Source: an optimization exercise on an open RTL-to-GDS flow (aim: small area). Production flows keep margins and buffers that such runs may drop. RTL that was checked went through simulation tests only; none was proved equivalent to the original. Some runs may be left out. An edit can pass the tests and still lose a function that they never use. Only the layout flow was run in run 2; the RTL was not checked for function there. Power is estimated from default activity; no workload was simulated.

Figure 1. Metal 1 (run 1).
The bar under the picture is 200 µm long. Supply wires on this layer in gray. Cells faint in the background.
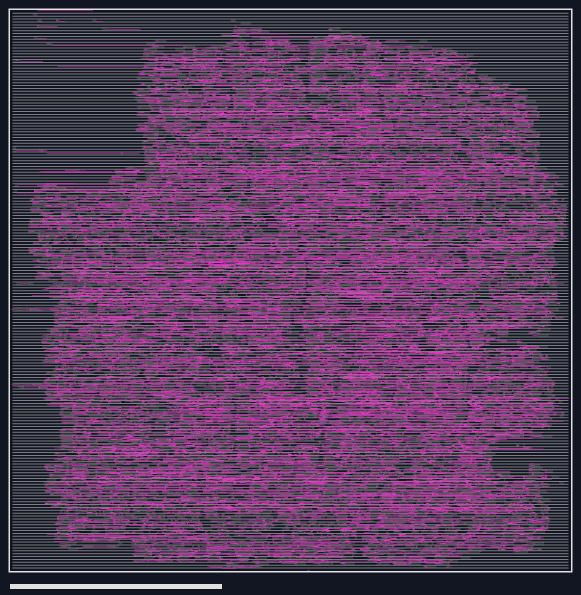
Figure 2. Signal wires on met2 (run 1).
The bar under the picture is 200 µm long.
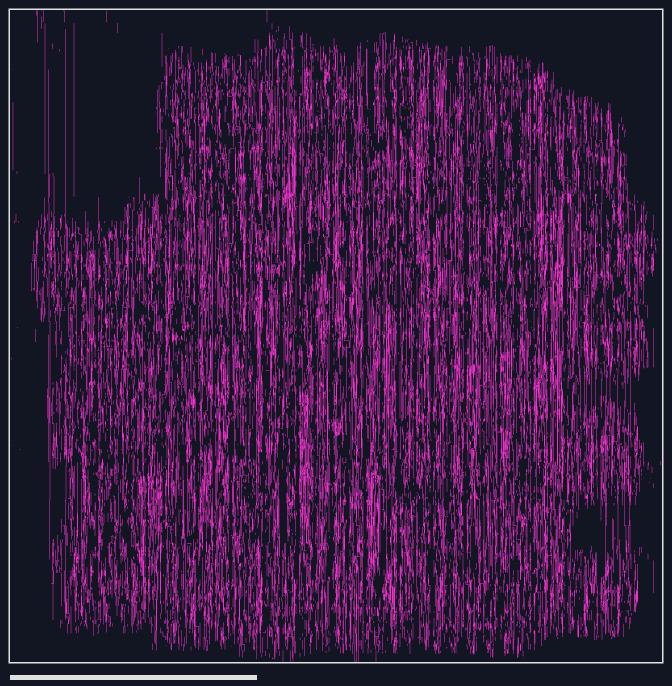
Figure 3. M3 wires (run 1).
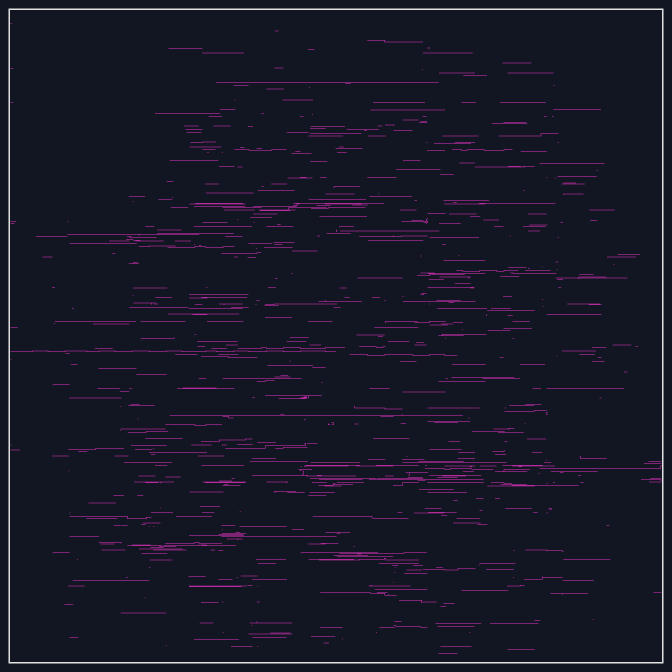
[design/flow/config.mk]
export PLATFORM = sky130hd
export DESIGN_NAME = neuron_layer
export DESIGN_NICKNAME = neuron_layer
export VERILOG_FILES = /design/flow/design.v
export SDC_FILE = /design/flow/constraint.sdc
export NUM_CORES = 4
export LEC_CHECK = 0
export CAP_MARGIN = 20
export CORE_MARGIN = 2
export CORE_UTILIZATION = 45
export PLACE_DENSITY = 0.6
export SLEW_MARGIN = 20
[design/flow/constraint.sdc]
create_clock -name core_clock -period 7.0 [get_ports {clk}]
set_input_delay 1.4000 -clock core_clock [delete_from_list [all_inputs] [get_ports {clk}]]
set_output_delay 1.4000 -clock core_clock [all_outputs]
set_load 0.01 [all_outputs]
[design/flow/design.v]
module csa8 (
  input [63:0] p,
  output h
);
  wire t1 = p[0] ^ p[8] ^ p[16];
  wire t2 = (p[0] & p[8]) | (p[0] & p[16]) | (p[8] & p[16]);
  wire t3 = p[24] ^ p[32] ^ p[40];
  wire t4 = (p[24] & p[32]) | (p[24] & p[40]) | (p[32] & p[40]);
  wire t5 = p[48] ^ p[56] ^ t1;
  wire t6 = (p[48] & p[56]) | (p[48] & t1) | (p[56] & t1);
  wire t7 = t3 ^ t5;
  wire t8 = t3 & t5;
  wire t9 = p[1] ^ p[9] ^ p[17];
  wire t10 = (p[1] & p[9]) | (p[1] & p[17]) | (p[9] & p[17]);
  wire t11 = p[25] ^ p[33] ^ p[41];
  wire t12 = (p[25] & p[33]) | (p[25] & p[41]) | (p[33] & p[41]);
  wire t13 = p[49] ^ p[57] ^ t2;
  wire t14 = (p[49] & p[57]) | (p[49] & t2) | (p[57] & t2);
  wire t15 = t4 ^ t9 ^ t11;
  wire t16 = (t4 & t9) | (t4 & t11) | (t9 & t11);
  wire t17 = t6 ^ t13 ^ t15;
  wire t18 = (t6 & t13) | (t6 & t15) | (t13 & t15);
  wire t19 = t8 ^ t17;
  wire t20 = t8 & t17;
  wire t21 = p[2] ^ p[10] ^ p[18];
  wire t22 = (p[2] & p[10]) | (p[2] & p[18]) | (p[10] & p[18]);
  wire t23 = p[26] ^ p[34] ^ p[42];
  wire t24 = (p[26] & p[34]) | (p[26] & p[42]) | (p[34] & p[42]);
  wire t25 = p[50] ^ p[58] ^ t10;
  wire t26 = (p[50] & p[58]) | (p[50] & t10) | (p[58] & t10);
  wire t27 = t12 ^ t21 ^ t23;
  wire t28 = (t12 & t21) | (t12 & t23) | (t21 & t23);
  wire t29 = t14 ^ t16 ^ t25;
  wire t30 = (t14 & t16) | (t14 & t25) | (t16 & t25);
  wire t31 = t27 ^ t18 ^ t29;
  wire t32 = (t27 & t18) | (t27 & t29) | (t18 & t29);
  wire t33 = t20 ^ t31;
  wire t34 = t20 & t31;
  wire t35 = p[3] ^ p[11] ^ p[19];
  wire t36 = (p[3] & p[11]) | (p[3] & p[19]) | (p[11] & p[19]);
  wire t37 = p[27] ^ p[35] ^ p[43];
  wire t38 = (p[27] & p[35]) | (p[27] & p[43]) | (p[35] & p[43]);
  wire t39 = p[51] ^ p[59] ^ t22;
  wire t40 = (p[51] & p[59]) | (p[51] & t22) | (p[59] & t22);
  wire t41 = t24 ^ t35 ^ t37;
  wire t42 = (t24 & t35) | (t24 & t37) | (t35 & t37);
  wire t43 = t26 ^ t28 ^ t39;
  wire t44 = (t26 & t28) | (t26 & t39) | (t28 & t39);
  wire t45 = t41 ^ t30 ^ t43;
  wire t46 = (t41 & t30) | (t41 & t43) | (t30 & t43);
  wire t47 = t32 ^ t45 ^ t34;
  wire t48 = (t32 & t45) | (t32 & t34) | (t45 & t34);
  wire t49 = p[4] ^ p[12] ^ p[20];
  wire t50 = (p[4] & p[12]) | (p[4] & p[20]) | (p[12] & p[20]);
  wire t51 = p[28] ^ p[36] ^ p[44];
  wire t52 = (p[28] & p[36]) | (p[28] & p[44]) | (p[36] & p[44]);
  wire t53 = p[52] ^ p[60] ^ t36;
  wire t54 = (p[52] & p[60]) | (p[52] & t36) | (p[60] & t36);
  wire t55 = t38 ^ t49 ^ t51;
  wire t56 = (t38 & t49) | (t38 & t51) | (t49 & t51);
  wire t57 = t40 ^ t42 ^ t53;
  wire t58 = (t40 & t42) | (t40 & t53) | (t42 & t53);
  wire t59 = t55 ^ t44 ^ t57;
  wire t60 = (t55 & t44) | (t55 & t57) | (t44 & t57);
  wire t61 = t46 ^ t59 ^ t48;
  wire t62 = (t46 & t59) | (t46 & t48) | (t59 & t48);
  wire t63 = p[5] ^ p[13] ^ p[21];
  wire t64 = (p[5] & p[13]) | (p[5] & p[21]) | (p[13] & p[21]);
  wire t65 = p[29] ^ p[37] ^ p[45];
  wire t66 = (p[29] & p[37]) | (p[29] & p[45]) | (p[37] & p[45]);
  wire t67 = p[53] ^ p[61] ^ t50;
  wire t68 = (p[53] & p[61]) | (p[53] & t50) | (p[61] & t50);
  wire t69 = t52 ^ t63 ^ t65;
  wire t70 = (t52 & t63) | (t52 & t65) | (t63 & t65);
  wire t71 = t54 ^ t56 ^ t67;
  wire t72 = (t54 & t56) | (t54 & t67) | (t56 & t67);
  wire t73 = t69 ^ t58 ^ t71;
  wire t74 = (t69 & t58) | (t69 & t71) | (t58 & t71);
  wire t75 = t60 ^ t73 ^ t62;
  wire t76 = (t60 & t73) | (t60 & t62) | (t73 & t62);
  wire t77 = p[6] ^ p[14] ^ p[22];
  wire t78 = (p[6] & p[14]) | (p[6] & p[22]) | (p[14] & p[22]);
  wire t79 = p[30] ^ p[38] ^ p[46];
  wire t80 = (p[30] & p[38]) | (p[30] & p[46]) | (p[38] & p[46]);
  wire t81 = p[54] ^ p[62] ^ t64;
  wire t82 = (p[54] & p[62]) | (p[54] & t64) | (p[62] & t64);
  wire t83 = t66 ^ t77 ^ t79;
  wire t84 = (t66 & t77) | (t66 & t79) | (t77 & t79);
  wire t85 = t68 ^ t70 ^ t81;
  wire t86 = (t68 & t70) | (t68 & t81) | (t70 & t81);
  wire t87 = t83 ^ t72 ^ t85;
  wire t88 = (t83 & t72) | (t83 & t85) | (t72 & t85);
  wire t89 = t74 ^ t87 ^ t76;
  wire t90 = (t74 & t87) | (t74 & t76) | (t87 & t76);
  wire t91 = p[7] ^ p[15];
  wire t92 = p[23] ^ p[31];
  wire t93 = p[39] ^ p[47];
  wire t94 = p[55] ^ p[63];
  wire t95 = t91 ^ t92;
  wire t96 = t93 ^ t94;
  wire t97 = t78 ^ t80;
  wire t98 = t95 ^ t96;
  wire t99 = t97 ^ t98;
  wire t100 = t82 ^ t84;
  wire t101 = t99 ^ t100;
  wire t102 = t86 ^ t101;
  wire t103 = t102 ^ t88;
  wire t104 = t103 ^ t90;
  wire [7:0] s = {t104, t89, t75, t61, t47, t33, t19, t7};
  assign h = s[7] & (|s[6:0]);
endmodule
module csa32 (
  input [255:0] p,
  output h
);
  wire t1 = p[0] ^ p[8] ^ p[16];
  wire t2 = (p[0] & p[8]) | (p[0] & p[16]) | (p[8] & p[16]);
  wire t3 = p[24] ^ p[32] ^ p[40];
  wire t4 = (p[24] & p[32]) | (p[24] & p[40]) | (p[32] & p[40]);
  wire t5 = p[48] ^ p[56] ^ p[64];
  wire t6 = (p[48] & p[56]) | (p[48] & p[64]) | (p[56] & p[64]);
  wire t7 = p[72] ^ p[80] ^ p[88];
  wire t8 = (p[72] & p[80]) | (p[72] & p[88]) | (p[80] & p[88]);
  wire t9 = p[96] ^ p[104] ^ p[112];
  wire t10 = (p[96] & p[104]) | (p[96] & p[112]) | (p[104] & p[112]);
  wire t11 = p[120] ^ p[128] ^ p[136];
  wire t12 = (p[120] & p[128]) | (p[120] & p[136]) | (p[128] & p[136]);
  wire t13 = p[144] ^ p[152] ^ p[160];
  wire t14 = (p[144] & p[152]) | (p[144] & p[160]) | (p[152] & p[160]);
  wire t15 = p[168] ^ p[176] ^ p[184];
  wire t16 = (p[168] & p[176]) | (p[168] & p[184]) | (p[176] & p[184]);
  wire t17 = p[192] ^ p[200] ^ p[208];
  wire t18 = (p[192] & p[200]) | (p[192] & p[208]) | (p[200] & p[208]);
  wire t19 = p[216] ^ p[224] ^ p[232];
  wire t20 = (p[216] & p[224]) | (p[216] & p[232]) | (p[224] & p[232]);
  wire t21 = p[240] ^ p[248] ^ t1;
  wire t22 = (p[240] & p[248]) | (p[240] & t1) | (p[248] & t1);
  wire t23 = t3 ^ t5 ^ t7;
  wire t24 = (t3 & t5) | (t3 & t7) | (t5 & t7);
  wire t25 = t9 ^ t11 ^ t13;
  wire t26 = (t9 & t11) | (t9 & t13) | (t11 & t13);
  wire t27 = t15 ^ t17 ^ t19;
  wire t28 = (t15 & t17) | (t15 & t19) | (t17 & t19);
  wire t29 = t21 ^ t23 ^ t25;
  wire t30 = (t21 & t23) | (t21 & t25) | (t23 & t25);
  wire t31 = t27 ^ t29;
  wire t32 = t27 & t29;
  wire t33 = p[1] ^ p[9] ^ p[17];
  wire t34 = (p[1] & p[9]) | (p[1] & p[17]) | (p[9] & p[17]);
  wire t35 = p[25] ^ p[33] ^ p[41];
  wire t36 = (p[25] & p[33]) | (p[25] & p[41]) | (p[33] & p[41]);
  wire t37 = p[49] ^ p[57] ^ p[65];
  wire t38 = (p[49] & p[57]) | (p[49] & p[65]) | (p[57] & p[65]);
  wire t39 = p[73] ^ p[81] ^ p[89];
  wire t40 = (p[73] & p[81]) | (p[73] & p[89]) | (p[81] & p[89]);
  wire t41 = p[97] ^ p[105] ^ p[113];
  wire t42 = (p[97] & p[105]) | (p[97] & p[113]) | (p[105] & p[113]);
  wire t43 = p[121] ^ p[129] ^ p[137];
  wire t44 = (p[121] & p[129]) | (p[121] & p[137]) | (p[129] & p[137]);
  wire t45 = p[145] ^ p[153] ^ p[161];
  wire t46 = (p[145] & p[153]) | (p[145] & p[161]) | (p[153] & p[161]);
  wire t47 = p[169] ^ p[177] ^ p[185];
  wire t48 = (p[169] & p[177]) | (p[169] & p[185]) | (p[177] & p[185]);
  wire t49 = p[193] ^ p[201] ^ p[209];
  wire t50 = (p[193] & p[201]) | (p[193] & p[209]) | (p[201] & p[209]);
  wire t51 = p[217] ^ p[225] ^ p[233];
  wire t52 = (p[217] & p[225]) | (p[217] & p[233]) | (p[225] & p[233]);
  wire t53 = p[241] ^ p[249] ^ t2;
  wire t54 = (p[241] & p[249]) | (p[241] & t2) | (p[249] & t2);
  wire t55 = t4 ^ t6 ^ t8;
  wire t56 = (t4 & t6) | (t4 & t8) | (t6 & t8);
  wire t57 = t10 ^ t12 ^ t14;
  wire t58 = (t10 & t12) | (t10 & t14) | (t12 & t14);
  wire t59 = t16 ^ t18 ^ t20;
  wire t60 = (t16 & t18) | (t16 & t20) | (t18 & t20);
  wire t61 = t33 ^ t35 ^ t37;
  wire t62 = (t33 & t35) | (t33 & t37) | (t35 & t37);
  wire t63 = t39 ^ t41 ^ t43;
  wire t64 = (t39 & t41) | (t39 & t43) | (t41 & t43);
  wire t65 = t45 ^ t47 ^ t49;
  wire t66 = (t45 & t47) | (t45 & t49) | (t47 & t49);
  wire t67 = t51 ^ t22 ^ t24;
  wire t68 = (t51 & t22) | (t51 & t24) | (t22 & t24);
  wire t69 = t26 ^ t28 ^ t53;
  wire t70 = (t26 & t28) | (t26 & t53) | (t28 & t53);
  wire t71 = t55 ^ t57 ^ t59;
  wire t72 = (t55 & t57) | (t55 & t59) | (t57 & t59);
  wire t73 = t61 ^ t63 ^ t65;
  wire t74 = (t61 & t63) | (t61 & t65) | (t63 & t65);
  wire t75 = t30 ^ t67 ^ t69;
  wire t76 = (t30 & t67) | (t30 & t69) | (t67 & t69);
  wire t77 = t71 ^ t73 ^ t32;
  wire t78 = (t71 & t73) | (t71 & t32) | (t73 & t32);
  wire t79 = t75 ^ t77;
  wire t80 = t75 & t77;
  wire t81 = p[2] ^ p[10] ^ p[18];
  wire t82 = (p[2] & p[10]) | (p[2] & p[18]) | (p[10] & p[18]);
  wire t83 = p[26] ^ p[34] ^ p[42];
  wire t84 = (p[26] & p[34]) | (p[26] & p[42]) | (p[34] & p[42]);
  wire t85 = p[50] ^ p[58] ^ p[66];
  wire t86 = (p[50] & p[58]) | (p[50] & p[66]) | (p[58] & p[66]);
  wire t87 = p[74] ^ p[82] ^ p[90];
  wire t88 = (p[74] & p[82]) | (p[74] & p[90]) | (p[82] & p[90]);
  wire t89 = p[98] ^ p[106] ^ p[114];
  wire t90 = (p[98] & p[106]) | (p[98] & p[114]) | (p[106] & p[114]);
  wire t91 = p[122] ^ p[130] ^ p[138];
  wire t92 = (p[122] & p[130]) | (p[122] & p[138]) | (p[130] & p[138]);
  wire t93 = p[146] ^ p[154] ^ p[162];
  wire t94 = (p[146] & p[154]) | (p[146] & p[162]) | (p[154] & p[162]);
  wire t95 = p[170] ^ p[178] ^ p[186];
  wire t96 = (p[170] & p[178]) | (p[170] & p[186]) | (p[178] & p[186]);
  wire t97 = p[194] ^ p[202] ^ p[210];
  wire t98 = (p[194] & p[202]) | (p[194] & p[210]) | (p[202] & p[210]);
  wire t99 = p[218] ^ p[226] ^ p[234];
  wire t100 = (p[218] & p[226]) | (p[218] & p[234]) | (p[226] & p[234]);
  wire t101 = p[242] ^ p[250] ^ t34;
  wire t102 = (p[242] & p[250]) | (p[242] & t34) | (p[250] & t34);
  wire t103 = t36 ^ t38 ^ t40;
  wire t104 = (t36 & t38) | (t36 & t40) | (t38 & t40);
  wire t105 = t42 ^ t44 ^ t46;
  wire t106 = (t42 & t44) | (t42 & t46) | (t44 & t46);
  wire t107 = t48 ^ t50 ^ t52;
  wire t108 = (t48 & t50) | (t48 & t52) | (t50 & t52);
  wire t109 = t81 ^ t83 ^ t85;
  wire t110 = (t81 & t83) | (t81 & t85) | (t83 & t85);
  wire t111 = t87 ^ t89 ^ t91;
  wire t112 = (t87 & t89) | (t87 & t91) | (t89 & t91);
  wire t113 = t93 ^ t95 ^ t97;
  wire t114 = (t93 & t95) | (t93 & t97) | (t95 & t97);
  wire t115 = t99 ^ t54 ^ t56;
  wire t116 = (t99 & t54) | (t99 & t56) | (t54 & t56);
  wire t117 = t58 ^ t60 ^ t62;
  wire t118 = (t58 & t60) | (t58 & t62) | (t60 & t62);
  wire t119 = t64 ^ t66 ^ t101;
  wire t120 = (t64 & t66) | (t64 & t101) | (t66 & t101);
  wire t121 = t103 ^ t105 ^ t107;
  wire t122 = (t103 & t105) | (t103 & t107) | (t105 & t107);
  wire t123 = t109 ^ t111 ^ t113;
  wire t124 = (t109 & t111) | (t109 & t113) | (t111 & t113);
  wire t125 = t68 ^ t70 ^ t72;
  wire t126 = (t68 & t70) | (t68 & t72) | (t70 & t72);
  wire t127 = t74 ^ t115 ^ t117;
  wire t128 = (t74 & t115) | (t74 & t117) | (t115 & t117);
  wire t129 = t119 ^ t121 ^ t123;
  wire t130 = (t119 & t121) | (t119 & t123) | (t121 & t123);
  wire t131 = t76 ^ t125 ^ t127;
  wire t132 = (t76 & t125) | (t76 & t127) | (t125 & t127);
  wire t133 = t129 ^ t78 ^ t80;
  wire t134 = (t129 & t78) | (t129 & t80) | (t78 & t80);
  wire t135 = t131 ^ t133;
  wire t136 = t131 & t133;
  wire t137 = p[3] ^ p[11] ^ p[19];
  wire t138 = (p[3] & p[11]) | (p[3] & p[19]) | (p[11] & p[19]);
  wire t139 = p[27] ^ p[35] ^ p[43];
  wire t140 = (p[27] & p[35]) | (p[27] & p[43]) | (p[35] & p[43]);
  wire t141 = p[51] ^ p[59] ^ p[67];
  wire t142 = (p[51] & p[59]) | (p[51] & p[67]) | (p[59] & p[67]);
  wire t143 = p[75] ^ p[83] ^ p[91];
  wire t144 = (p[75] & p[83]) | (p[75] & p[91]) | (p[83] & p[91]);
  wire t145 = p[99] ^ p[107] ^ p[115];
  wire t146 = (p[99] & p[107]) | (p[99] & p[115]) | (p[107] & p[115]);
  wire t147 = p[123] ^ p[131] ^ p[139];
  wire t148 = (p[123] & p[131]) | (p[123] & p[139]) | (p[131] & p[139]);
  wire t149 = p[147] ^ p[155] ^ p[163];
  wire t150 = (p[147] & p[155]) | (p[147] & p[163]) | (p[155] & p[163]);
  wire t151 = p[171] ^ p[179] ^ p[187];
  wire t152 = (p[171] & p[179]) | (p[171] & p[187]) | (p[179] & p[187]);
  wire t153 = p[195] ^ p[203] ^ p[211];
  wire t154 = (p[195] & p[203]) | (p[195] & p[211]) | (p[203] & p[211]);
  wire t155 = p[219] ^ p[227] ^ p[235];
  wire t156 = (p[219] & p[227]) | (p[219] & p[235]) | (p[227] & p[235]);
  wire t157 = p[243] ^ p[251] ^ t82;
  wire t158 = (p[243] & p[251]) | (p[243] & t82) | (p[251] & t82);
  wire t159 = t84 ^ t86 ^ t88;
  wire t160 = (t84 & t86) | (t84 & t88) | (t86 & t88);
  wire t161 = t90 ^ t92 ^ t94;
  wire t162 = (t90 & t92) | (t90 & t94) | (t92 & t94);
  wire t163 = t96 ^ t98 ^ t100;
  wire t164 = (t96 & t98) | (t96 & t100) | (t98 & t100);
  wire t165 = t137 ^ t139 ^ t141;
  wire t166 = (t137 & t139) | (t137 & t141) | (t139 & t141);
  wire t167 = t143 ^ t145 ^ t147;
  wire t168 = (t143 & t145) | (t143 & t147) | (t145 & t147);
  wire t169 = t149 ^ t151 ^ t153;
  wire t170 = (t149 & t151) | (t149 & t153) | (t151 & t153);
  wire t171 = t155 ^ t102 ^ t104;
  wire t172 = (t155 & t102) | (t155 & t104) | (t102 & t104);
  wire t173 = t106 ^ t108 ^ t110;
  wire t174 = (t106 & t108) | (t106 & t110) | (t108 & t110);
  wire t175 = t112 ^ t114 ^ t157;
  wire t176 = (t112 & t114) | (t112 & t157) | (t114 & t157);
  wire t177 = t159 ^ t161 ^ t163;
  wire t178 = (t159 & t161) | (t159 & t163) | (t161 & t163);
  wire t179 = t165 ^ t167 ^ t169;
  wire t180 = (t165 & t167) | (t165 & t169) | (t167 & t169);
  wire t181 = t116 ^ t118 ^ t120;
  wire t182 = (t116 & t118) | (t116 & t120) | (t118 & t120);
  wire t183 = t122 ^ t124 ^ t171;
  wire t184 = (t122 & t124) | (t122 & t171) | (t124 & t171);
  wire t185 = t173 ^ t175 ^ t177;
  wire t186 = (t173 & t175) | (t173 & t177) | (t175 & t177);
  wire t187 = t179 ^ t126 ^ t128;
  wire t188 = (t179 & t126) | (t179 & t128) | (t126 & t128);
  wire t189 = t130 ^ t181 ^ t183;
  wire t190 = (t130 & t181) | (t130 & t183) | (t181 & t183);
  wire t191 = t185 ^ t132 ^ t187;
  wire t192 = (t185 & t132) | (t185 & t187) | (t132 & t187);
  wire t193 = t189 ^ t134 ^ t191;
  wire t194 = (t189 & t134) | (t189 & t191) | (t134 & t191);
  wire t195 = t136 ^ t193;
  wire t196 = t136 & t193;
  wire t197 = p[4] ^ p[12] ^ p[20];
  wire t198 = (p[4] & p[12]) | (p[4] & p[20]) | (p[12] & p[20]);
  wire t199 = p[28] ^ p[36] ^ p[44];
  wire t200 = (p[28] & p[36]) | (p[28] & p[44]) | (p[36] & p[44]);
  wire t201 = p[52] ^ p[60] ^ p[68];
  wire t202 = (p[52] & p[60]) | (p[52] & p[68]) | (p[60] & p[68]);
  wire t203 = p[76] ^ p[84] ^ p[92];
  wire t204 = (p[76] & p[84]) | (p[76] & p[92]) | (p[84] & p[92]);
  wire t205 = p[100] ^ p[108] ^ p[116];
  wire t206 = (p[100] & p[108]) | (p[100] & p[116]) | (p[108] & p[116]);
  wire t207 = p[124] ^ p[132] ^ p[140];
  wire t208 = (p[124] & p[132]) | (p[124] & p[140]) | (p[132] & p[140]);
  wire t209 = p[148] ^ p[156] ^ p[164];
  wire t210 = (p[148] & p[156]) | (p[148] & p[164]) | (p[156] & p[164]);
  wire t211 = p[172] ^ p[180] ^ p[188];
  wire t212 = (p[172] & p[180]) | (p[172] & p[188]) | (p[180] & p[188]);
  wire t213 = p[196] ^ p[204] ^ p[212];
  wire t214 = (p[196] & p[204]) | (p[196] & p[212]) | (p[204] & p[212]);
  wire t215 = p[220] ^ p[228] ^ p[236];
  wire t216 = (p[220] & p[228]) | (p[220] & p[236]) | (p[228] & p[236]);
  wire t217 = p[244] ^ p[252] ^ t138;
  wire t218 = (p[244] & p[252]) | (p[244] & t138) | (p[252] & t138);
  wire t219 = t140 ^ t142 ^ t144;
  wire t220 = (t140 & t142) | (t140 & t144) | (t142 & t144);
  wire t221 = t146 ^ t148 ^ t150;
  wire t222 = (t146 & t148) | (t146 & t150) | (t148 & t150);
  wire t223 = t152 ^ t154 ^ t156;
  wire t224 = (t152 & t154) | (t152 & t156) | (t154 & t156);
  wire t225 = t197 ^ t199 ^ t201;
  wire t226 = (t197 & t199) | (t197 & t201) | (t199 & t201);
  wire t227 = t203 ^ t205 ^ t207;
  wire t228 = (t203 & t205) | (t203 & t207) | (t205 & t207);
  wire t229 = t209 ^ t211 ^ t213;
  wire t230 = (t209 & t211) | (t209 & t213) | (t211 & t213);
  wire t231 = t215 ^ t158 ^ t160;
  wire t232 = (t215 & t158) | (t215 & t160) | (t158 & t160);
  wire t233 = t162 ^ t164 ^ t166;
  wire t234 = (t162 & t164) | (t162 & t166) | (t164 & t166);
  wire t235 = t168 ^ t170 ^ t217;
  wire t236 = (t168 & t170) | (t168 & t217) | (t170 & t217);
  wire t237 = t219 ^ t221 ^ t223;
  wire t238 = (t219 & t221) | (t219 & t223) | (t221 & t223);
  wire t239 = t225 ^ t227 ^ t229;
  wire t240 = (t225 & t227) | (t225 & t229) | (t227 & t229);
  wire t241 = t172 ^ t174 ^ t176;
  wire t242 = (t172 & t174) | (t172 & t176) | (t174 & t176);
  wire t243 = t178 ^ t180 ^ t231;
  wire t244 = (t178 & t180) | (t178 & t231) | (t180 & t231);
  wire t245 = t233 ^ t235 ^ t237;
  wire t246 = (t233 & t235) | (t233 & t237) | (t235 & t237);
  wire t247 = t239 ^ t182 ^ t184;
  wire t248 = (t239 & t182) | (t239 & t184) | (t182 & t184);
  wire t249 = t186 ^ t241 ^ t243;
  wire t250 = (t186 & t241) | (t186 & t243) | (t241 & t243);
  wire t251 = t245 ^ t188 ^ t190;
  wire t252 = (t245 & t188) | (t245 & t190) | (t188 & t190);
  wire t253 = t247 ^ t249 ^ t192;
  wire t254 = (t247 & t249) | (t247 & t192) | (t249 & t192);
  wire t255 = t251 ^ t194 ^ t253;
  wire t256 = (t251 & t194) | (t251 & t253) | (t194 & t253);
  wire t257 = t196 ^ t255;
  wire t258 = t196 & t255;
  wire t259 = p[5] ^ p[13] ^ p[21];
  wire t260 = (p[5] & p[13]) | (p[5] & p[21]) | (p[13] & p[21]);
  wire t261 = p[29] ^ p[37] ^ p[45];
  wire t262 = (p[29] & p[37]) | (p[29] & p[45]) | (p[37] & p[45]);
  wire t263 = p[53] ^ p[61] ^ p[69];
  wire t264 = (p[53] & p[61]) | (p[53] & p[69]) | (p[61] & p[69]);
  wire t265 = p[77] ^ p[85] ^ p[93];
  wire t266 = (p[77] & p[85]) | (p[77] & p[93]) | (p[85] & p[93]);
  wire t267 = p[101] ^ p[109] ^ p[117];
  wire t268 = (p[101] & p[109]) | (p[101] & p[117]) | (p[109] & p[117]);
  wire t269 = p[125] ^ p[133] ^ p[141];
  wire t270 = (p[125] & p[133]) | (p[125] & p[141]) | (p[133] & p[141]);
  wire t271 = p[149] ^ p[157] ^ p[165];
  wire t272 = (p[149] & p[157]) | (p[149] & p[165]) | (p[157] & p[165]);
  wire t273 = p[173] ^ p[181] ^ p[189];
  wire t274 = (p[173] & p[181]) | (p[173] & p[189]) | (p[181] & p[189]);
  wire t275 = p[197] ^ p[205] ^ p[213];
  wire t276 = (p[197] & p[205]) | (p[197] & p[213]) | (p[205] & p[213]);
  wire t277 = p[221] ^ p[229] ^ p[237];
  wire t278 = (p[221] & p[229]) | (p[221] & p[237]) | (p[229] & p[237]);
  wire t279 = p[245] ^ p[253] ^ t198;
  wire t280 = (p[245] & p[253]) | (p[245] & t198) | (p[253] & t198);
  wire t281 = t200 ^ t202 ^ t204;
  wire t282 = (t200 & t202) | (t200 & t204) | (t202 & t204);
  wire t283 = t206 ^ t208 ^ t210;
  wire t284 = (t206 & t208) | (t206 & t210) | (t208 & t210);
  wire t285 = t212 ^ t214 ^ t216;
  wire t286 = (t212 & t214) | (t212 & t216) | (t214 & t216);
  wire t287 = t259 ^ t261 ^ t263;
  wire t288 = (t259 & t261) | (t259 & t263) | (t261 & t263);
  wire t289 = t265 ^ t267 ^ t269;
  wire t290 = (t265 & t267) | (t265 & t269) | (t267 & t269);
  wire t291 = t271 ^ t273 ^ t275;
  wire t292 = (t271 & t273) | (t271 & t275) | (t273 & t275);
  wire t293 = t277 ^ t218 ^ t220;
  wire t294 = (t277 & t218) | (t277 & t220) | (t218 & t220);
  wire t295 = t222 ^ t224 ^ t226;
  wire t296 = (t222 & t224) | (t222 & t226) | (t224 & t226);
  wire t297 = t228 ^ t230 ^ t279;
  wire t298 = (t228 & t230) | (t228 & t279) | (t230 & t279);
  wire t299 = t281 ^ t283 ^ t285;
  wire t300 = (t281 & t283) | (t281 & t285) | (t283 & t285);
  wire t301 = t287 ^ t289 ^ t291;
  wire t302 = (t287 & t289) | (t287 & t291) | (t289 & t291);
  wire t303 = t232 ^ t234 ^ t236;
  wire t304 = (t232 & t234) | (t232 & t236) | (t234 & t236);
  wire t305 = t238 ^ t240 ^ t293;
  wire t306 = (t238 & t240) | (t238 & t293) | (t240 & t293);
  wire t307 = t295 ^ t297 ^ t299;
  wire t308 = (t295 & t297) | (t295 & t299) | (t297 & t299);
  wire t309 = t301 ^ t242 ^ t244;
  wire t310 = (t301 & t242) | (t301 & t244) | (t242 & t244);
  wire t311 = t246 ^ t303 ^ t305;
  wire t312 = (t246 & t303) | (t246 & t305) | (t303 & t305);
  wire t313 = t307 ^ t248 ^ t250;
  wire t314 = (t307 & t248) | (t307 & t250) | (t248 & t250);
  wire t315 = t309 ^ t311 ^ t252;
  wire t316 = (t309 & t311) | (t309 & t252) | (t311 & t252);
  wire t317 = t313 ^ t254 ^ t315;
  wire t318 = (t313 & t254) | (t313 & t315) | (t254 & t315);
  wire t319 = t256 ^ t317 ^ t258;
  wire t320 = (t256 & t317) | (t256 & t258) | (t317 & t258);
  wire t321 = p[6] ^ p[14] ^ p[22];
  wire t322 = (p[6] & p[14]) | (p[6] & p[22]) | (p[14] & p[22]);
  wire t323 = p[30] ^ p[38] ^ p[46];
  wire t324 = (p[30] & p[38]) | (p[30] & p[46]) | (p[38] & p[46]);
  wire t325 = p[54] ^ p[62] ^ p[70];
  wire t326 = (p[54] & p[62]) | (p[54] & p[70]) | (p[62] & p[70]);
  wire t327 = p[78] ^ p[86] ^ p[94];
  wire t328 = (p[78] & p[86]) | (p[78] & p[94]) | (p[86] & p[94]);
  wire t329 = p[102] ^ p[110] ^ p[118];
  wire t330 = (p[102] & p[110]) | (p[102] & p[118]) | (p[110] & p[118]);
  wire t331 = p[126] ^ p[134] ^ p[142];
  wire t332 = (p[126] & p[134]) | (p[126] & p[142]) | (p[134] & p[142]);
  wire t333 = p[150] ^ p[158] ^ p[166];
  wire t334 = (p[150] & p[158]) | (p[150] & p[166]) | (p[158] & p[166]);
  wire t335 = p[174] ^ p[182] ^ p[190];
  wire t336 = (p[174] & p[182]) | (p[174] & p[190]) | (p[182] & p[190]);
  wire t337 = p[198] ^ p[206] ^ p[214];
  wire t338 = (p[198] & p[206]) | (p[198] & p[214]) | (p[206] & p[214]);
  wire t339 = p[222] ^ p[230] ^ p[238];
  wire t340 = (p[222] & p[230]) | (p[222] & p[238]) | (p[230] & p[238]);
  wire t341 = p[246] ^ p[254] ^ t260;
  wire t342 = (p[246] & p[254]) | (p[246] & t260) | (p[254] & t260);
  wire t343 = t262 ^ t264 ^ t266;
  wire t344 = (t262 & t264) | (t262 & t266) | (t264 & t266);
  wire t345 = t268 ^ t270 ^ t272;
  wire t346 = (t268 & t270) | (t268 & t272) | (t270 & t272);
  wire t347 = t274 ^ t276 ^ t278;
  wire t348 = (t274 & t276) | (t274 & t278) | (t276 & t278);
  wire t349 = t321 ^ t323 ^ t325;
  wire t350 = (t321 & t323) | (t321 & t325) | (t323 & t325);
  wire t351 = t327 ^ t329 ^ t331;
  wire t352 = (t327 & t329) | (t327 & t331) | (t329 & t331);
  wire t353 = t333 ^ t335 ^ t337;
  wire t354 = (t333 & t335) | (t333 & t337) | (t335 & t337);
  wire t355 = t339 ^ t280 ^ t282;
  wire t356 = (t339 & t280) | (t339 & t282) | (t280 & t282);
  wire t357 = t284 ^ t286 ^ t288;
  wire t358 = (t284 & t286) | (t284 & t288) | (t286 & t288);
  wire t359 = t290 ^ t292 ^ t341;
  wire t360 = (t290 & t292) | (t290 & t341) | (t292 & t341);
  wire t361 = t343 ^ t345 ^ t347;
  wire t362 = (t343 & t345) | (t343 & t347) | (t345 & t347);
  wire t363 = t349 ^ t351 ^ t353;
  wire t364 = (t349 & t351) | (t349 & t353) | (t351 & t353);
  wire t365 = t294 ^ t296 ^ t298;
  wire t366 = (t294 & t296) | (t294 & t298) | (t296 & t298);
  wire t367 = t300 ^ t302 ^ t355;
  wire t368 = (t300 & t302) | (t300 & t355) | (t302 & t355);
  wire t369 = t357 ^ t359 ^ t361;
  wire t370 = (t357 & t359) | (t357 & t361) | (t359 & t361);
  wire t371 = t363 ^ t304 ^ t306;
  wire t372 = (t363 & t304) | (t363 & t306) | (t304 & t306);
  wire t373 = t308 ^ t365 ^ t367;
  wire t374 = (t308 & t365) | (t308 & t367) | (t365 & t367);
  wire t375 = t369 ^ t310 ^ t312;
  wire t376 = (t369 & t310) | (t369 & t312) | (t310 & t312);
  wire t377 = t371 ^ t373 ^ t314;
  wire t378 = (t371 & t373) | (t371 & t314) | (t373 & t314);
  wire t379 = t375 ^ t316 ^ t377;
  wire t380 = (t375 & t316) | (t375 & t377) | (t316 & t377);
  wire t381 = t318 ^ t379 ^ t320;
  wire t382 = (t318 & t379) | (t318 & t320) | (t379 & t320);
  wire t383 = p[7] ^ p[15];
  wire t384 = p[23] ^ p[31];
  wire t385 = p[39] ^ p[47];
  wire t386 = p[55] ^ p[63];
  wire t387 = p[71] ^ p[79];
  wire t388 = p[87] ^ p[95];
  wire t389 = p[103] ^ p[111];
  wire t390 = p[119] ^ p[127];
  wire t391 = p[135] ^ p[143];
  wire t392 = p[151] ^ p[159];
  wire t393 = p[167] ^ p[175];
  wire t394 = p[183] ^ p[191];
  wire t395 = p[199] ^ p[207];
  wire t396 = p[215] ^ p[223];
  wire t397 = p[231] ^ p[239];
  wire t398 = p[247] ^ p[255];
  wire t399 = t383 ^ t384;
  wire t400 = t385 ^ t386;
  wire t401 = t387 ^ t388;
  wire t402 = t389 ^ t390;
  wire t403 = t391 ^ t392;
  wire t404 = t393 ^ t394;
  wire t405 = t395 ^ t396;
  wire t406 = t397 ^ t398;
  wire t407 = t322 ^ t324;
  wire t408 = t326 ^ t328;
  wire t409 = t330 ^ t332;
  wire t410 = t334 ^ t336;
  wire t411 = t338 ^ t340;
  wire t412 = t399 ^ t400;
  wire t413 = t401 ^ t402;
  wire t414 = t403 ^ t404;
  wire t415 = t405 ^ t406;
  wire t416 = t407 ^ t408;
  wire t417 = t409 ^ t410;
  wire t418 = t411 ^ t412;
  wire t419 = t413 ^ t414;
  wire t420 = t415 ^ t342;
  wire t421 = t344 ^ t346;
  wire t422 = t348 ^ t350;
  wire t423 = t352 ^ t354;
  wire t424 = t416 ^ t417;
  wire t425 = t418 ^ t419;
  wire t426 = t420 ^ t421;
  wire t427 = t422 ^ t423;
  wire t428 = t424 ^ t425;
  wire t429 = t356 ^ t358;
  wire t430 = t360 ^ t362;
  wire t431 = t364 ^ t426;
  wire t432 = t427 ^ t428;
  wire t433 = t429 ^ t430;
  wire t434 = t431 ^ t432;
  wire t435 = t366 ^ t368;
  wire t436 = t370 ^ t433;
  wire t437 = t434 ^ t435;
  wire t438 = t436 ^ t372;
  wire t439 = t374 ^ t437;
  wire t440 = t438 ^ t439;
  wire t441 = t376 ^ t440;
  wire t442 = t441 ^ t378;
  wire t443 = t442 ^ t380;
  wire t444 = t443 ^ t382;
  wire [7:0] s = {t444, t381, t319, t257, t195, t135, t79, t31};
  assign h = s[7] & (|s[6:0]);
endmodule
module neuron_layer
#(
	parameter SIZE = 32
)
(
	input [SIZE-1:0] in,
	input [7:0] set_weight,
	input [4:0] set_addr,
	input [5:0] set_unit,
	input swr, clk,
	output out
);
	reg [7:0] in_n;           
	reg [31:0] h_n;           
	reg [3:0] od;             
	always @ (posedge clk) in_n <= ~in[7:0];
	wire [7:0] wd_n = ~set_weight;
	wire [7:0] asel;
	genvar i;
	generate
		for (i = 0; i < 8; i = i + 1) begin : addr_dec
			assign asel[i] = (set_addr[2:0] == i);
		end
	endgenerate
	wire [31:0] h;
	generate
		for (i = 0; i < 32; i = i + 1) begin : layer_generation
			wire usel = swr & (set_unit == i);
			neuron neuron_inst (
				.clk (clk),
				.in_n (in_n),
				.wd_n (wd_n),
				.we (asel & {8{usel}}),
				.h (h[i])
			);
		end
	endgenerate
	always @ (posedge clk) h_n <= ~h;
	wire o;
	r_neuron r_neuron_inst (
		.clk (clk),
		.in_n (h_n),
		.wd_n (wd_n),
		.set_addr (set_addr),
		.sel (swr & set_unit[5]),
		.h (o)
	);
	always @ (posedge clk) od <= {od[2:0], o};
	assign out = od[3];
endmodule
module neuron (
	input clk,
	input [7:0] in_n,
	input [7:0] wd_n,
	input [7:0] we,
	output h
);
	reg [63:0] w_n;
	wire [63:0] p;
	genvar i;
	generate
		for (i = 0; i < 8; i = i + 1) begin : weights
			always @ (posedge clk)
				if (we[i])
					w_n[i*8 +: 8] <= wd_n;
			assign p[i*8 +: 8] = ~(w_n[i*8 +: 8] | {8{in_n[i]}});
		end
	endgenerate
	csa8 sum (.p (p), .h (h));
endmodule
module r_neuron (
	input clk,
	input [31:0] in_n,
	input [7:0] wd_n,
	input [4:0] set_addr,
	input sel,
	output h
);
	reg [255:0] w_n;
	wire [255:0] p;
	genvar i;
	generate
		for (i = 0; i < 32; i = i + 1) begin : weights
			always @ (posedge clk)
				if (sel && set_addr == i)
					w_n[i*8 +: 8] <= wd_n;
			assign p[i*8 +: 8] = ~(w_n[i*8 +: 8] | {8{in_n[i]}});
		end
	endgenerate
	csa32 sum (.p (p), .h (h));
endmodule
[design/flow/run.sh]
#!/bin/bash
# synth_recipe.tcl (not shown) runs the flow's synth.tcl, then flattens the netlist and writes it again
# the make line also repeats each setting of config.mk as NAME=value (left out here)
make -C /OpenROAD-flow-scripts/flow DESIGN_CONFIG=/design/flow/config.mk WORK_HOME=/design/flow/orfs CLKGATE_MAP_FILE= SYNTH_SCRIPT=/design/flow/synth_recipe.tcl finish
==> summary.txt, run 1 <==
GRT:
- The via count of the first global-routing pass came to 69.5k.
- Global routing used 20.5% of the available tracks across all layers.

Final layout:
- The number of flip-flops under the largest register name is 2048.
- The layout net count is 10.5k.
- Across the whole layout, storage elements make up 50.6% of the cell area.
- Measured on the finished design, the core utilization comes to 50.7%.
- The top cell types in the final layout, fill and taps aside, are sky130_fd_sc_hd__edfxtp_1 (2304), sky130_fd_sc_hd__nor2_1 (1945), sky130_fd_sc_hd__fa_1 (1528).
- In the finished design the tool counted flip-flops and latches totalling 2348.
- The layout-stage area growth over the synthesis result is 12.2%.
- The share of final-layout standard cells stronger than drive strength 1 is 14.8%.
- The largest registers in the layout are layer_generation.neuron_inst.w_n (2048), r_neuron_inst.w_n (256), h_n (32).

Synth:
- Summed over its instances, the top area cell type makes up 56.0% of the synthesized netlist area.
- The count of warnings emitted by yosys is 3.
- The adder and majority gate portion of the synthesized area is 25.8%.
- Ranked by instance count, the synthesized netlist is headed by sky130_fd_sc_hd__edfxtp_1 (2304), sky130_fd_sc_hd__nor2_1 (1945), sky130_fd_sc_hd__fa_1 (1529), sky130_fd_sc_hd__inv_1 (1027), sky130_fd_sc_hd__or2_2 (657).
- The simple-gate share of the synthesized area is 9.73%.
- The cell with the most instances after synthesis is sky130_fd_sc_hd__edfxtp_1.
- The main flop type after synthesis is sky130_fd_sc_hd__edfxtp_1.

Placed design:
- Detailed placement ended at an HPWL of 184000 µm.
- Routability-driven placement finished with a final weighted congestion of 0.855.

STA:
- Static timing analysis puts the maximum clock frequency at 0.147 GHz.
- Across all setup checks in the final design, the least slack found is 0.196 ns.
- Setup repair after global routing could not meet its margin everywhere.
- On the final layout, the worst hold slack is 0.328 ns.
- The number of failing setup endpoints in the final timing report is 0.

Setup path:
- The capturing point of the worst reg2reg path is od[0].
- Data on the critical path arrives at its endpoint at 7.64 ns.
- The depth of the most critical reg-to-reg path is 23.
- The nature of the critical path endpoint is a register.
- The buffers plus inverters on the worst setup path is 4.
- The critical path launch point type is a register.
- The worst register-to-register path begins at r_neuron_inst.w_n[25].
- The signal on the critical path passes through or2_2 > fa_1 > inv_1 > fa_1 > fa_2 > fa_1 > fa_1 > inv_1 > fa_1 > fa_1 > fa_1 > inv_1 > ha_1 > fa_1 > inv_1 > fa_1 > xor2_1 > xnor2_1 > xnor2_1 > xnor2_1 > xnor2_2 > xnor3_1 > a21oi_2.

Routing:
- The first routing iteration left 5032 violations.
- The post-detailed-route count of antenna-violating nets is 0.
- The wire length on met2 is 139000 µm.
- The post-route met1 wirelength is 120000 µm.
- In the detailed route, the total length drawn on met3 is 13500 µm.

Floorplanning:
- For this floorplan the total number of well-tap instances is 3589.
- The number of placement rows is 192.
- The floorplan die width is 528 µm.
- The area enclosed by the die boundary is 279000 µm².

Power:
- The cell leakage power is 51.4 nW.
- The power density over cell area is 384 nW/µm².
- The switching power is 18.5 mW.
- The part of the power in the clock network is 26.4%.
- The switching fraction of total power is 34.8%.

CTS:
- For this design, the CTS-stage hold fixing added 0 buffers.
- The largest buffer count on any clock path is 4.
- TritonCTS created 277 clock buffers.
- The clock root buffer master is sky130_fd_sc_hd__clkbuf_16.
- TritonCTS built the clock tree.

Outcome:
- The flow ran to the end and the layout has no timing, DRC or antenna violations.

Min path:
- The startpoint identified for the worst hold timing path is od[2].
- The hold path depth is 0.
-- Figure 1 (at the start) --
wire length on this layer: 120 mm
nets with wire on the layer: 9635
longest straight run: 195 µm
main direction: horizontal
share of all routed wire: 43%
vias after detailed routing: 62.9k
met1 GRT Util: 28.5%
Detailed Route WL: 277000 µm

-- Figure 2 (at the start) --
main direction: vertical
longest straight run: 223 µm
nets with wire on the layer: 8736
share of all routed wire: 50%
GRT met2 Usage: 34.7%

-- Figure 3 (at the start) --
wire length on this layer: 13500 µm
nets with wire on the layer: 304
share of all routed wire: 4.9%
longest straight run: 237 µm
met3 Usage GRT: 2.76%

## Run 2: files that changed since run 1, shown whole
==> design/flow/design.v <==
module neuron
#(
	SIZE = 8,
	ADDR_SIZE = 3
)
(
	input [SIZE-1:0] in,
	input [SIZE-1:0] set_weight,
	input [ADDR_SIZE-1:0] set_addr,
	input swr, sel, clk,
	output reg out
);
	reg [7:0] weight [SIZE-1:0];
	always @ (posedge clk)
		if (swr==1 && sel==1)
			weight[set_addr] <= set_weight;
	reg [7:0] mul [SIZE-1:0];
	reg [7:0] sum;
	integer i;
	always @ (posedge clk) begin
		if (swr==0)
			for (i=0; i<SIZE; i=i+1)
				mul[i] <= weight[i] * in[i];
			sum <= mul[0]+mul[1]+mul[2]+mul[3]+mul[4]+mul[5]+mul[6]+mul[7];
			if (sum > 8'b10000000)
				out <= 1'b1;
			else
				out <= 1'b0;
	end
endmodule
module neuron_layer
#(
	SIZE = 32
)
(
	input [SIZE-1:0] in,
	input [7:0] set_weight,
	input [4:0] set_addr,
	input [5:0] set_unit,
	input swr, clk,
	output out
);
	wire [SIZE-1:0] mid_out;
	genvar i;
	generate
		for (i=0; i<SIZE; i=i+1)
		begin : layer_generation
			neuron neuron_inst(
				.in (in[7:0]),
				.set_weight (set_weight),
				.set_addr (set_addr[2:0]),
				.swr (swr),
				.sel (set_unit == i),
				.clk (clk),
				.out (mid_out[i])
			);
		end
	endgenerate
	r_neuron r_neuron_inst(
		.in (mid_out),
		.set_weight ({24'b0, set_weight}),
		.set_addr (set_addr),
		.swr (swr),
		.sel (set_unit[5]),
		.clk (clk),
		.out (out)
	);
endmodule
module r_neuron
#(
	SIZE = 32,
	ADDR_SIZE = 5
)
(
	input [SIZE-1:0] in,
	input [SIZE-1:0] set_weight,
	input [ADDR_SIZE-1:0] set_addr,
	input swr, sel, clk,
	output reg out
);
	reg [7:0] weight [SIZE-1:0];
	always @ (posedge clk)
		if (swr==1 && sel==1)
			weight[set_addr] <= set_weight[7:0];
	reg [7:0] mul [SIZE-1:0];
	reg [7:0] sum;
	integer i;
	always @ (posedge clk) begin
		if (swr==0)
			for (i=0; i<SIZE; i=i+1)
				mul[i] <= weight[i] * in[i];
			sum <= mul[0]+mul[1]+mul[2]+mul[3]+mul[4]+mul[5]+mul[6]+mul[7]+mul[8]+mul[9]+mul[10]+mul[11]+mul[12]+mul[13]+mul[14]+mul[15]+mul[16]+mul[17]+mul[18]+mul[19]+mul[20]+mul[21]+mul[22]+mul[23]+mul[24]+mul[25]+mul[26]+mul[27]+mul[28]+mul[29]+mul[30]+mul[31];
			if (sum > 8'b10000000)
				out <= 1'b1;
			else
				out <= 1'b0;
	end
endmodule
==> summary.txt, run 2 <==
Power:
- The cell leakage power is 86.5 nW.
- Power spread over the standard cell area amounts to 400 nW/µm².
- Sequential cells consume a total of 35.2 mW.
- The internal portion of the total power is 64.9 mW.
- The combinational power is 30.5 mW.
- Summing internal, switching and leakage power gives 93.2 mW.
- The part of the power in the clock network is 29.6%.
- Net switching is 30.3% of the power.
- The analysis attributes to net switching a power of 28.3 mW.
- The sequential fraction of design power is 37.7%.

Setup path:
- The origin of the critical flop-to-flop path is r_neuron_inst.mul[4][2].
- The flop-to-flop setup slack is 0.65 ns.
- The capturing point of the worst reg2reg path is r_neuron_inst.sum[7].
- The top cell family by delay on the critical path is adder cells.
- The nature of the critical path endpoint is a register.
- The buffers plus inverters on the worst setup path is 6.
- The data arrival time of the critical path is 7.20 ns.
- The critical path's most frequent cell is sky130_fd_sc_hd__fa_1.
- STA classifies the critical path startpoint as a register.
- The worst setup path is of the reg2reg kind.
- In this design, the stage delay of the slowest critical-path cell is 0.54 ns.
- The critical path crosses 21 cells after its start point.
- The critical path goes through inv_1 > fa_1 > inv_1 > fa_1 > fa_1 > inv_1 > fa_1 > fa_1 > inv_1 > fa_1 > inv_1 > fa_1 > inv_1 > fa_1 > ha_1 > a21o_1 > a21oi_1 > o21bai_1 > a21oi_1 > xnor3_1 > xnor2_1.
- Among all stages on the critical path, the largest delay is contributed by sky130_fd_sc_hd__fa_1.
- Measured in cells, the most critical reg-to-reg path has a length of 21.
- The critical path required time is 7.85 ns.

Floorplanning:
- In this run the vertical extent of the chip is 683 µm.
- The die covers 467000 µm².
- Once the floorplan was initialized, standard cells occupied 45.2% of the core.
- The number of placement rows is 249.
- The floorplan die width is 683 µm.
- During I/O placement, the number of pins put on the boundary was 54.
- The flow inserted 6149 tap cells.

Placed design:
- The instance area after placement is 216000 µm².
- The half-perimeter wire length of the detailed placement result is 254000 µm.
- The pre-CTS setup slack is 0.660 ns.
- The global placement routability congestion is 0.800.
- The count of port buffers added during placement is 29.

Synth:
- In the synthesized netlist, mux cells make up 0% of the area.
- The sequential element share of the synthesized area is 69.5%.
- The adder and majority gate portion of the synthesized area is 15.5%.
- For this run, the leading register cell type out of synthesis is sky130_fd_sc_hd__edfxtp_1.
- Synthesis produced a netlist whose cell count is 12.4k.
- Sorting the synthesized cells by area gives the leading types as sky130_fd_sc_hd__edfxtp_1 (67%), sky130_fd_sc_hd__fa_1 (14%), sky130_fd_sc_hd__and2_1 (6.9%).
- During synthesis, Yosys emitted a total of 4 warnings.
- In this run the cell area of the synthesized design comes to 208000 µm².
- After synthesis, the most frequently instantiated cells are sky130_fd_sc_hd__edfxtp_1 (4608), sky130_fd_sc_hd__and2_1 (2304), sky130_fd_sc_hd__inv_1 (1919), sky130_fd_sc_hd__fa_1 (1431), sky130_fd_sc_hd__xnor2_1 (566).
- In the post-synthesis netlist, the cell with the most instances is sky130_fd_sc_hd__edfxtp_1.
- After Yosys synthesis, and, or, nand and nor cells account for 7.82% of the synthesized area.
- Yosys mapped a number of flops with a built-in enable equal to 4608.
- The share of synthesized area in the top cell type comes to 66.6%.
- After synthesis, the share of flip-flops with an asynchronous set or reset is 0%.
- The netlist uses 28 different library cells.

Final layout:
- Counting plain and timing-repair buffers in the layout gives 134.
- The post-route netlist has 6.76% of its cells at a drive strength greater than 1.
- The diode insertion count for antenna repair is 19.
- The sequential share of cell area is 61.9%.
- The utilization of the core after routing is 50.7%.
- Counting the clock-network buffers in the layout gives 679.
- After filler insertion, the fill cell instance count of the layout stands at 37.6k.
- The multi-input logic portion of the cell area is 23.7%.
- The sequential standard cell area is 144000 µm².
- The layout net count is 14.5k.
- The most common cell after layout, fill and taps aside is sky130_fd_sc_hd__edfxtp_1.
- The multi-input logic area is 55300 µm².
- Compared with the post-synthesis result, the final layout area differs by 12.3%.
- The top cell types in the final layout, fill and taps aside, are sky130_fd_sc_hd__edfxtp_1 (4608), sky130_fd_sc_hd__and2_1 (2304), sky130_fd_sc_hd__inv_1 (1918).
- The largest registers in the layout are layer_generation.neuron_inst.mul (2048), layer_generation.neuron_inst.weight (2048).
- The number of flip-flops and latches is 4905.
- In the final layout, clock buffers and inverters account for 7.38% of the cell area.
- The biggest cell category by area in the final layout is sequential cells.

Routing:
- Dividing the detail-routed wire length by the instance count gives 21.5 µm.
- The detailed router's first-iteration violation count is 7692.
- The post-detailed-route count of antenna-violating nets is 0.
- After detailed routing, the number of vias per cell comes to 4.79.
- The number of search-and-repair iterations in the first detailed-routing pass is 5.

Min path:
- The hold path depth is 1.
- The worst hold endpoint is layer_generation[1].neuron_inst.out.
- The startpoint of the most critical hold path is layer_generation[1].neuron_inst.sum[7].

CTS:
- In this run, post-CTS hold repair placed 0 buffers.
- The tree built by TritonCTS fans out to 4905 sinks.
- The H-tree was split into 6 levels.
- After clock tree synthesis, the repair step resized 0 gates.
- The clock tree from TritonCTS is done.
- Clock tree synthesis inserted a total of 518 buffers.
- The post-CTS clock slew at the launch and capture registers of the worst setup and hold paths is 0.06 ns.
- The worst-skew pair later-pin latency is 1.03 ns.
- The largest buffer count on any clock path is 4.
- Clock tree synthesis selected as its root buffer the cell sky130_fd_sc_hd__clkbuf_16.

GRT:
- In the global route stage, overall resource usage came out at 18.1%.
- The first global-routing pass estimated 636000 µm of wire.
- Global routing used 25.5% of the available met1 tracks.
- The via count of the first global-routing pass is 102k.
- For this run, global-route usage on met3 was measured as 2.38%.
- The number of antenna violations at the first check in global routing was 37.

STA:
- The number of failing hold endpoints at the final stage is 0.
- The smallest setup slack after layout is 0.649 ns.
- Final hold analysis gives a worst-case slack of 0.443 ns.
- The clock tree skew after final layout is 0.0527 ns.
- Of the available clock period, the critical path in the final layout requires 90.7%.
- In this run the tightest slew margin relative to its limit is 9.85%.
- Subtracting the final worst setup slack from the clock period gives 6.35 ns.
- The accumulated negative setup slack is 0 ns.
- Setup violations remaining at the end of the flow were counted as 0.
- Based on the critical path, the design can be clocked at up to 0.157 GHz.
- Setup repair after global routing left no endpoint under its margin.

Job:
- The max capacitance violation total is 0.

Outcome:
- The flow ran to the end and the layout has no timing, DRC or antenna violations.
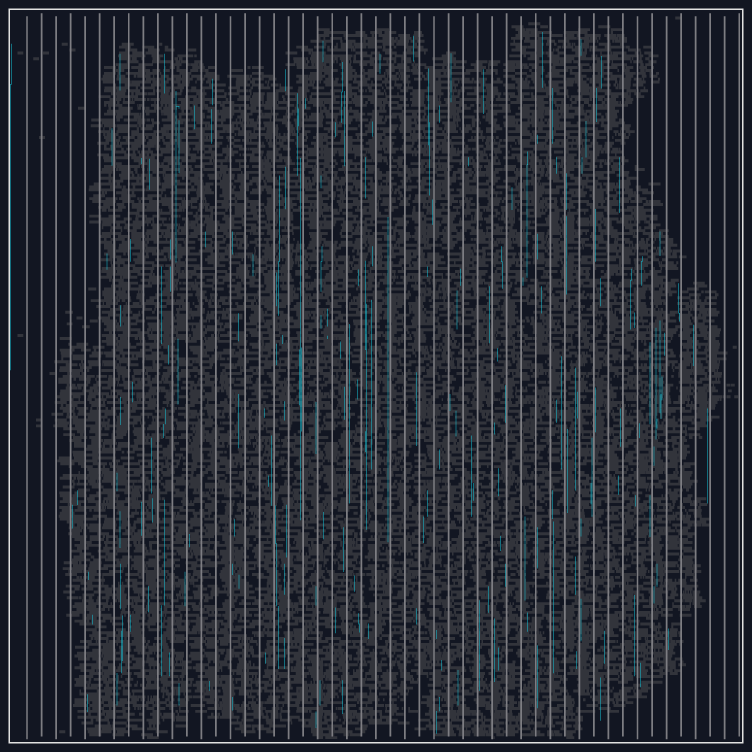
Figure 4: run 2, met4 routing.
Supply wires on this layer in gray. Cells faint in the background.
main direction: vertical
nets with wire on the layer: 99
share of all routed wire: 2.0%
vias after detailed routing: 92.6k
Detailed Route WL: 417000 µm

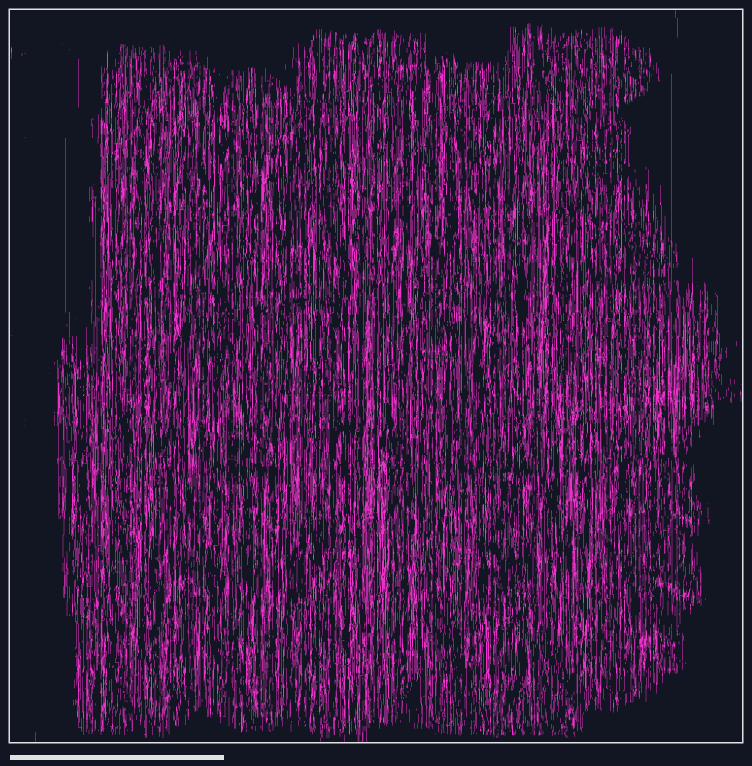
Figure 5: run 2, signal wires on met2.
The bar under the picture is 200 µm long.
wire length on this layer: 204 mm
main direction: vertical
longest straight run: 227 µm
GRT met2 Usage: 30.2%

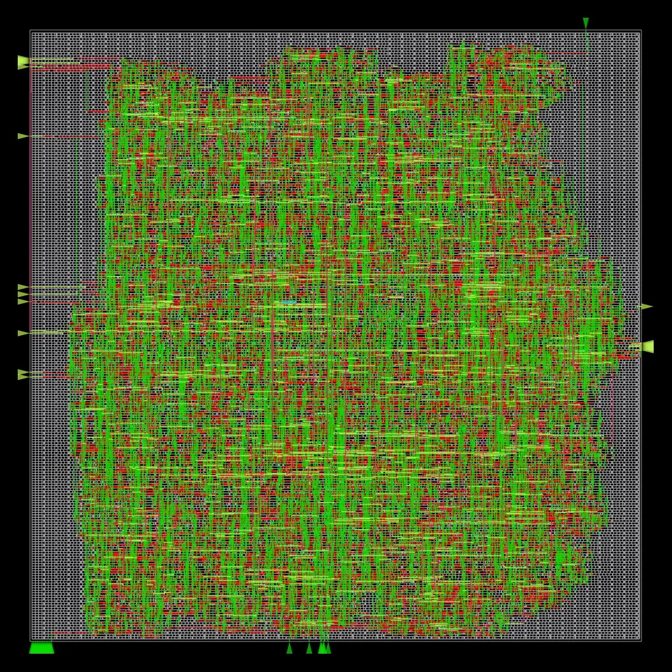
Figure 6: run 2, signal routing as the flow saved it.
top sig layer: met5
Detail Route met2 WL: 204000 µm
M1 wire length: 184000 µm
WL met3: 20300 µm

--- run 3 (changed files replaced; the others as in run 2) ---
==> design/flow/design.v <==
module fa (input a, b, c, output s, co);
  assign s = a ^ b ^ c;
  assign co = (a & b) | (a & c) | (b & c);
endmodule
module xr (input a, b, output y);
  assign y = a ^ b;
endmodule
module ha (input a, b, output s, co);
  assign s = a ^ b;
  assign co = a & b;
endmodule
module csa8 (
  input [63:0] p,
  output h
);
  wire t1, t2;
  fa ft1 (.a(p[0]), .b(p[8]), .c(p[16]), .s(t1), .co(t2));
  wire t3, t4;
  fa ft3 (.a(p[24]), .b(p[32]), .c(p[40]), .s(t3), .co(t4));
  wire t5, t6;
  fa ft5 (.a(p[48]), .b(p[56]), .c(t1), .s(t5), .co(t6));
  wire t7, t8;
  ha ht7 (.a(t3), .b(t5), .s(t7), .co(t8));
  wire t9, t10;
  fa ft9 (.a(p[1]), .b(p[9]), .c(p[17]), .s(t9), .co(t10));
  wire t11, t12;
  fa ft11 (.a(p[25]), .b(p[33]), .c(p[41]), .s(t11), .co(t12));
  wire t13, t14;
  fa ft13 (.a(p[49]), .b(p[57]), .c(t2), .s(t13), .co(t14));
  wire t15, t16;
  fa ft15 (.a(t4), .b(t9), .c(t11), .s(t15), .co(t16));
  wire t17, t18;
  fa ft17 (.a(t6), .b(t13), .c(t15), .s(t17), .co(t18));
  wire t19, t20;
  ha ht19 (.a(t8), .b(t17), .s(t19), .co(t20));
  wire t21, t22;
  fa ft21 (.a(p[2]), .b(p[10]), .c(p[18]), .s(t21), .co(t22));
  wire t23, t24;
  fa ft23 (.a(p[26]), .b(p[34]), .c(p[42]), .s(t23), .co(t24));
  wire t25, t26;
  fa ft25 (.a(p[50]), .b(p[58]), .c(t10), .s(t25), .co(t26));
  wire t27, t28;
  fa ft27 (.a(t12), .b(t21), .c(t23), .s(t27), .co(t28));
  wire t29, t30;
  fa ft29 (.a(t14), .b(t16), .c(t25), .s(t29), .co(t30));
  wire t31, t32;
  fa ft31 (.a(t27), .b(t18), .c(t29), .s(t31), .co(t32));
  wire t33, t34;
  ha ht33 (.a(t20), .b(t31), .s(t33), .co(t34));
  wire t35, t36;
  fa ft35 (.a(p[3]), .b(p[11]), .c(p[19]), .s(t35), .co(t36));
  wire t37, t38;
  fa ft37 (.a(p[27]), .b(p[35]), .c(p[43]), .s(t37), .co(t38));
  wire t39, t40;
  fa ft39 (.a(p[51]), .b(p[59]), .c(t22), .s(t39), .co(t40));
  wire t41, t42;
  fa ft41 (.a(t24), .b(t35), .c(t37), .s(t41), .co(t42));
  wire t43, t44;
  fa ft43 (.a(t26), .b(t28), .c(t39), .s(t43), .co(t44));
  wire t45, t46;
  fa ft45 (.a(t41), .b(t30), .c(t43), .s(t45), .co(t46));
  wire t47, t48;
  fa ft47 (.a(t32), .b(t45), .c(t34), .s(t47), .co(t48));
  wire t49, t50;
  fa ft49 (.a(p[4]), .b(p[12]), .c(p[20]), .s(t49), .co(t50));
  wire t51, t52;
  fa ft51 (.a(p[28]), .b(p[36]), .c(p[44]), .s(t51), .co(t52));
  wire t53, t54;
  fa ft53 (.a(p[52]), .b(p[60]), .c(t36), .s(t53), .co(t54));
  wire t55, t56;
  fa ft55 (.a(t38), .b(t49), .c(t51), .s(t55), .co(t56));
  wire t57, t58;
  fa ft57 (.a(t40), .b(t42), .c(t53), .s(t57), .co(t58));
  wire t59, t60;
  fa ft59 (.a(t55), .b(t44), .c(t57), .s(t59), .co(t60));
  wire t61, t62;
  fa ft61 (.a(t46), .b(t59), .c(t48), .s(t61), .co(t62));
  wire t63, t64;
  fa ft63 (.a(p[5]), .b(p[13]), .c(p[21]), .s(t63), .co(t64));
  wire t65, t66;
  fa ft65 (.a(p[29]), .b(p[37]), .c(p[45]), .s(t65), .co(t66));
  wire t67, t68;
  fa ft67 (.a(p[53]), .b(p[61]), .c(t50), .s(t67), .co(t68));
  wire t69, t70;
  fa ft69 (.a(t52), .b(t63), .c(t65), .s(t69), .co(t70));
  wire t71, t72;
  fa ft71 (.a(t54), .b(t56), .c(t67), .s(t71), .co(t72));
  wire t73, t74;
  fa ft73 (.a(t69), .b(t58), .c(t71), .s(t73), .co(t74));
  wire t75, t76;
  fa ft75 (.a(t60), .b(t73), .c(t62), .s(t75), .co(t76));
  wire t77, t78;
  fa ft77 (.a(p[6]), .b(p[14]), .c(p[22]), .s(t77), .co(t78));
  wire t79, t80;
  fa ft79 (.a(p[30]), .b(p[38]), .c(p[46]), .s(t79), .co(t80));
  wire t81, t82;
  fa ft81 (.a(p[54]), .b(p[62]), .c(t64), .s(t81), .co(t82));
  wire t83, t84;
  fa ft83 (.a(t66), .b(t77), .c(t79), .s(t83), .co(t84));
  wire t85, t86;
  fa ft85 (.a(t68), .b(t70), .c(t81), .s(t85), .co(t86));
  wire t87, t88;
  fa ft87 (.a(t83), .b(t72), .c(t85), .s(t87), .co(t88));
  wire t89, t90;
  fa ft89 (.a(t74), .b(t87), .c(t76), .s(t89), .co(t90));
  wire t91;
  xr xt91 (.a(p[7]), .b(p[15]), .y(t91));
  wire t92;
  xr xt92 (.a(p[23]), .b(p[31]), .y(t92));
  wire t93;
  xr xt93 (.a(p[39]), .b(p[47]), .y(t93));
  wire t94;
  xr xt94 (.a(p[55]), .b(p[63]), .y(t94));
  wire t95;
  xr xt95 (.a(t91), .b(t92), .y(t95));
  wire t96;
  xr xt96 (.a(t93), .b(t94), .y(t96));
  wire t97;
  xr xt97 (.a(t78), .b(t80), .y(t97));
  wire t98;
  xr xt98 (.a(t95), .b(t96), .y(t98));
  wire t99;
  xr xt99 (.a(t97), .b(t98), .y(t99));
  wire t100;
  xr xt100 (.a(t82), .b(t84), .y(t100));
  wire t101;
  xr xt101 (.a(t99), .b(t100), .y(t101));
  wire t102;
  xr xt102 (.a(t86), .b(t101), .y(t102));
  wire t103;
  xr xt103 (.a(t102), .b(t88), .y(t103));
  wire t104;
  xr xt104 (.a(t103), .b(t90), .y(t104));
  wire [7:0] s = {t104, t89, t75, t61, t47, t33, t19, t7};
  assign h = s[7] & (|s[6:0]);
endmodule
module csa32 (
  input [255:0] p,
  output h
);
  wire t1, t2;
  fa ft1 (.a(p[0]), .b(p[8]), .c(p[16]), .s(t1), .co(t2));
  wire t3, t4;
  fa ft3 (.a(p[24]), .b(p[32]), .c(p[40]), .s(t3), .co(t4));
  wire t5, t6;
  fa ft5 (.a(p[48]), .b(p[56]), .c(p[64]), .s(t5), .co(t6));
  wire t7, t8;
  fa ft7 (.a(p[72]), .b(p[80]), .c(p[88]), .s(t7), .co(t8));
  wire t9, t10;
  fa ft9 (.a(p[96]), .b(p[104]), .c(p[112]), .s(t9), .co(t10));
  wire t11, t12;
  fa ft11 (.a(p[120]), .b(p[128]), .c(p[136]), .s(t11), .co(t12));
  wire t13, t14;
  fa ft13 (.a(p[144]), .b(p[152]), .c(p[160]), .s(t13), .co(t14));
  wire t15, t16;
  fa ft15 (.a(p[168]), .b(p[176]), .c(p[184]), .s(t15), .co(t16));
  wire t17, t18;
  fa ft17 (.a(p[192]), .b(p[200]), .c(p[208]), .s(t17), .co(t18));
  wire t19, t20;
  fa ft19 (.a(p[216]), .b(p[224]), .c(p[232]), .s(t19), .co(t20));
  wire t21, t22;
  fa ft21 (.a(p[240]), .b(p[248]), .c(t1), .s(t21), .co(t22));
  wire t23, t24;
  fa ft23 (.a(t3), .b(t5), .c(t7), .s(t23), .co(t24));
  wire t25, t26;
  fa ft25 (.a(t9), .b(t11), .c(t13), .s(t25), .co(t26));
  wire t27, t28;
  fa ft27 (.a(t15), .b(t17), .c(t19), .s(t27), .co(t28));
  wire t29, t30;
  fa ft29 (.a(t21), .b(t23), .c(t25), .s(t29), .co(t30));
  wire t31, t32;
  ha ht31 (.a(t27), .b(t29), .s(t31), .co(t32));
  wire t33, t34;
  fa ft33 (.a(p[1]), .b(p[9]), .c(p[17]), .s(t33), .co(t34));
  wire t35, t36;
  fa ft35 (.a(p[25]), .b(p[33]), .c(p[41]), .s(t35), .co(t36));
  wire t37, t38;
  fa ft37 (.a(p[49]), .b(p[57]), .c(p[65]), .s(t37), .co(t38));
  wire t39, t40;
  fa ft39 (.a(p[73]), .b(p[81]), .c(p[89]), .s(t39), .co(t40));
  wire t41, t42;
  fa ft41 (.a(p[97]), .b(p[105]), .c(p[113]), .s(t41), .co(t42));
  wire t43, t44;
  fa ft43 (.a(p[121]), .b(p[129]), .c(p[137]), .s(t43), .co(t44));
  wire t45, t46;
  fa ft45 (.a(p[145]), .b(p[153]), .c(p[161]), .s(t45), .co(t46));
  wire t47, t48;
  fa ft47 (.a(p[169]), .b(p[177]), .c(p[185]), .s(t47), .co(t48));
  wire t49, t50;
  fa ft49 (.a(p[193]), .b(p[201]), .c(p[209]), .s(t49), .co(t50));
  wire t51, t52;
  fa ft51 (.a(p[217]), .b(p[225]), .c(p[233]), .s(t51), .co(t52));
  wire t53, t54;
  fa ft53 (.a(p[241]), .b(p[249]), .c(t2), .s(t53), .co(t54));
  wire t55, t56;
  fa ft55 (.a(t4), .b(t6), .c(t8), .s(t55), .co(t56));
  wire t57, t58;
  fa ft57 (.a(t10), .b(t12), .c(t14), .s(t57), .co(t58));
  wire t59, t60;
  fa ft59 (.a(t16), .b(t18), .c(t20), .s(t59), .co(t60));
  wire t61, t62;
  fa ft61 (.a(t33), .b(t35), .c(t37), .s(t61), .co(t62));
  wire t63, t64;
  fa ft63 (.a(t39), .b(t41), .c(t43), .s(t63), .co(t64));
  wire t65, t66;
  fa ft65 (.a(t45), .b(t47), .c(t49), .s(t65), .co(t66));
  wire t67, t68;
  fa ft67 (.a(t51), .b(t22), .c(t24), .s(t67), .co(t68));
  wire t69, t70;
  fa ft69 (.a(t26), .b(t28), .c(t53), .s(t69), .co(t70));
  wire t71, t72;
  fa ft71 (.a(t55), .b(t57), .c(t59), .s(t71), .co(t72));
  wire t73, t74;
  fa ft73 (.a(t61), .b(t63), .c(t65), .s(t73), .co(t74));
  wire t75, t76;
  fa ft75 (.a(t30), .b(t67), .c(t69), .s(t75), .co(t76));
  wire t77, t78;
  fa ft77 (.a(t71), .b(t73), .c(t32), .s(t77), .co(t78));
  wire t79, t80;
  ha ht79 (.a(t75), .b(t77), .s(t79), .co(t80));
  wire t81, t82;
  fa ft81 (.a(p[2]), .b(p[10]), .c(p[18]), .s(t81), .co(t82));
  wire t83, t84;
  fa ft83 (.a(p[26]), .b(p[34]), .c(p[42]), .s(t83), .co(t84));
  wire t85, t86;
  fa ft85 (.a(p[50]), .b(p[58]), .c(p[66]), .s(t85), .co(t86));
  wire t87, t88;
  fa ft87 (.a(p[74]), .b(p[82]), .c(p[90]), .s(t87), .co(t88));
  wire t89, t90;
  fa ft89 (.a(p[98]), .b(p[106]), .c(p[114]), .s(t89), .co(t90));
  wire t91, t92;
  fa ft91 (.a(p[122]), .b(p[130]), .c(p[138]), .s(t91), .co(t92));
  wire t93, t94;
  fa ft93 (.a(p[146]), .b(p[154]), .c(p[162]), .s(t93), .co(t94));
  wire t95, t96;
  fa ft95 (.a(p[170]), .b(p[178]), .c(p[186]), .s(t95), .co(t96));
  wire t97, t98;
  fa ft97 (.a(p[194]), .b(p[202]), .c(p[210]), .s(t97), .co(t98));
  wire t99, t100;
  fa ft99 (.a(p[218]), .b(p[226]), .c(p[234]), .s(t99), .co(t100));
  wire t101, t102;
  fa ft101 (.a(p[242]), .b(p[250]), .c(t34), .s(t101), .co(t102));
  wire t103, t104;
  fa ft103 (.a(t36), .b(t38), .c(t40), .s(t103), .co(t104));
  wire t105, t106;
  fa ft105 (.a(t42), .b(t44), .c(t46), .s(t105), .co(t106));
  wire t107, t108;
  fa ft107 (.a(t48), .b(t50), .c(t52), .s(t107), .co(t108));
  wire t109, t110;
  fa ft109 (.a(t81), .b(t83), .c(t85), .s(t109), .co(t110));
  wire t111, t112;
  fa ft111 (.a(t87), .b(t89), .c(t91), .s(t111), .co(t112));
  wire t113, t114;
  fa ft113 (.a(t93), .b(t95), .c(t97), .s(t113), .co(t114));
  wire t115, t116;
  fa ft115 (.a(t99), .b(t54), .c(t56), .s(t115), .co(t116));
  wire t117, t118;
  fa ft117 (.a(t58), .b(t60), .c(t62), .s(t117), .co(t118));
  wire t119, t120;
  fa ft119 (.a(t64), .b(t66), .c(t101), .s(t119), .co(t120));
  wire t121, t122;
  fa ft121 (.a(t103), .b(t105), .c(t107), .s(t121), .co(t122));
  wire t123, t124;
  fa ft123 (.a(t109), .b(t111), .c(t113), .s(t123), .co(t124));
  wire t125, t126;
  fa ft125 (.a(t68), .b(t70), .c(t72), .s(t125), .co(t126));
  wire t127, t128;
  fa ft127 (.a(t74), .b(t115), .c(t117), .s(t127), .co(t128));
  wire t129, t130;
  fa ft129 (.a(t119), .b(t121), .c(t123), .s(t129), .co(t130));
  wire t131, t132;
  fa ft131 (.a(t76), .b(t125), .c(t127), .s(t131), .co(t132));
  wire t133, t134;
  fa ft133 (.a(t129), .b(t78), .c(t80), .s(t133), .co(t134));
  wire t135, t136;
  ha ht135 (.a(t131), .b(t133), .s(t135), .co(t136));
  wire t137, t138;
  fa ft137 (.a(p[3]), .b(p[11]), .c(p[19]), .s(t137), .co(t138));
  wire t139, t140;
  fa ft139 (.a(p[27]), .b(p[35]), .c(p[43]), .s(t139), .co(t140));
  wire t141, t142;
  fa ft141 (.a(p[51]), .b(p[59]), .c(p[67]), .s(t141), .co(t142));
  wire t143, t144;
  fa ft143 (.a(p[75]), .b(p[83]), .c(p[91]), .s(t143), .co(t144));
  wire t145, t146;
  fa ft145 (.a(p[99]), .b(p[107]), .c(p[115]), .s(t145), .co(t146));
  wire t147, t148;
  fa ft147 (.a(p[123]), .b(p[131]), .c(p[139]), .s(t147), .co(t148));
  wire t149, t150;
  fa ft149 (.a(p[147]), .b(p[155]), .c(p[163]), .s(t149), .co(t150));
  wire t151, t152;
  fa ft151 (.a(p[171]), .b(p[179]), .c(p[187]), .s(t151), .co(t152));
  wire t153, t154;
  fa ft153 (.a(p[195]), .b(p[203]), .c(p[211]), .s(t153), .co(t154));
  wire t155, t156;
  fa ft155 (.a(p[219]), .b(p[227]), .c(p[235]), .s(t155), .co(t156));
  wire t157, t158;
  fa ft157 (.a(p[243]), .b(p[251]), .c(t82), .s(t157), .co(t158));
  wire t159, t160;
  fa ft159 (.a(t84), .b(t86), .c(t88), .s(t159), .co(t160));
  wire t161, t162;
  fa ft161 (.a(t90), .b(t92), .c(t94), .s(t161), .co(t162));
  wire t163, t164;
  fa ft163 (.a(t96), .b(t98), .c(t100), .s(t163), .co(t164));
  wire t165, t166;
  fa ft165 (.a(t137), .b(t139), .c(t141), .s(t165), .co(t166));
  wire t167, t168;
  fa ft167 (.a(t143), .b(t145), .c(t147), .s(t167), .co(t168));
  wire t169, t170;
  fa ft169 (.a(t149), .b(t151), .c(t153), .s(t169), .co(t170));
  wire t171, t172;
  fa ft171 (.a(t155), .b(t102), .c(t104), .s(t171), .co(t172));
  wire t173, t174;
  fa ft173 (.a(t106), .b(t108), .c(t110), .s(t173), .co(t174));
  wire t175, t176;
  fa ft175 (.a(t112), .b(t114), .c(t157), .s(t175), .co(t176));
  wire t177, t178;
  fa ft177 (.a(t159), .b(t161), .c(t163), .s(t177), .co(t178));
  wire t179, t180;
  fa ft179 (.a(t165), .b(t167), .c(t169), .s(t179), .co(t180));
  wire t181, t182;
  fa ft181 (.a(t116), .b(t118), .c(t120), .s(t181), .co(t182));
  wire t183, t184;
  fa ft183 (.a(t122), .b(t124), .c(t171), .s(t183), .co(t184));
  wire t185, t186;
  fa ft185 (.a(t173), .b(t175), .c(t177), .s(t185), .co(t186));
  wire t187, t188;
  fa ft187 (.a(t179), .b(t126), .c(t128), .s(t187), .co(t188));
  wire t189, t190;
  fa ft189 (.a(t130), .b(t181), .c(t183), .s(t189), .co(t190));
  wire t191, t192;
  fa ft191 (.a(t185), .b(t132), .c(t187), .s(t191), .co(t192));
  wire t193, t194;
  fa ft193 (.a(t189), .b(t134), .c(t191), .s(t193), .co(t194));
  wire t195, t196;
  ha ht195 (.a(t136), .b(t193), .s(t195), .co(t196));
  wire t197, t198;
  fa ft197 (.a(p[4]), .b(p[12]), .c(p[20]), .s(t197), .co(t198));
  wire t199, t200;
  fa ft199 (.a(p[28]), .b(p[36]), .c(p[44]), .s(t199), .co(t200));
  wire t201, t202;
  fa ft201 (.a(p[52]), .b(p[60]), .c(p[68]), .s(t201), .co(t202));
  wire t203, t204;
  fa ft203 (.a(p[76]), .b(p[84]), .c(p[92]), .s(t203), .co(t204));
  wire t205, t206;
  fa ft205 (.a(p[100]), .b(p[108]), .c(p[116]), .s(t205), .co(t206));
  wire t207, t208;
  fa ft207 (.a(p[124]), .b(p[132]), .c(p[140]), .s(t207), .co(t208));
  wire t209, t210;
  fa ft209 (.a(p[148]), .b(p[156]), .c(p[164]), .s(t209), .co(t210));
  wire t211, t212;
  fa ft211 (.a(p[172]), .b(p[180]), .c(p[188]), .s(t211), .co(t212));
  wire t213, t214;
  fa ft213 (.a(p[196]), .b(p[204]), .c(p[212]), .s(t213), .co(t214));
  wire t215, t216;
  fa ft215 (.a(p[220]), .b(p[228]), .c(p[236]), .s(t215), .co(t216));
  wire t217, t218;
  fa ft217 (.a(p[244]), .b(p[252]), .c(t138), .s(t217), .co(t218));
  wire t219, t220;
  fa ft219 (.a(t140), .b(t142), .c(t144), .s(t219), .co(t220));
  wire t221, t222;
  fa ft221 (.a(t146), .b(t148), .c(t150), .s(t221), .co(t222));
  wire t223, t224;
  fa ft223 (.a(t152), .b(t154), .c(t156), .s(t223), .co(t224));
  wire t225, t226;
  fa ft225 (.a(t197), .b(t199), .c(t201), .s(t225), .co(t226));
  wire t227, t228;
  fa ft227 (.a(t203), .b(t205), .c(t207), .s(t227), .co(t228));
  wire t229, t230;
  fa ft229 (.a(t209), .b(t211), .c(t213), .s(t229), .co(t230));
  wire t231, t232;
  fa ft231 (.a(t215), .b(t158), .c(t160), .s(t231), .co(t232));
  wire t233, t234;
  fa ft233 (.a(t162), .b(t164), .c(t166), .s(t233), .co(t234));
  wire t235, t236;
  fa ft235 (.a(t168), .b(t170), .c(t217), .s(t235), .co(t236));
  wire t237, t238;
  fa ft237 (.a(t219), .b(t221), .c(t223), .s(t237), .co(t238));
  wire t239, t240;
  fa ft239 (.a(t225), .b(t227), .c(t229), .s(t239), .co(t240));
  wire t241, t242;
  fa ft241 (.a(t172), .b(t174), .c(t176), .s(t241), .co(t242));
  wire t243, t244;
  fa ft243 (.a(t178), .b(t180), .c(t231), .s(t243), .co(t244));
  wire t245, t246;
  fa ft245 (.a(t233), .b(t235), .c(t237), .s(t245), .co(t246));
  wire t247, t248;
  fa ft247 (.a(t239), .b(t182), .c(t184), .s(t247), .co(t248));
  wire t249, t250;
  fa ft249 (.a(t186), .b(t241), .c(t243), .s(t249), .co(t250));
  wire t251, t252;
  fa ft251 (.a(t245), .b(t188), .c(t190), .s(t251), .co(t252));
  wire t253, t254;
  fa ft253 (.a(t247), .b(t249), .c(t192), .s(t253), .co(t254));
  wire t255, t256;
  fa ft255 (.a(t251), .b(t194), .c(t253), .s(t255), .co(t256));
  wire t257, t258;
  ha ht257 (.a(t196), .b(t255), .s(t257), .co(t258));
  wire t259, t260;
  fa ft259 (.a(p[5]), .b(p[13]), .c(p[21]), .s(t259), .co(t260));
  wire t261, t262;
  fa ft261 (.a(p[29]), .b(p[37]), .c(p[45]), .s(t261), .co(t262));
  wire t263, t264;
  fa ft263 (.a(p[53]), .b(p[61]), .c(p[69]), .s(t263), .co(t264));
  wire t265, t266;
  fa ft265 (.a(p[77]), .b(p[85]), .c(p[93]), .s(t265), .co(t266));
  wire t267, t268;
  fa ft267 (.a(p[101]), .b(p[109]), .c(p[117]), .s(t267), .co(t268));
  wire t269, t270;
  fa ft269 (.a(p[125]), .b(p[133]), .c(p[141]), .s(t269), .co(t270));
  wire t271, t272;
  fa ft271 (.a(p[149]), .b(p[157]), .c(p[165]), .s(t271), .co(t272));
  wire t273, t274;
  fa ft273 (.a(p[173]), .b(p[181]), .c(p[189]), .s(t273), .co(t274));
  wire t275, t276;
  fa ft275 (.a(p[197]), .b(p[205]), .c(p[213]), .s(t275), .co(t276));
  wire t277, t278;
  fa ft277 (.a(p[221]), .b(p[229]), .c(p[237]), .s(t277), .co(t278));
  wire t279, t280;
  fa ft279 (.a(p[245]), .b(p[253]), .c(t198), .s(t279), .co(t280));
  wire t281, t282;
  fa ft281 (.a(t200), .b(t202), .c(t204), .s(t281), .co(t282));
  wire t283, t284;
  fa ft283 (.a(t206), .b(t208), .c(t210), .s(t283), .co(t284));
  wire t285, t286;
  fa ft285 (.a(t212), .b(t214), .c(t216), .s(t285), .co(t286));
  wire t287, t288;
  fa ft287 (.a(t259), .b(t261), .c(t263), .s(t287), .co(t288));
  wire t289, t290;
  fa ft289 (.a(t265), .b(t267), .c(t269), .s(t289), .co(t290));
  wire t291, t292;
  fa ft291 (.a(t271), .b(t273), .c(t275), .s(t291), .co(t292));
  wire t293, t294;
  fa ft293 (.a(t277), .b(t218), .c(t220), .s(t293), .co(t294));
  wire t295, t296;
  fa ft295 (.a(t222), .b(t224), .c(t226), .s(t295), .co(t296));
  wire t297, t298;
  fa ft297 (.a(t228), .b(t230), .c(t279), .s(t297), .co(t298));
  wire t299, t300;
  fa ft299 (.a(t281), .b(t283), .c(t285), .s(t299), .co(t300));
  wire t301, t302;
  fa ft301 (.a(t287), .b(t289), .c(t291), .s(t301), .co(t302));
  wire t303, t304;
  fa ft303 (.a(t232), .b(t234), .c(t236), .s(t303), .co(t304));
  wire t305, t306;
  fa ft305 (.a(t238), .b(t240), .c(t293), .s(t305), .co(t306));
  wire t307, t308;
  fa ft307 (.a(t295), .b(t297), .c(t299), .s(t307), .co(t308));
  wire t309, t310;
  fa ft309 (.a(t301), .b(t242), .c(t244), .s(t309), .co(t310));
  wire t311, t312;
  fa ft311 (.a(t246), .b(t303), .c(t305), .s(t311), .co(t312));
  wire t313, t314;
  fa ft313 (.a(t307), .b(t248), .c(t250), .s(t313), .co(t314));
  wire t315, t316;
  fa ft315 (.a(t309), .b(t311), .c(t252), .s(t315), .co(t316));
  wire t317, t318;
  fa ft317 (.a(t313), .b(t254), .c(t315), .s(t317), .co(t318));
  wire t319, t320;
  fa ft319 (.a(t256), .b(t317), .c(t258), .s(t319), .co(t320));
  wire t321, t322;
  fa ft321 (.a(p[6]), .b(p[14]), .c(p[22]), .s(t321), .co(t322));
  wire t323, t324;
  fa ft323 (.a(p[30]), .b(p[38]), .c(p[46]), .s(t323), .co(t324));
  wire t325, t326;
  fa ft325 (.a(p[54]), .b(p[62]), .c(p[70]), .s(t325), .co(t326));
  wire t327, t328;
  fa ft327 (.a(p[78]), .b(p[86]), .c(p[94]), .s(t327), .co(t328));
  wire t329, t330;
  fa ft329 (.a(p[102]), .b(p[110]), .c(p[118]), .s(t329), .co(t330));
  wire t331, t332;
  fa ft331 (.a(p[126]), .b(p[134]), .c(p[142]), .s(t331), .co(t332));
  wire t333, t334;
  fa ft333 (.a(p[150]), .b(p[158]), .c(p[166]), .s(t333), .co(t334));
  wire t335, t336;
  fa ft335 (.a(p[174]), .b(p[182]), .c(p[190]), .s(t335), .co(t336));
  wire t337, t338;
  fa ft337 (.a(p[198]), .b(p[206]), .c(p[214]), .s(t337), .co(t338));
  wire t339, t340;
  fa ft339 (.a(p[222]), .b(p[230]), .c(p[238]), .s(t339), .co(t340));
  wire t341, t342;
  fa ft341 (.a(p[246]), .b(p[254]), .c(t260), .s(t341), .co(t342));
  wire t343, t344;
  fa ft343 (.a(t262), .b(t264), .c(t266), .s(t343), .co(t344));
  wire t345, t346;
  fa ft345 (.a(t268), .b(t270), .c(t272), .s(t345), .co(t346));
  wire t347, t348;
  fa ft347 (.a(t274), .b(t276), .c(t278), .s(t347), .co(t348));
  wire t349, t350;
  fa ft349 (.a(t321), .b(t323), .c(t325), .s(t349), .co(t350));
  wire t351, t352;
  fa ft351 (.a(t327), .b(t329), .c(t331), .s(t351), .co(t352));
  wire t353, t354;
  fa ft353 (.a(t333), .b(t335), .c(t337), .s(t353), .co(t354));
  wire t355, t356;
  fa ft355 (.a(t339), .b(t280), .c(t282), .s(t355), .co(t356));
  wire t357, t358;
  fa ft357 (.a(t284), .b(t286), .c(t288), .s(t357), .co(t358));
  wire t359, t360;
  fa ft359 (.a(t290), .b(t292), .c(t341), .s(t359), .co(t360));
  wire t361, t362;
  fa ft361 (.a(t343), .b(t345), .c(t347), .s(t361), .co(t362));
  wire t363, t364;
  fa ft363 (.a(t349), .b(t351), .c(t353), .s(t363), .co(t364));
  wire t365, t366;
  fa ft365 (.a(t294), .b(t296), .c(t298), .s(t365), .co(t366));
  wire t367, t368;
  fa ft367 (.a(t300), .b(t302), .c(t355), .s(t367), .co(t368));
  wire t369, t370;
  fa ft369 (.a(t357), .b(t359), .c(t361), .s(t369), .co(t370));
  wire t371, t372;
  fa ft371 (.a(t363), .b(t304), .c(t306), .s(t371), .co(t372));
  wire t373, t374;
  fa ft373 (.a(t308), .b(t365), .c(t367), .s(t373), .co(t374));
  wire t375, t376;
  fa ft375 (.a(t369), .b(t310), .c(t312), .s(t375), .co(t376));
  wire t377, t378;
  fa ft377 (.a(t371), .b(t373), .c(t314), .s(t377), .co(t378));
  wire t379, t380;
  fa ft379 (.a(t375), .b(t316), .c(t377), .s(t379), .co(t380));
  wire t381, t382;
  fa ft381 (.a(t318), .b(t379), .c(t320), .s(t381), .co(t382));
  wire t383;
  xr xt383 (.a(p[7]), .b(p[15]), .y(t383));
  wire t384;
  xr xt384 (.a(p[23]), .b(p[31]), .y(t384));
  wire t385;
  xr xt385 (.a(p[39]), .b(p[47]), .y(t385));
  wire t386;
  xr xt386 (.a(p[55]), .b(p[63]), .y(t386));
  wire t387;
  xr xt387 (.a(p[71]), .b(p[79]), .y(t387));
  wire t388;
  xr xt388 (.a(p[87]), .b(p[95]), .y(t388));
  wire t389;
  xr xt389 (.a(p[103]), .b(p[111]), .y(t389));
  wire t390;
  xr xt390 (.a(p[119]), .b(p[127]), .y(t390));
  wire t391;
  xr xt391 (.a(p[135]), .b(p[143]), .y(t391));
  wire t392;
  xr xt392 (.a(p[151]), .b(p[159]), .y(t392));
  wire t393;
  xr xt393 (.a(p[167]), .b(p[175]), .y(t393));
  wire t394;
  xr xt394 (.a(p[183]), .b(p[191]), .y(t394));
  wire t395;
  xr xt395 (.a(p[199]), .b(p[207]), .y(t395));
  wire t396;
  xr xt396 (.a(p[215]), .b(p[223]), .y(t396));
  wire t397;
  xr xt397 (.a(p[231]), .b(p[239]), .y(t397));
  wire t398;
  xr xt398 (.a(p[247]), .b(p[255]), .y(t398));
  wire t399;
  xr xt399 (.a(t383), .b(t384), .y(t399));
  wire t400;
  xr xt400 (.a(t385), .b(t386), .y(t400));
  wire t401;
  xr xt401 (.a(t387), .b(t388), .y(t401));
  wire t402;
  xr xt402 (.a(t389), .b(t390), .y(t402));
  wire t403;
  xr xt403 (.a(t391), .b(t392), .y(t403));
  wire t404;
  xr xt404 (.a(t393), .b(t394), .y(t404));
  wire t405;
  xr xt405 (.a(t395), .b(t396), .y(t405));
  wire t406;
  xr xt406 (.a(t397), .b(t398), .y(t406));
  wire t407;
  xr xt407 (.a(t322), .b(t324), .y(t407));
  wire t408;
  xr xt408 (.a(t326), .b(t328), .y(t408));
  wire t409;
  xr xt409 (.a(t330), .b(t332), .y(t409));
  wire t410;
  xr xt410 (.a(t334), .b(t336), .y(t410));
  wire t411;
  xr xt411 (.a(t338), .b(t340), .y(t411));
  wire t412;
  xr xt412 (.a(t399), .b(t400), .y(t412));
  wire t413;
  xr xt413 (.a(t401), .b(t402), .y(t413));
  wire t414;
  xr xt414 (.a(t403), .b(t404), .y(t414));
  wire t415;
  xr xt415 (.a(t405), .b(t406), .y(t415));
  wire t416;
  xr xt416 (.a(t407), .b(t408), .y(t416));
  wire t417;
  xr xt417 (.a(t409), .b(t410), .y(t417));
  wire t418;
  xr xt418 (.a(t411), .b(t412), .y(t418));
  wire t419;
  xr xt419 (.a(t413), .b(t414), .y(t419));
  wire t420;
  xr xt420 (.a(t415), .b(t342), .y(t420));
  wire t421;
  xr xt421 (.a(t344), .b(t346), .y(t421));
  wire t422;
  xr xt422 (.a(t348), .b(t350), .y(t422));
  wire t423;
  xr xt423 (.a(t352), .b(t354), .y(t423));
  wire t424;
  xr xt424 (.a(t416), .b(t417), .y(t424));
  wire t425;
  xr xt425 (.a(t418), .b(t419), .y(t425));
  wire t426;
  xr xt426 (.a(t420), .b(t421), .y(t426));
  wire t427;
  xr xt427 (.a(t422), .b(t423), .y(t427));
  wire t428;
  xr xt428 (.a(t424), .b(t425), .y(t428));
  wire t429;
  xr xt429 (.a(t356), .b(t358), .y(t429));
  wire t430;
  xr xt430 (.a(t360), .b(t362), .y(t430));
  wire t431;
  xr xt431 (.a(t364), .b(t426), .y(t431));
  wire t432;
  xr xt432 (.a(t427), .b(t428), .y(t432));
  wire t433;
  xr xt433 (.a(t429), .b(t430), .y(t433));
  wire t434;
  xr xt434 (.a(t431), .b(t432), .y(t434));
  wire t435;
  xr xt435 (.a(t366), .b(t368), .y(t435));
  wire t436;
  xr xt436 (.a(t370), .b(t433), .y(t436));
  wire t437;
  xr xt437 (.a(t434), .b(t435), .y(t437));
  wire t438;
  xr xt438 (.a(t436), .b(t372), .y(t438));
  wire t439;
  xr xt439 (.a(t374), .b(t437), .y(t439));
  wire t440;
  xr xt440 (.a(t438), .b(t439), .y(t440));
  wire t441;
  xr xt441 (.a(t376), .b(t440), .y(t441));
  wire t442;
  xr xt442 (.a(t441), .b(t378), .y(t442));
  wire t443;
  xr xt443 (.a(t442), .b(t380), .y(t443));
  wire t444;
  xr xt444 (.a(t443), .b(t382), .y(t444));
  wire [7:0] s = {t444, t381, t319, t257, t195, t135, t79, t31};
  assign h = s[7] & (|s[6:0]);
endmodule
module neuron_layer
#(
	parameter SIZE = 32
)
(
	input [SIZE-1:0] in,
	input [7:0] set_weight,
	input [4:0] set_addr,
	input [5:0] set_unit,
	input swr, clk,
	output out
);
	reg [7:0] in_n;           
	reg [31:0] h_n;           
	reg [3:0] od;             
	always @ (posedge clk) in_n <= ~in[7:0];
	wire [7:0] wd_n = ~set_weight;
	wire [7:0] asel_n;
	wire [31:0] usel_n;
	wire hsel = swr & ~set_unit[5];
	genvar i;
	generate
		for (i = 0; i < 8; i = i + 1) begin : addr_dec
			assign asel_n[i] = ~(set_addr[2:0] == i);
		end
		for (i = 0; i < 32; i = i + 1) begin : unit_dec
			assign usel_n[i] = ~(hsel & (set_unit[4:0] == i));
		end
	endgenerate
	wire [31:0] h;
	generate
		for (i = 0; i < 32; i = i + 1) begin : layer_generation
			neuron neuron_inst (
				.clk (clk),
				.in_n (in_n),
				.wd_n (wd_n),
				.asel_n (asel_n),
				.usel_n (usel_n[i]),
				.h (h[i])
			);
		end
	endgenerate
	always @ (posedge clk) h_n <= ~h;
	wire o;
	r_neuron r_neuron_inst (
		.clk (clk),
		.in_n (h_n),
		.wd_n (wd_n),
		.set_addr (set_addr),
		.sel (swr & set_unit[5]),
		.h (o)
	);
	always @ (posedge clk) od <= {od[2:0], o};
	assign out = od[3];
endmodule
module neuron (
	input clk,
	input [7:0] in_n,
	input [7:0] wd_n,
	input [7:0] asel_n,
	input usel_n,
	output h
);
	reg [63:0] w_n;
	wire [63:0] p;
	wire [7:0] we = ~(asel_n | {8{usel_n}});
	genvar i;
	generate
		for (i = 0; i < 8; i = i + 1) begin : weights
			always @ (posedge clk)
				if (we[i])
					w_n[i*8 +: 8] <= wd_n;
			assign p[i*8 +: 8] = ~(w_n[i*8 +: 8] | {8{in_n[i]}});
		end
	endgenerate
	csa8 sum (.p (p), .h (h));
endmodule
module r_neuron (
	input clk,
	input [31:0] in_n,
	input [7:0] wd_n,
	input [4:0] set_addr,
	input sel,
	output h
);
	reg [255:0] w_n;
	wire [255:0] p;
	genvar i;
	generate
		for (i = 0; i < 32; i = i + 1) begin : weights
			always @ (posedge clk)
				if (sel && set_addr == i)
					w_n[i*8 +: 8] <= wd_n;
			assign p[i*8 +: 8] = ~(w_n[i*8 +: 8] | {8{in_n[i]}});
		end
	endgenerate
	csa32 sum (.p (p), .h (h));
endmodule
==> design/flow/config.mk <==
export PLATFORM = sky130hd
export DESIGN_NAME = neuron_layer
export DESIGN_NICKNAME = neuron_layer
export VERILOG_FILES = /design/flow/design.v
export SDC_FILE = /design/flow/constraint.sdc
export NUM_CORES = 4
export LEC_CHECK = 0
export CAP_MARGIN = 20
export CORE_MARGIN = 2
export CORE_UTILIZATION = 45
export PLACE_DENSITY = 0.6
export SLEW_MARGIN = 20
export SYNTH_HIERARCHICAL = 1
==> summary.txt, run 3 <==
Outcome:
- The run finished with no timing, DRC or antenna violations.

Final layout:
- The layout net count is 9412.
- The sequential standard cell area is 70100 µm².
- Leaving out fill and tap cells, the most frequent cells in the layout are sky130_fd_sc_hd__nor2_1 (2593), sky130_fd_sc_hd__edfxtp_1 (2304), sky130_fd_sc_hd__fa_1 (1530).
- The clock network takes up 6.34% of total cell area after layout.
- The biggest slice of the area belongs to sequential cells.
- The utilization of the core after routing is 49.4%.
- The sequential share of cell area is 53.0%.
- Multi-input logic gates represent a cell area share of 35.9%.
- The count of non-CTS buffers in the layout is 152.
- The number of flip-flops and latches is 2348.
- The multi-input logic area is 47400 µm².

Routing:
- The first TritonRoute pass finished after 7 iterations.
- The post-route met1 wirelength is 112000 µm.
- The wire length on met2 is 129000 µm.
- The detailed router's first-iteration violation count is 4198.
- In the final routed layout, each cell accounts on average for 22.7 µm.

Setup path:
- The total stage count of the critical path is 14.
- Data arrives at the worst endpoint at 6.84 ns.
- The origin of the critical flop-to-flop path is h_n[0].
- The flop-to-flop setup slack is 0.96 ns.
- The capturing point of the worst reg2reg path is od[0].
- The critical path required time is 7.79 ns.
- Traced cell by cell, the critical path runs through nor2_1 > fa_1 > fa_1 > fa_1 > fa_1 > fa_1 > fa_1 > fa_1 > fa_1 > ha_1 > fa_1 > fa_1 > nor4_2 > a21boi_1.
- The worst setup path is of the reg2reg kind.

GRT:
- The global routing met1 resource utilization is 27.3%.
- The number of antenna violations at the first check in global routing is 13.

Floorplanning:
- The I/O pin count is 54.
- The starting utilization of the core area is 45.2%.
- The floorplan step defined a die boundary enclosing 273000 µm².
- The vertical die dimension is 523 µm.

Job:
- Across the run, the number of max-cap violations was 0.

Power:
- Per report_power, the sequential group accounts for 32.7% of the total.
- Cell internal power was estimated by the tool at 32.5 mW.

STA:
- The maximum operating frequency is 0.165 GHz.
- The shortest clock period the worst path allows after layout is 6.04 ns.
- Setup repair after global routing left no endpoint under its margin.
- Measured against its own limit, the worst slew margin works out to 25.7%.

Synth:
- Sequential elements use 57.9% of the synthesized area.
- The Yosys step of the flow raised 9 warnings.

Min path:
- Counting instances, the worst hold path has a depth of 0.
- The startpoint of the most critical hold path is od[2].

CTS:
- The number of hold buffers added after cts is 0.
- CTS saw 2348 sinks.

Placed design:
- The instance area after placement is 124000 µm².
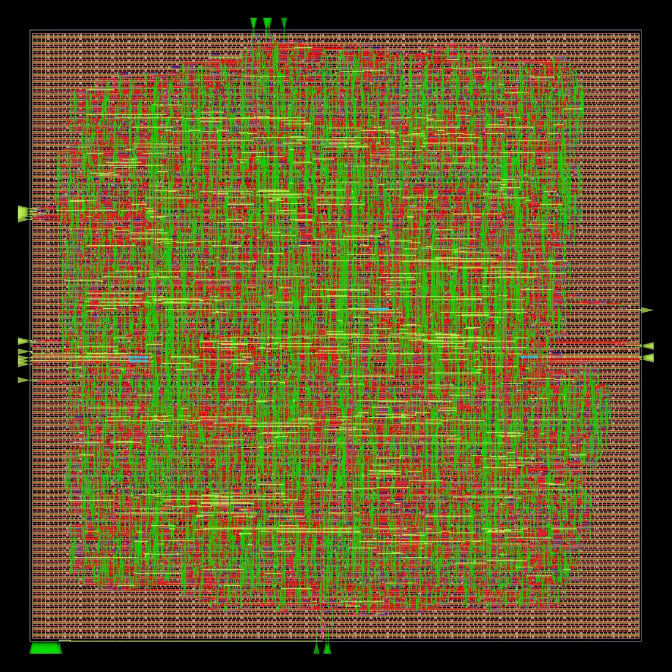
Figure 7: run 3, signal routing as the flow saved it.
Detailed Route WL: 260000 µm
vias after detailed routing: 58.9k

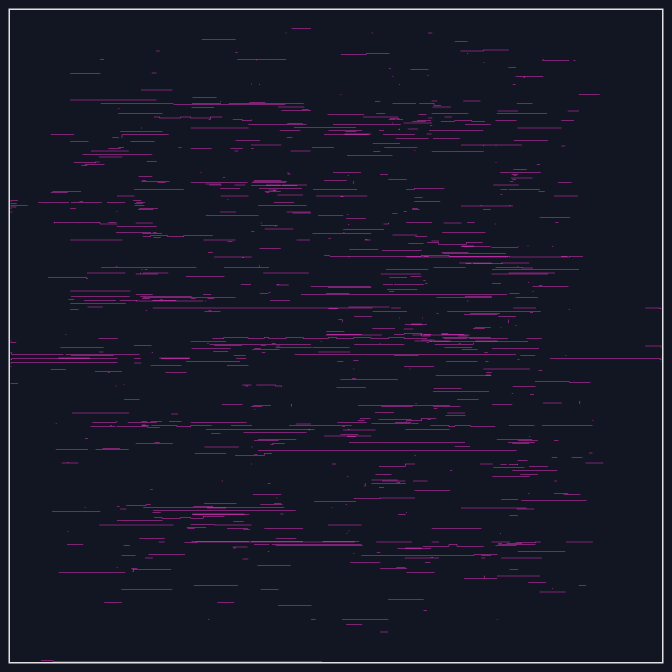
Figure 8: run 3, M3 wires.
share of all routed wire: 5.5%
nets with wire on the layer: 314
wire length on this layer: 14200 µm
longest straight run: 215 µm
main direction: horizontal
met3 Usage GRT: 3.21%

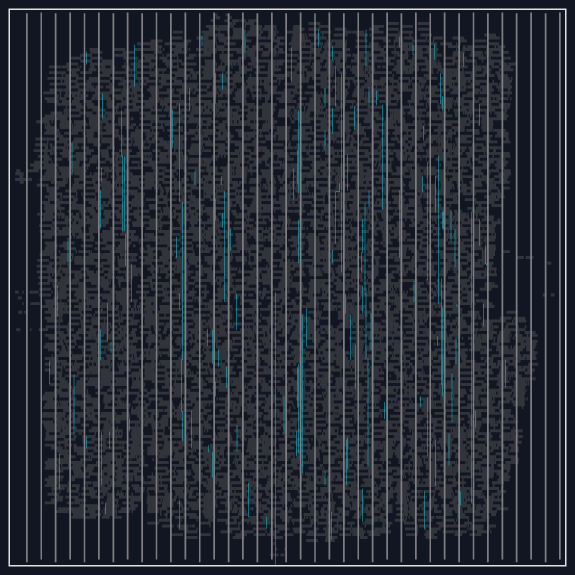
Figure 9: run 3, met4 routing.
Supply wires on this layer in gray. Cells faint in the background.
main direction: vertical
wire length on this layer: 5190 µm
nets with wire on the layer: 74
longest straight run: 274 µm

--- run 4 (diff from run 3) ---
--- a/design/flow/config.mk
+++ b/design/flow/config.mk
@@ -7,7 +7,10 @@
 export LEC_CHECK = 0
 export CAP_MARGIN = 20
 export CORE_MARGIN = 2
-export CORE_UTILIZATION = 45
-export PLACE_DENSITY = 0.6
+export CORE_UTILIZATION = 65
+export CTS_BUF_LIST = sky130_fd_sc_hd__clkbuf_8
+export CTS_CLUSTER_DIAMETER = 60
+export CTS_CLUSTER_SIZE = 16
+export PLACE_DENSITY = 0.75
 export SLEW_MARGIN = 20
 export SYNTH_HIERARCHICAL = 1
==> summary.txt, run 4 <==
Placed design:
- The global placement routability congestion is 0.840.
- The instance area after placement is 123000 µm².
- The half-perimeter wire length of the detailed placement result is 163000 µm.
- The count of port buffers added during placement is 29.
- Before CTS, the worst setup slack after placement is 0.935 ns.

CTS:
- The number of hold buffers added after cts is 0.
- The largest buffer count on any clock path is 3.
- The number of setup buffers added after CTS is 0.
- The worst-skew pair later-pin latency is 1.00 ns.
- The clock tree from TritonCTS is done.
- Clock-pin slew was measured on the worst setup and hold paths at 0.10 ns.
- The TritonCTS buffer count is 185.
- Clock tree synthesis found a total of 2348 sinks.
- The number of H-tree levels is 4.
- CTS placed an instance of sky130_fd_sc_hd__clkbuf_8 at the clock tree root.
- The number of resized instances in the post-cts repair step is 0.

Setup path:
- The worst stage delay on the critical path is 0.80 ns.
- The depth of the most critical reg-to-reg path is 14.
- The buffers plus inverters on the worst setup path is 2.
- In this run the critical register-to-register path is launched from in_n[4].
- The total stage count of the critical path is 14.
- The capturing point of the worst reg2reg path is h_n[3].
- In this design, the largest share of critical-path delay is due to adder cells.
- Walking the worst path, the cells encountered are buf_12 > nor2_1 > fa_1 > fa_1 > fa_1 > fa_1 > ha_1 > fa_1 > fa_1 > fa_1 > fa_1 > xor2_1 > a21boi_1 > inv_1.
- The cell with the biggest individual delay on the critical path is sky130_fd_sc_hd__dfxtp_4.
- The worst register-to-register path has a setup slack of 0.84 ns.
- STA classifies the critical path endpoint as a register.
- The critical path's most frequent cell is sky130_fd_sc_hd__fa_1.
- The category of the most critical setup path is reg2reg.
- STA puts the critical path data required time at 7.74 ns.
- The critical path launch point type is a register.

Final layout:
- The utilization of the core after routing is 68.2%.
- The fraction of area in clock buffers and inverters is 2.97%.
- In the layout the commonest cells are sky130_fd_sc_hd__nor2_1 (2593), sky130_fd_sc_hd__edfxtp_1 (2304), sky130_fd_sc_hd__fa_1 (1530).
- The sequential standard cell area is 70100 µm².
- The multi-input combinational cells in the finished layout cover a total of 47400 µm².
- In the final layout, flip-flops and latches take up 55.5% of the cell area.
- The area growth from synthesis to layout is 4.38%.
- The biggest cell category by area in the final layout is sequential cells.
- The largest registers in the layout are layer_generation.neuron_inst.w_n (2048), r_neuron_inst.w_n (256), h_n (32).
- The multi-input logic portion of the cell area is 37.5%.
- The number of flip-flops under the largest register name is 2048.
- Leaving out fill and tap cells, the most frequent cell in the layout is sky130_fd_sc_hd__nor2_1.
- The final-layout non-clock buffer area share is 1.37%.
- The layout has 167 buffers outside the clock class.
- In the finished design the tool counted flip-flops and latches totalling 2348.
- The share of final-layout standard cells stronger than drive strength 1 is 5.94%.
- The filler cells instantiated in the layout total 12.2k.
- The layout net count is 9337.

STA:
- The shortest clock period the worst path allows after layout is 6.16 ns.
- The final clock period utilization by the worst path is 88.0%.
- The accumulated negative setup slack is 0 ns.
- The maximum operating frequency is 0.162 GHz.
- Setup repair after global routing left no endpoint under its margin.
- Setup violations remaining at the end of the flow were counted as 0.
- Across the routed clock network, the largest skew measured is 0.0511 ns.
- Across all hold checks on the routed design, the worst slack comes to 0.335 ns.
- The number of failing hold endpoints at the final stage is 0.
- Across all setup checks in the final design, the least slack found is 0.839 ns.
- In this run the tightest slew margin relative to its limit is 28.8%.

Synth:
- Summing the areas of all and, or, nand and nor instances in the mapped netlist gives 8.91% of the synthesized area.
- The register bit total from synthesis is 2348.
- The count of unique library cells instantiated by Yosys is 37.
- Of the synthesized area, sequential elements account for 57.9%.
- Summing every instance area after synthesis gives 121000 µm².
- By count the netlist is led by sky130_fd_sc_hd__nor2_1 (2593), sky130_fd_sc_hd__edfxtp_1 (2304), sky130_fd_sc_hd__fa_1 (1530), sky130_fd_sc_hd__xor2_1 (510), sky130_fd_sc_hd__buf_6 (291).
- During synthesis, Yosys emitted a total of 9 warnings.
- The adder and majority gate portion of the synthesized area is 26.3%.
- After synthesis, the share of flip-flops with an asynchronous set or reset is 0%.
- In the synthesized netlist, mux cells make up 0% of the area.
- Yosys attributes the largest share of cell area to sky130_fd_sc_hd__edfxtp_1 (57%), sky130_fd_sc_hd__fa_1 (25%), sky130_fd_sc_hd__nor2_1 (8.0%).
- The area share of the leading cell type in the synthesized netlist is 57.1%.
- For this run, the leading register cell type out of synthesis is sky130_fd_sc_hd__edfxtp_1.
- The number of instances in the synthesized netlist is 7629.

Outcome:
- The flow ran to the end and the layout has no timing, DRC or antenna violations.

Floorplanning:
- In this run the core area contains 158 standard-cell rows.
- Measured along the y axis, the die boundary spans 436 µm.
- The floorplan step set the die width to 436 µm.
- The die covers 190000 µm².
- The total number of tap cells is 2480.
- The area of the core is 185000 µm².
- For this design the top-level I/O count stands at 54.
- The starting utilization of the core area is 65.4%.

Power:
- Of the total power, the share spent switching nets is 36.0%.
- The internal power summed over all cells is 27.5 mW.
- The peak ir drop on the vdd network is 0.00271 V.
- The analysis attributes to cell leakage a power of 46.8 nW.
- The switching power is 15.5 mW.
- Summed over all sequential cells, the power is 15.9 mW.
- The combinational power is 19.2 mW.
- The power density over cell area is 340 nW/µm².
- The sequential fraction of design power is 37.0%.
- The part of the power in the clock network is 18.2%.
- The total power draw is 43.0 mW.

Routing:
- The post-detailed-route via-to-cell ratio is 5.75.
- For this run, the detailed router's first-pass iteration total came to 5.
- The post-detailed-route count of antenna-violating nets is 0.
- After detailed routing, the met3 layer carries 14700 µm of wire.
- The highest layer touched by signal routing is met4.

GRT:
- The via count of the first global-routing pass is 65.2k.
- The number of antenna violations at the first check in global routing was 7.
- For this run, global-route usage on met2 was measured as 44.3%.
- The first global-routing pass estimated 379000 µm of wire.
- For this run, global-route usage on met3 was measured as 3.76%.

Min path:
- The startpoint of the most critical hold path is od[1].
- The worst hold path passes through 0 cells.

Job:
- The max capacitance violation total is 0.
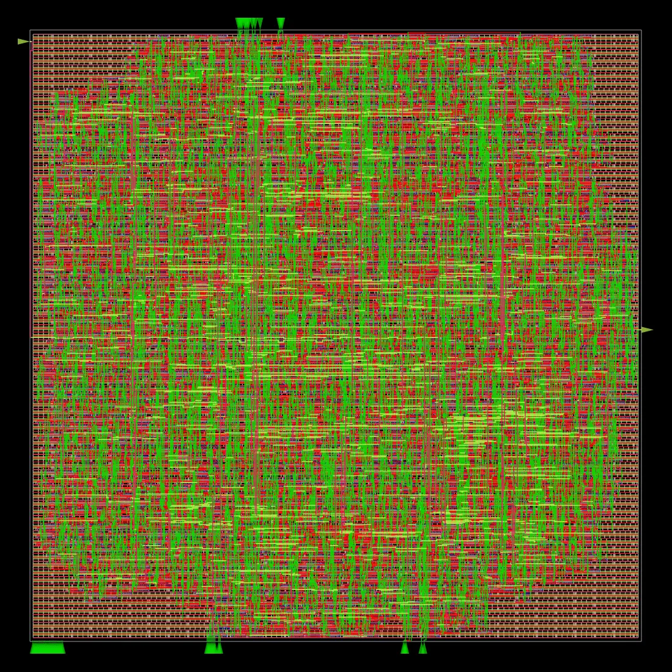
Figure 10: run 4, signal routing as the flow saved it.
M1 wire length: 96600 µm
Detail Route met2 WL: 123000 µm
total routing usage reported by global routing: 26.6%

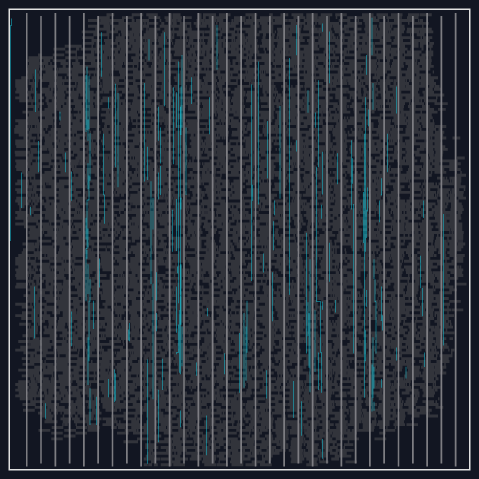
Figure 11: run 4, met4 routing.
Supply wires on this layer in gray. Cells faint in the background.
share of all routed wire: 3.0%
main direction: vertical
longest straight run: 250 µm
Detailed Route WL: 241000 µm
vias after detailed routing: 59.0k

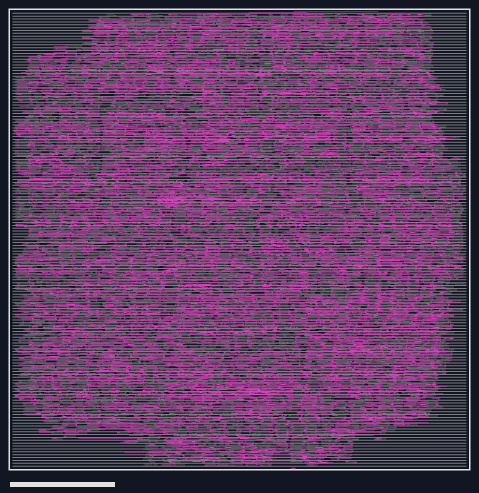
Figure 12: run 4, metal 1.
The bar under the picture is 100 µm long. Supply wires on this layer in gray. Cells faint in the background.
nets with wire on the layer: 8453
main direction: horizontal
wire length on this layer: 96.6 mm
share of all routed wire: 40%
longest straight run: 228 µm
met1 GRT Util: 37.3%

--- run 5 (diff from run 4) ---
--- a/design/flow/config.mk
+++ b/design/flow/config.mk
@@ -5,12 +5,12 @@
 export SDC_FILE = /design/flow/constraint.sdc
 export NUM_CORES = 4
 export LEC_CHECK = 0
-export CAP_MARGIN = 20
+export CAP_MARGIN = 5
 export CORE_MARGIN = 2
 export CORE_UTILIZATION = 65
 export CTS_BUF_LIST = sky130_fd_sc_hd__clkbuf_8
 export CTS_CLUSTER_DIAMETER = 60
 export CTS_CLUSTER_SIZE = 16
 export PLACE_DENSITY = 0.75
-export SLEW_MARGIN = 20
+export SLEW_MARGIN = 5
 export SYNTH_HIERARCHICAL = 1
==> summary.txt, run 5 <==
Power:
- The part of the power in the clock network is 18.2%.
- Across the VDD grid, the largest voltage drop is 0.00271 V.
- Internal power comes to 27.5 mW.
- The power of the sequential group is 15.9 mW.
- After layout, the design draws a total of 43.0 mW.
- The sequential fraction of design power is 37.0%.

Routing:
- The post-route met1 wirelength is 96600 µm.
- The final wirelength is 241000 µm.
- Routed signal wires occupy layers up through met4.
- After detailed routing, the met3 layer carries 14700 µm of wire.
- The final routed wire length divided by cell count is 23.5 µm.
- The post-detailed-route via-to-cell ratio is 5.75.

Synth:
- Of the post-synthesis cell area, the part taken by muxes is 0%.
- Yosys attributes the largest share of cell area to sky130_fd_sc_hd__edfxtp_1 (57%), sky130_fd_sc_hd__fa_1 (25%), sky130_fd_sc_hd__nor2_1 (8.0%).
- The sequential element share of the synthesized area is 57.9%.
- The count of unique library cells instantiated by Yosys is 37.
- The most used flip-flop cell after synthesis is sky130_fd_sc_hd__edfxtp_1.
- The synthesized netlist devotes 8.91% of its cell area to simple gates.
- In this run the cell area of the synthesized design comes to 121000 µm².
- The cell with the most instances after synthesis is sky130_fd_sc_hd__nor2_1.
- The number of enable-type register cells in the synthesized netlist is 2304.
- Synthesis produced 7629 cells.

Setup path:
- The data arrival time of the critical path is 6.90 ns.
- The critical path required time is 7.74 ns.
- The buffers plus inverters on the worst setup path is 2.
- The total stage count of the critical path is 14.
- The flop-to-flop setup slack is 0.84 ns.
- The worst setup path is captured at a register.
- For this run, the slowest stage of the critical path takes 0.80 ns.
- Walking the worst path, the cells encountered are buf_12 > nor2_1 > fa_1 > fa_1 > fa_1 > fa_1 > ha_1 > fa_1 > fa_1 > fa_1 > fa_1 > xor2_1 > a21boi_1 > inv_1.

Job:
- The max capacitance violation total is 0.

Final layout:
- Counting plain and timing-repair buffers in the layout gives 167.
- The layout has 192 clock buffers.
- The multi-input logic portion of the cell area is 37.5%.
- The layout net count is 9337.
- The post-route netlist has 5.94% of its cells at a drive strength greater than 1.
- In the final layout, the registers with the most flip-flops are layer_generation.neuron_inst.w_n (2048), r_neuron_inst.w_n (256), h_n (32).
- The utilization of the core after routing is 68.2%.
- The most common cell after layout, fill and taps aside is sky130_fd_sc_hd__nor2_1.
- The sequential standard cell area is 70100 µm².
- In the final layout, non-clock buffers account for 1.37% of the cell area.

CTS:
- The largest buffer count on any clock path is 3.
- After clock tree synthesis, the clock-pin slew on the worst setup and hold paths is 0.10 ns.
- The number of resized instances in the post-cts repair step is 0.
- The tree is rooted in a sky130_fd_sc_hd__clkbuf_8.
- The clock tree from TritonCTS is done.
- The clock reaches the later pin of the worst-skew pair after 1.00 ns.
- The H-tree was split into 4 levels.
- In this run the post-CTS setup repair buffer count came out at 0.

Floorplanning:
- The area of the core is 185000 µm².
- The die is 436 µm tall.
- The total number of tap cells is 2480.
- The number of placement rows is 158.

STA:
- The accumulated negative setup slack is 0 ns.
- The worst slack on hold paths is 0.335 ns.

Placed design:
- The instance area after placement is 123000 µm².
- The pre-CTS setup slack is 0.935 ns.

GRT:
- The via count of the first global-routing pass is 65.2k.
- The total global routing track utilization is 26.6%.

Outcome:
- The flow ran to the end and the layout has no timing, DRC or antenna violations.
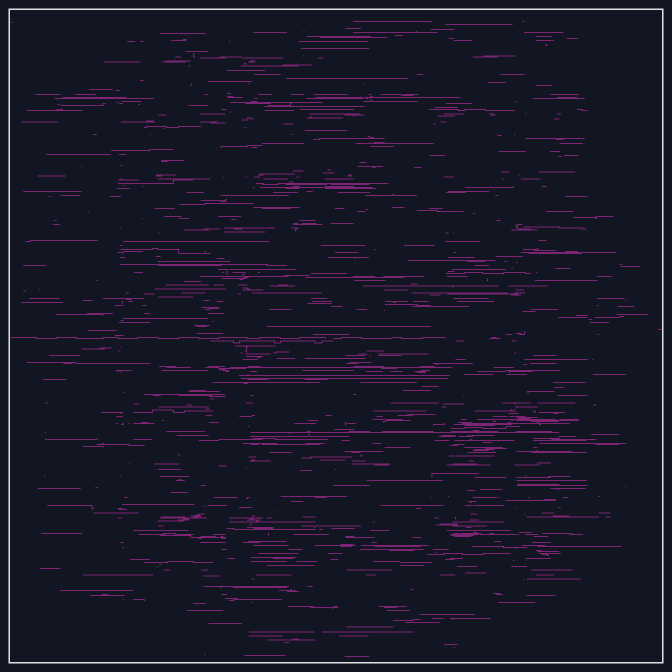
Figure 13: run 5, M3 wires.
share of all routed wire: 6.1%
longest straight run: 206 µm
nets with wire on the layer: 389
met3 Usage GRT: 3.76%

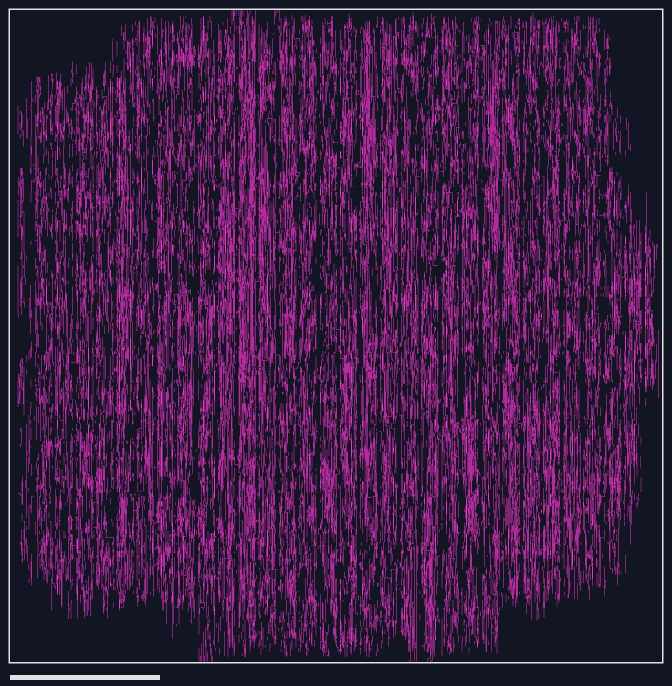
Figure 14: run 5, signal wires on met2.
The bar under the picture is 100 µm long.
main direction: vertical
share of all routed wire: 51%
nets with wire on the layer: 8007
GRT met2 Usage: 44.3%

--- run 6 (diff from run 5) ---
--- a/design/flow/design.v
+++ b/design/flow/design.v
@@ -659,71 +659,150 @@
 	input swr, clk,
 	output out
 );
-	reg [7:0] in_n;           
-	reg [31:0] h_n;           
-	reg [3:0] od;             
-	always @ (posedge clk) in_n <= ~in[7:0];
-	wire [7:0] wd_n = ~set_weight;
-	wire [7:0] asel_n;
-	wire [31:0] usel_n;
-	wire hsel = swr & ~set_unit[5];
-	genvar i;
+	reg [1:0] ph;
+	wire [1:0] ph_next = ph + 2'd1;
+	always @ (posedge clk) ph <= ph_next;
+	reg [7:0] in_d1, in_d2, in_r_n;
+	reg [7:0] rot;
+	integer k, r;
+	always @ (*)
+		for (r = 0; r < 2; r = r + 1)
+			for (k = 0; k < 4; k = k + 1)
+				rot[4*r + k] = in_d2[4*r + ((k - ph_next) & 3)];
+	always @ (posedge clk) begin
+		in_d1 <= in[7:0];
+		in_d2 <= in_d1;
+		in_r_n <= ~rot;
+	end
+	reg [2:0] q_v;                  
+	reg [4:0] q_u [1:3];
+	reg [2:0] q_a [1:3];
+	reg [7:0] q_w [1:3];
+	wire [3:0] v;
+	wire [4:0] u [0:3];
+	wire [2:0] a [0:3];
+	wire [31:0] wq_n;               
+	assign v[0] = swr & ~set_unit[5];
+	assign u[0] = set_unit[4:0];
+	assign a[0] = set_addr[2:0];
+	assign wq_n[7:0] = ~set_weight;
+	genvar i, j, d;
 	generate
-		for (i = 0; i < 8; i = i + 1) begin : addr_dec
-			assign asel_n[i] = ~(set_addr[2:0] == i);
+		for (d = 1; d < 4; d = d + 1) begin : stage
+			assign v[d] = q_v[d-1];
+			assign u[d] = q_u[d];
+			assign a[d] = q_a[d];
+			assign wq_n[8*d +: 8] = ~q_w[d];
 		end
-		for (i = 0; i < 32; i = i + 1) begin : unit_dec
-			assign usel_n[i] = ~(hsel & (set_unit[4:0] == i));
+	endgenerate
+	always @ (posedge clk) begin
+		q_v <= {q_v[1:0], v[0]};
+		q_u[1] <= u[0]; q_u[2] <= q_u[1]; q_u[3] <= q_u[2];
+		q_a[1] <= a[0]; q_a[2] <= q_a[1]; q_a[3] <= q_a[2];
+		q_w[1] <= set_weight; q_w[2] <= q_w[1]; q_w[3] <= q_w[2];
+	end
+	wire [3:0] land;
+	generate
+		for (d = 0; d < 4; d = d + 1) begin : landing
+			wire [3:0] newer;
+			for (j = 0; j < 4; j = j + 1) begin : cmp
+				if (j < d)
+					assign newer[j] = v[j] & (u[j] == u[d]) & (a[j] == a[d]);
+				else
+					assign newer[j] = 1'b0;
+			end
+			assign land[d] = v[d] & (a[d][1:0] == ~ph) & ~|newer;
+		end
+	endgenerate
+	wire [7:0] lo_dec [0:3];
+	wire [7:0] hi_dec [0:3];
+	generate
+		for (d = 0; d < 4; d = d + 1) begin : dec
+			for (j = 0; j < 8; j = j + 1) begin : l
+				assign lo_dec[d][j] = land[d] & (a[d][2] == j[2]) & (u[d][1:0] == j[1:0]);
+				assign hi_dec[d][j] = (u[d][4:2] == j);
+			end
 		end
 	endgenerate
 	wire [31:0] h;
 	generate
 		for (i = 0; i < 32; i = i + 1) begin : layer_generation
+			wire [7:0] sel;         
+			for (d = 0; d < 4; d = d + 1) begin : s
+				assign sel[d]     = lo_dec[d][{1'b0, i[1:0]}] & hi_dec[d][i[4:2]];
+				assign sel[4 + d] = lo_dec[d][{1'b1, i[1:0]}] & hi_dec[d][i[4:2]];
+			end
 			neuron neuron_inst (
 				.clk (clk),
-				.in_n (in_n),
-				.wd_n (wd_n),
-				.asel_n (asel_n),
-				.usel_n (usel_n[i]),
+				.in_n (in_r_n),
+				.wq_n (wq_n),
+				.sel (sel),
 				.h (h[i])
 			);
 		end
 	endgenerate
+	reg [31:0] h_n;
 	always @ (posedge clk) h_n <= ~h;
 	wire o;
 	r_neuron r_neuron_inst (
 		.clk (clk),
 		.in_n (h_n),
-		.wd_n (wd_n),
+		.wd_n (~set_weight),
 		.set_addr (set_addr),
 		.sel (swr & set_unit[5]),
 		.h (o)
 	);
-	always @ (posedge clk) od <= {od[2:0], o};
-	assign out = od[3];
+	reg o_r, out_r;
+	always @ (posedge clk) begin
+		o_r <= o;
+		out_r <= o_r;
+	end
+	assign out = out_r;
 endmodule
 module neuron (
 	input clk,
-	input [7:0] in_n,
-	input [7:0] wd_n,
-	input [7:0] asel_n,
-	input usel_n,
+	input [7:0] in_n,        
+	input [31:0] wq_n,       
+	input [7:0] sel,         
 	output h
 );
-	reg [63:0] w_n;
+	reg [63:0] w_n;          
 	wire [63:0] p;
-	wire [7:0] we = ~(asel_n | {8{usel_n}});
-	genvar i;
+	genvar r, k;
 	generate
-		for (i = 0; i < 8; i = i + 1) begin : weights
-			always @ (posedge clk)
-				if (we[i])
-					w_n[i*8 +: 8] <= wd_n;
-			assign p[i*8 +: 8] = ~(w_n[i*8 +: 8] | {8{in_n[i]}});
+		for (r = 0; r < 2; r = r + 1) begin : ring
+			wire [3:0] s = sel[4*r +: 4];
+			wire hold = ~|s;
+			wire [7:0] nw;
+			for (k = 0; k < 8; k = k + 1) begin : b
+				rbit rb (
+					.s0 (s[0]), .x0 (wq_n[k]),
+					.s1 (s[1]), .x1 (wq_n[8 + k]),
+					.s2 (s[2]), .x2 (wq_n[16 + k]),
+					.s3 (s[3]), .x3 (wq_n[24 + k]),
+					.hold (hold), .y (w_n[8*(4*r+3) + k]),
+					.d (nw[k])
+				);
+			end
+			always @ (posedge clk) begin
+				w_n[8*(4*r) +: 8] <= nw;
+				w_n[8*(4*r+1) +: 8] <= w_n[8*(4*r) +: 8];
+				w_n[8*(4*r+2) +: 8] <= w_n[8*(4*r+1) +: 8];
+				w_n[8*(4*r+3) +: 8] <= w_n[8*(4*r+2) +: 8];
+			end
+		end
+		for (k = 0; k < 8; k = k + 1) begin : prod
+			assign p[8*k +: 8] = ~(w_n[8*k +: 8] | {8{in_n[k]}});
 		end
 	endgenerate
 	csa8 sum (.p (p), .h (h));
 endmodule
+module rbit (
+	input s0, x0, s1, x1, s2, x2, s3, x3, hold, y,
+	output d
+);
+	assign d = ~(~((s0 & x0) | (s1 & x1)) & ~((s2 & x2) | (s3 & x3) | (hold & y)));
+endmodule
 module r_neuron (
 	input clk,
 	input [31:0] in_n,
--- a/design/flow/config.mk
+++ b/design/flow/config.mk
@@ -5,12 +5,12 @@
 export SDC_FILE = /design/flow/constraint.sdc
 export NUM_CORES = 4
 export LEC_CHECK = 0
-export CAP_MARGIN = 5
+export CAP_MARGIN = 20
 export CORE_MARGIN = 2
 export CORE_UTILIZATION = 65
 export CTS_BUF_LIST = sky130_fd_sc_hd__clkbuf_8
 export CTS_CLUSTER_DIAMETER = 60
 export CTS_CLUSTER_SIZE = 16
 export PLACE_DENSITY = 0.75
-export SLEW_MARGIN = 5
+export SLEW_MARGIN = 20
 export SYNTH_HIERARCHICAL = 1
==> summary.txt, run 6 <==
Setup path:
- The top cell family by delay on the critical path is adder cells.
- The category of the most critical setup path is reg2reg.
- For the worst setup path, the data required time is 7.88 ns.
- The critical path's most frequent cell is sky130_fd_sc_hd__fa_1.
- The flop-to-flop setup slack is 0.81 ns.
- The depth of the most critical reg-to-reg path is 14.
- The critical path goes through buf_12 > nor2_1 > fa_1 > fa_1 > fa_1 > fa_1 > ha_1 > fa_1 > fa_1 > fa_1 > fa_1 > xor2_1 > a21boi_1 > inv_1.
- For this run, the slowest stage of the critical path takes 0.69 ns.
- The capturing point of the worst reg2reg path is h_n[5].

Placed design:
- The pre-CTS setup slack is 0.955 ns.
- The instance area after placement is 118000 µm².
- Detailed placement finished with a half-perimeter wire length of 235000 µm.
- Routability-driven placement finished with a final weighted congestion of 0.983.

Floorplanning:
- The number of placement rows is 153.
- The starting utilization of the core area is 65.4%.
- The flow inserted 2325 tap cells.
- After floorplanning, the core was sized to cover 174000 µm².
- The I/O pin count is 54.

Synth:
- Measured against the total synthesized area, the mux share comes to 0.158%.
- The adder and majority gate portion of the synthesized area is 28.1%.
- After Yosys synthesis, and, or, nand and nor cells account for 12.7% of the synthesized area.
- For this run, the leading register cell type out of synthesis is sky130_fd_sc_hd__dfxtp_1.
- The count of warnings emitted by yosys is 12.
- The share of the Yosys chip area taken by registers is 44.8%.
- The area share of the leading cell type in the synthesized netlist is 38.0%.
- After synthesis the netlist holds a flip-flop and latch count of 2415.
- By count the netlist is led by sky130_fd_sc_hd__nor2_1 (2495), sky130_fd_sc_hd__dfxtp_1 (2159), sky130_fd_sc_hd__fa_1 (1530), sky130_fd_sc_hd__xor2_1 (538), sky130_fd_sc_hd__nand2_1 (530).
- The async set or reset register ratio after synthesis is 0%.
- The cell with the most instances after synthesis is sky130_fd_sc_hd__nor2_1.
- The cell area after synthesis is 114000 µm².
- The number of enable-type register cells in the synthesized netlist is 256.

Routing:
- The detailed router put a total of 123000 µm of wire on met1.
- In the detailed route, the total length drawn on met3 is 50900 µm.
- The final routed wire length divided by cell count is 29.5 µm.
- The detailed router finished its first iteration with 13.5k violations.
- Once detail routing completed, the nets flagged for antenna violations numbered 0.
- The number of search-and-repair iterations in the first detailed-routing pass is 14.
- The uppermost signal routing layer after detailed routing is met5.

GRT:
- The via count of the first global-routing pass is 85.8k.
- The wire length of the first global-routing pass is 535000 µm.
- In the global route stage, overall resource usage came out at 40.4%.
- The global routing usage on met3 is 12.9%.
- The number of antenna violations at the first check in global routing is 18.

CTS:
- The clock tree synthesis step divided the H-tree into 4 levels.
- Counting every sink on the clock net gives 2415.
- After clock tree synthesis, the clock-pin slew on the worst setup and hold paths is 0.10 ns.
- Hold repair after CTS inserted 0 buffers.
- The worst-skew pair later-pin latency is 1.03 ns.
- The number of resized instances in the post-cts repair step is 0.
- The largest buffer count on any clock path is 3.
- Counting the buffers created by CTS gives 185.

Final layout:
- The clock tree buffer count of the final layout is 199.
- The register with the most flip-flops in the layout has 2048 of them.
- For this run, the post-layout net count is 11.4k.
- The design has 2415 sequential cells.
- The filler cells instantiated in the layout total 12.4k.
- The largest registers in the layout are layer_generation.neuron_inst.w_n (2048), r_neuron_inst.w_n (256), h_n (32).
- Registers represent a cell area share of 41.7%.
- The fraction of final cell area spent on clock buffers and inverters in this run is 2.92%.
- The multi-input logic area is 61200 µm².
- The repair_antennas step left the layout with diodes totalling 14.
- Relative to the synthesized area, the layout overhead comes to 7.34%.
- The count of non-CTS buffers in the layout is 343.

STA:
- Setup repair after global routing left no endpoint under its margin.
- The number of failing hold endpoints at the final stage is 0.
- The clock arrives with 0.0525 ns of skew.
- The tightest slew margin relative to the limit is 14.0%.
- Of the available clock period, the critical path in the final layout requires 88.4%.

Power:
- Of the total power, the share spent switching nets is 41.5%.
- The internal power of the cells totals 29.5 mW.
- The part of the power in the clock network is 15.6%.
- The combinational power is 27.6 mW.
- The switching power is 20.9 mW.
- Power spread over the standard cell area amounts to 413 nW/µm².
- The total power draw is 50.5 mW.

Min path:
- The worst hold path was traced through 0 stages.
- The worst hold path terminates at layer_generation[19].neuron_inst.w_n[28].
- In this run the most critical hold path is launched from layer_generation[19].neuron_inst.w_n[20].

Outcome:
- The flow ran to the end and the layout has no timing, DRC or antenna violations.
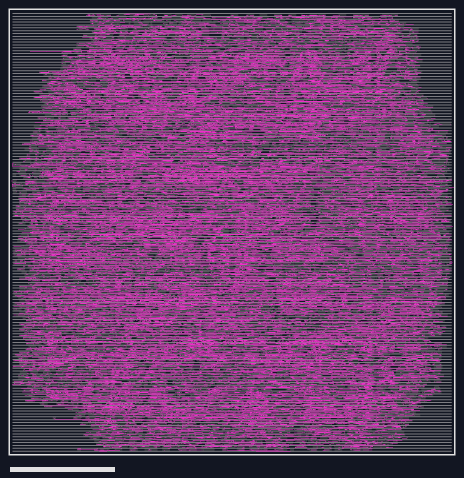
Figure 15: run 6, metal 1.
The bar under the picture is 100 µm long. Supply wires on this layer in gray. Cells faint in the background.
nets with wire on the layer: 10414
wire length on this layer: 123 mm
longest straight run: 221 µm
share of all routed wire: 34%
main direction: horizontal
Detailed Route WL: 359000 µm
met1 GRT Util: 51.1%
vias after detailed routing: 81.5k

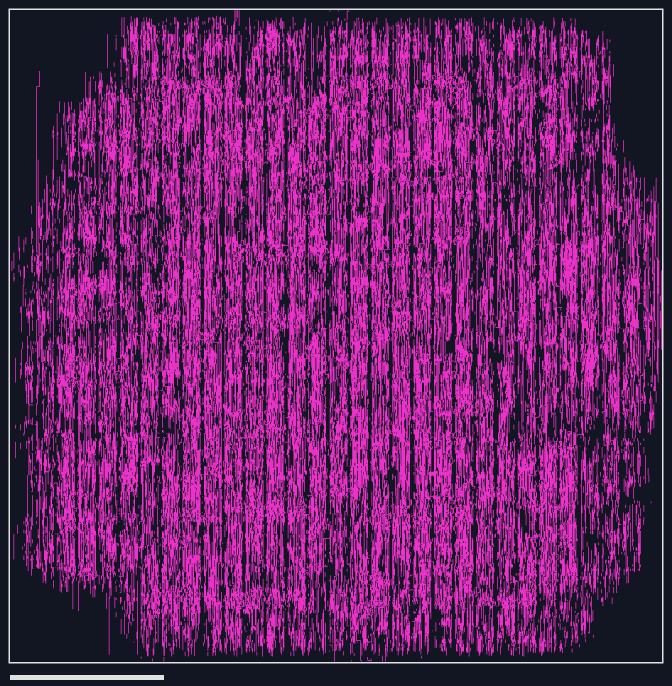
Figure 16: run 6, signal wires on met2.
The bar under the picture is 100 µm long.
longest straight run: 141 µm
main direction: vertical
share of all routed wire: 44%
nets with wire on the layer: 9980
GRT met2 Usage: 60.7%

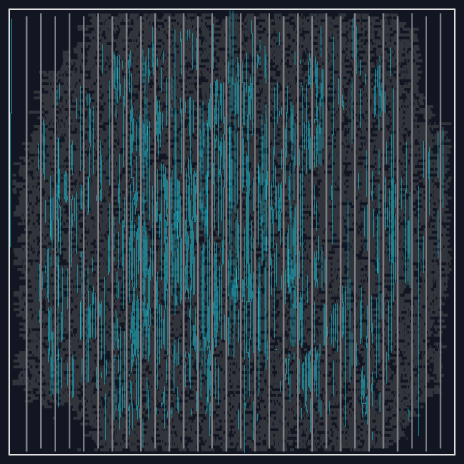
Figure 17: run 6, met4 routing.
Supply wires on this layer in gray. Cells faint in the background.
main direction: vertical
nets with wire on the layer: 297
share of all routed wire: 7.6%
longest straight run: 246 µm

-- static timing again, ports no longer ideal --
Ports are ideal in the flow. The routed layouts listed here were re-timed in OpenROAD. Step 1 sets driving cells, clkbuf_16 on the clock port and buf_2 on the other inputs (assumed; they add their load-dependent delay and slew). Step 2 times the ports against the registers' clock, not the clock port: input delays grow and output delays shrink by t, the midpoint of the rising clock arrivals with the driver on. Slacks: ideal ports / drivers / drivers and shift; pairs: ideal ports / drivers.
| run | t (ns) | setup WS [ns] | worst hold slack (ns) | clock arrival spread, ns | worst slew at a driven data input, ns |
|---|---|---|---|---|---|
| run 1 | 1.000 | 0.196 / 0.196 / 0.196 | 0.328 / 0.328 / 0.328 | 0.059 / 0.059 | 0.13 |
| run 2 | 1.116 | 0.649 / 0.649 / 0.649 | 0.443 / 0.443 / 0.443 | 0.062 / 0.062 | 0.22 |
| run 3 | 0.998 | 0.956 / 0.956 / 0.956 | 0.327 / 0.327 / 0.327 | 0.047 / 0.047 | 0.12 |
| run 4 | 1.046 | 0.839 / 0.839 / 0.839 | 0.335 / 0.335 / 0.335 | 0.065 / 0.065 | 0.09 |
| run 5 | 1.046 | 0.839 / 0.839 / 0.839 | 0.335 / 0.335 / 0.335 | 0.065 / 0.065 | 0.09 |
| run 6 | 1.083 | 0.809 / 0.809 / 0.809 | 0.325 / 0.325 / 0.325 | 0.056 / 0.057 | 0.19 |
After both steps setup and hold are still met in every run listed.
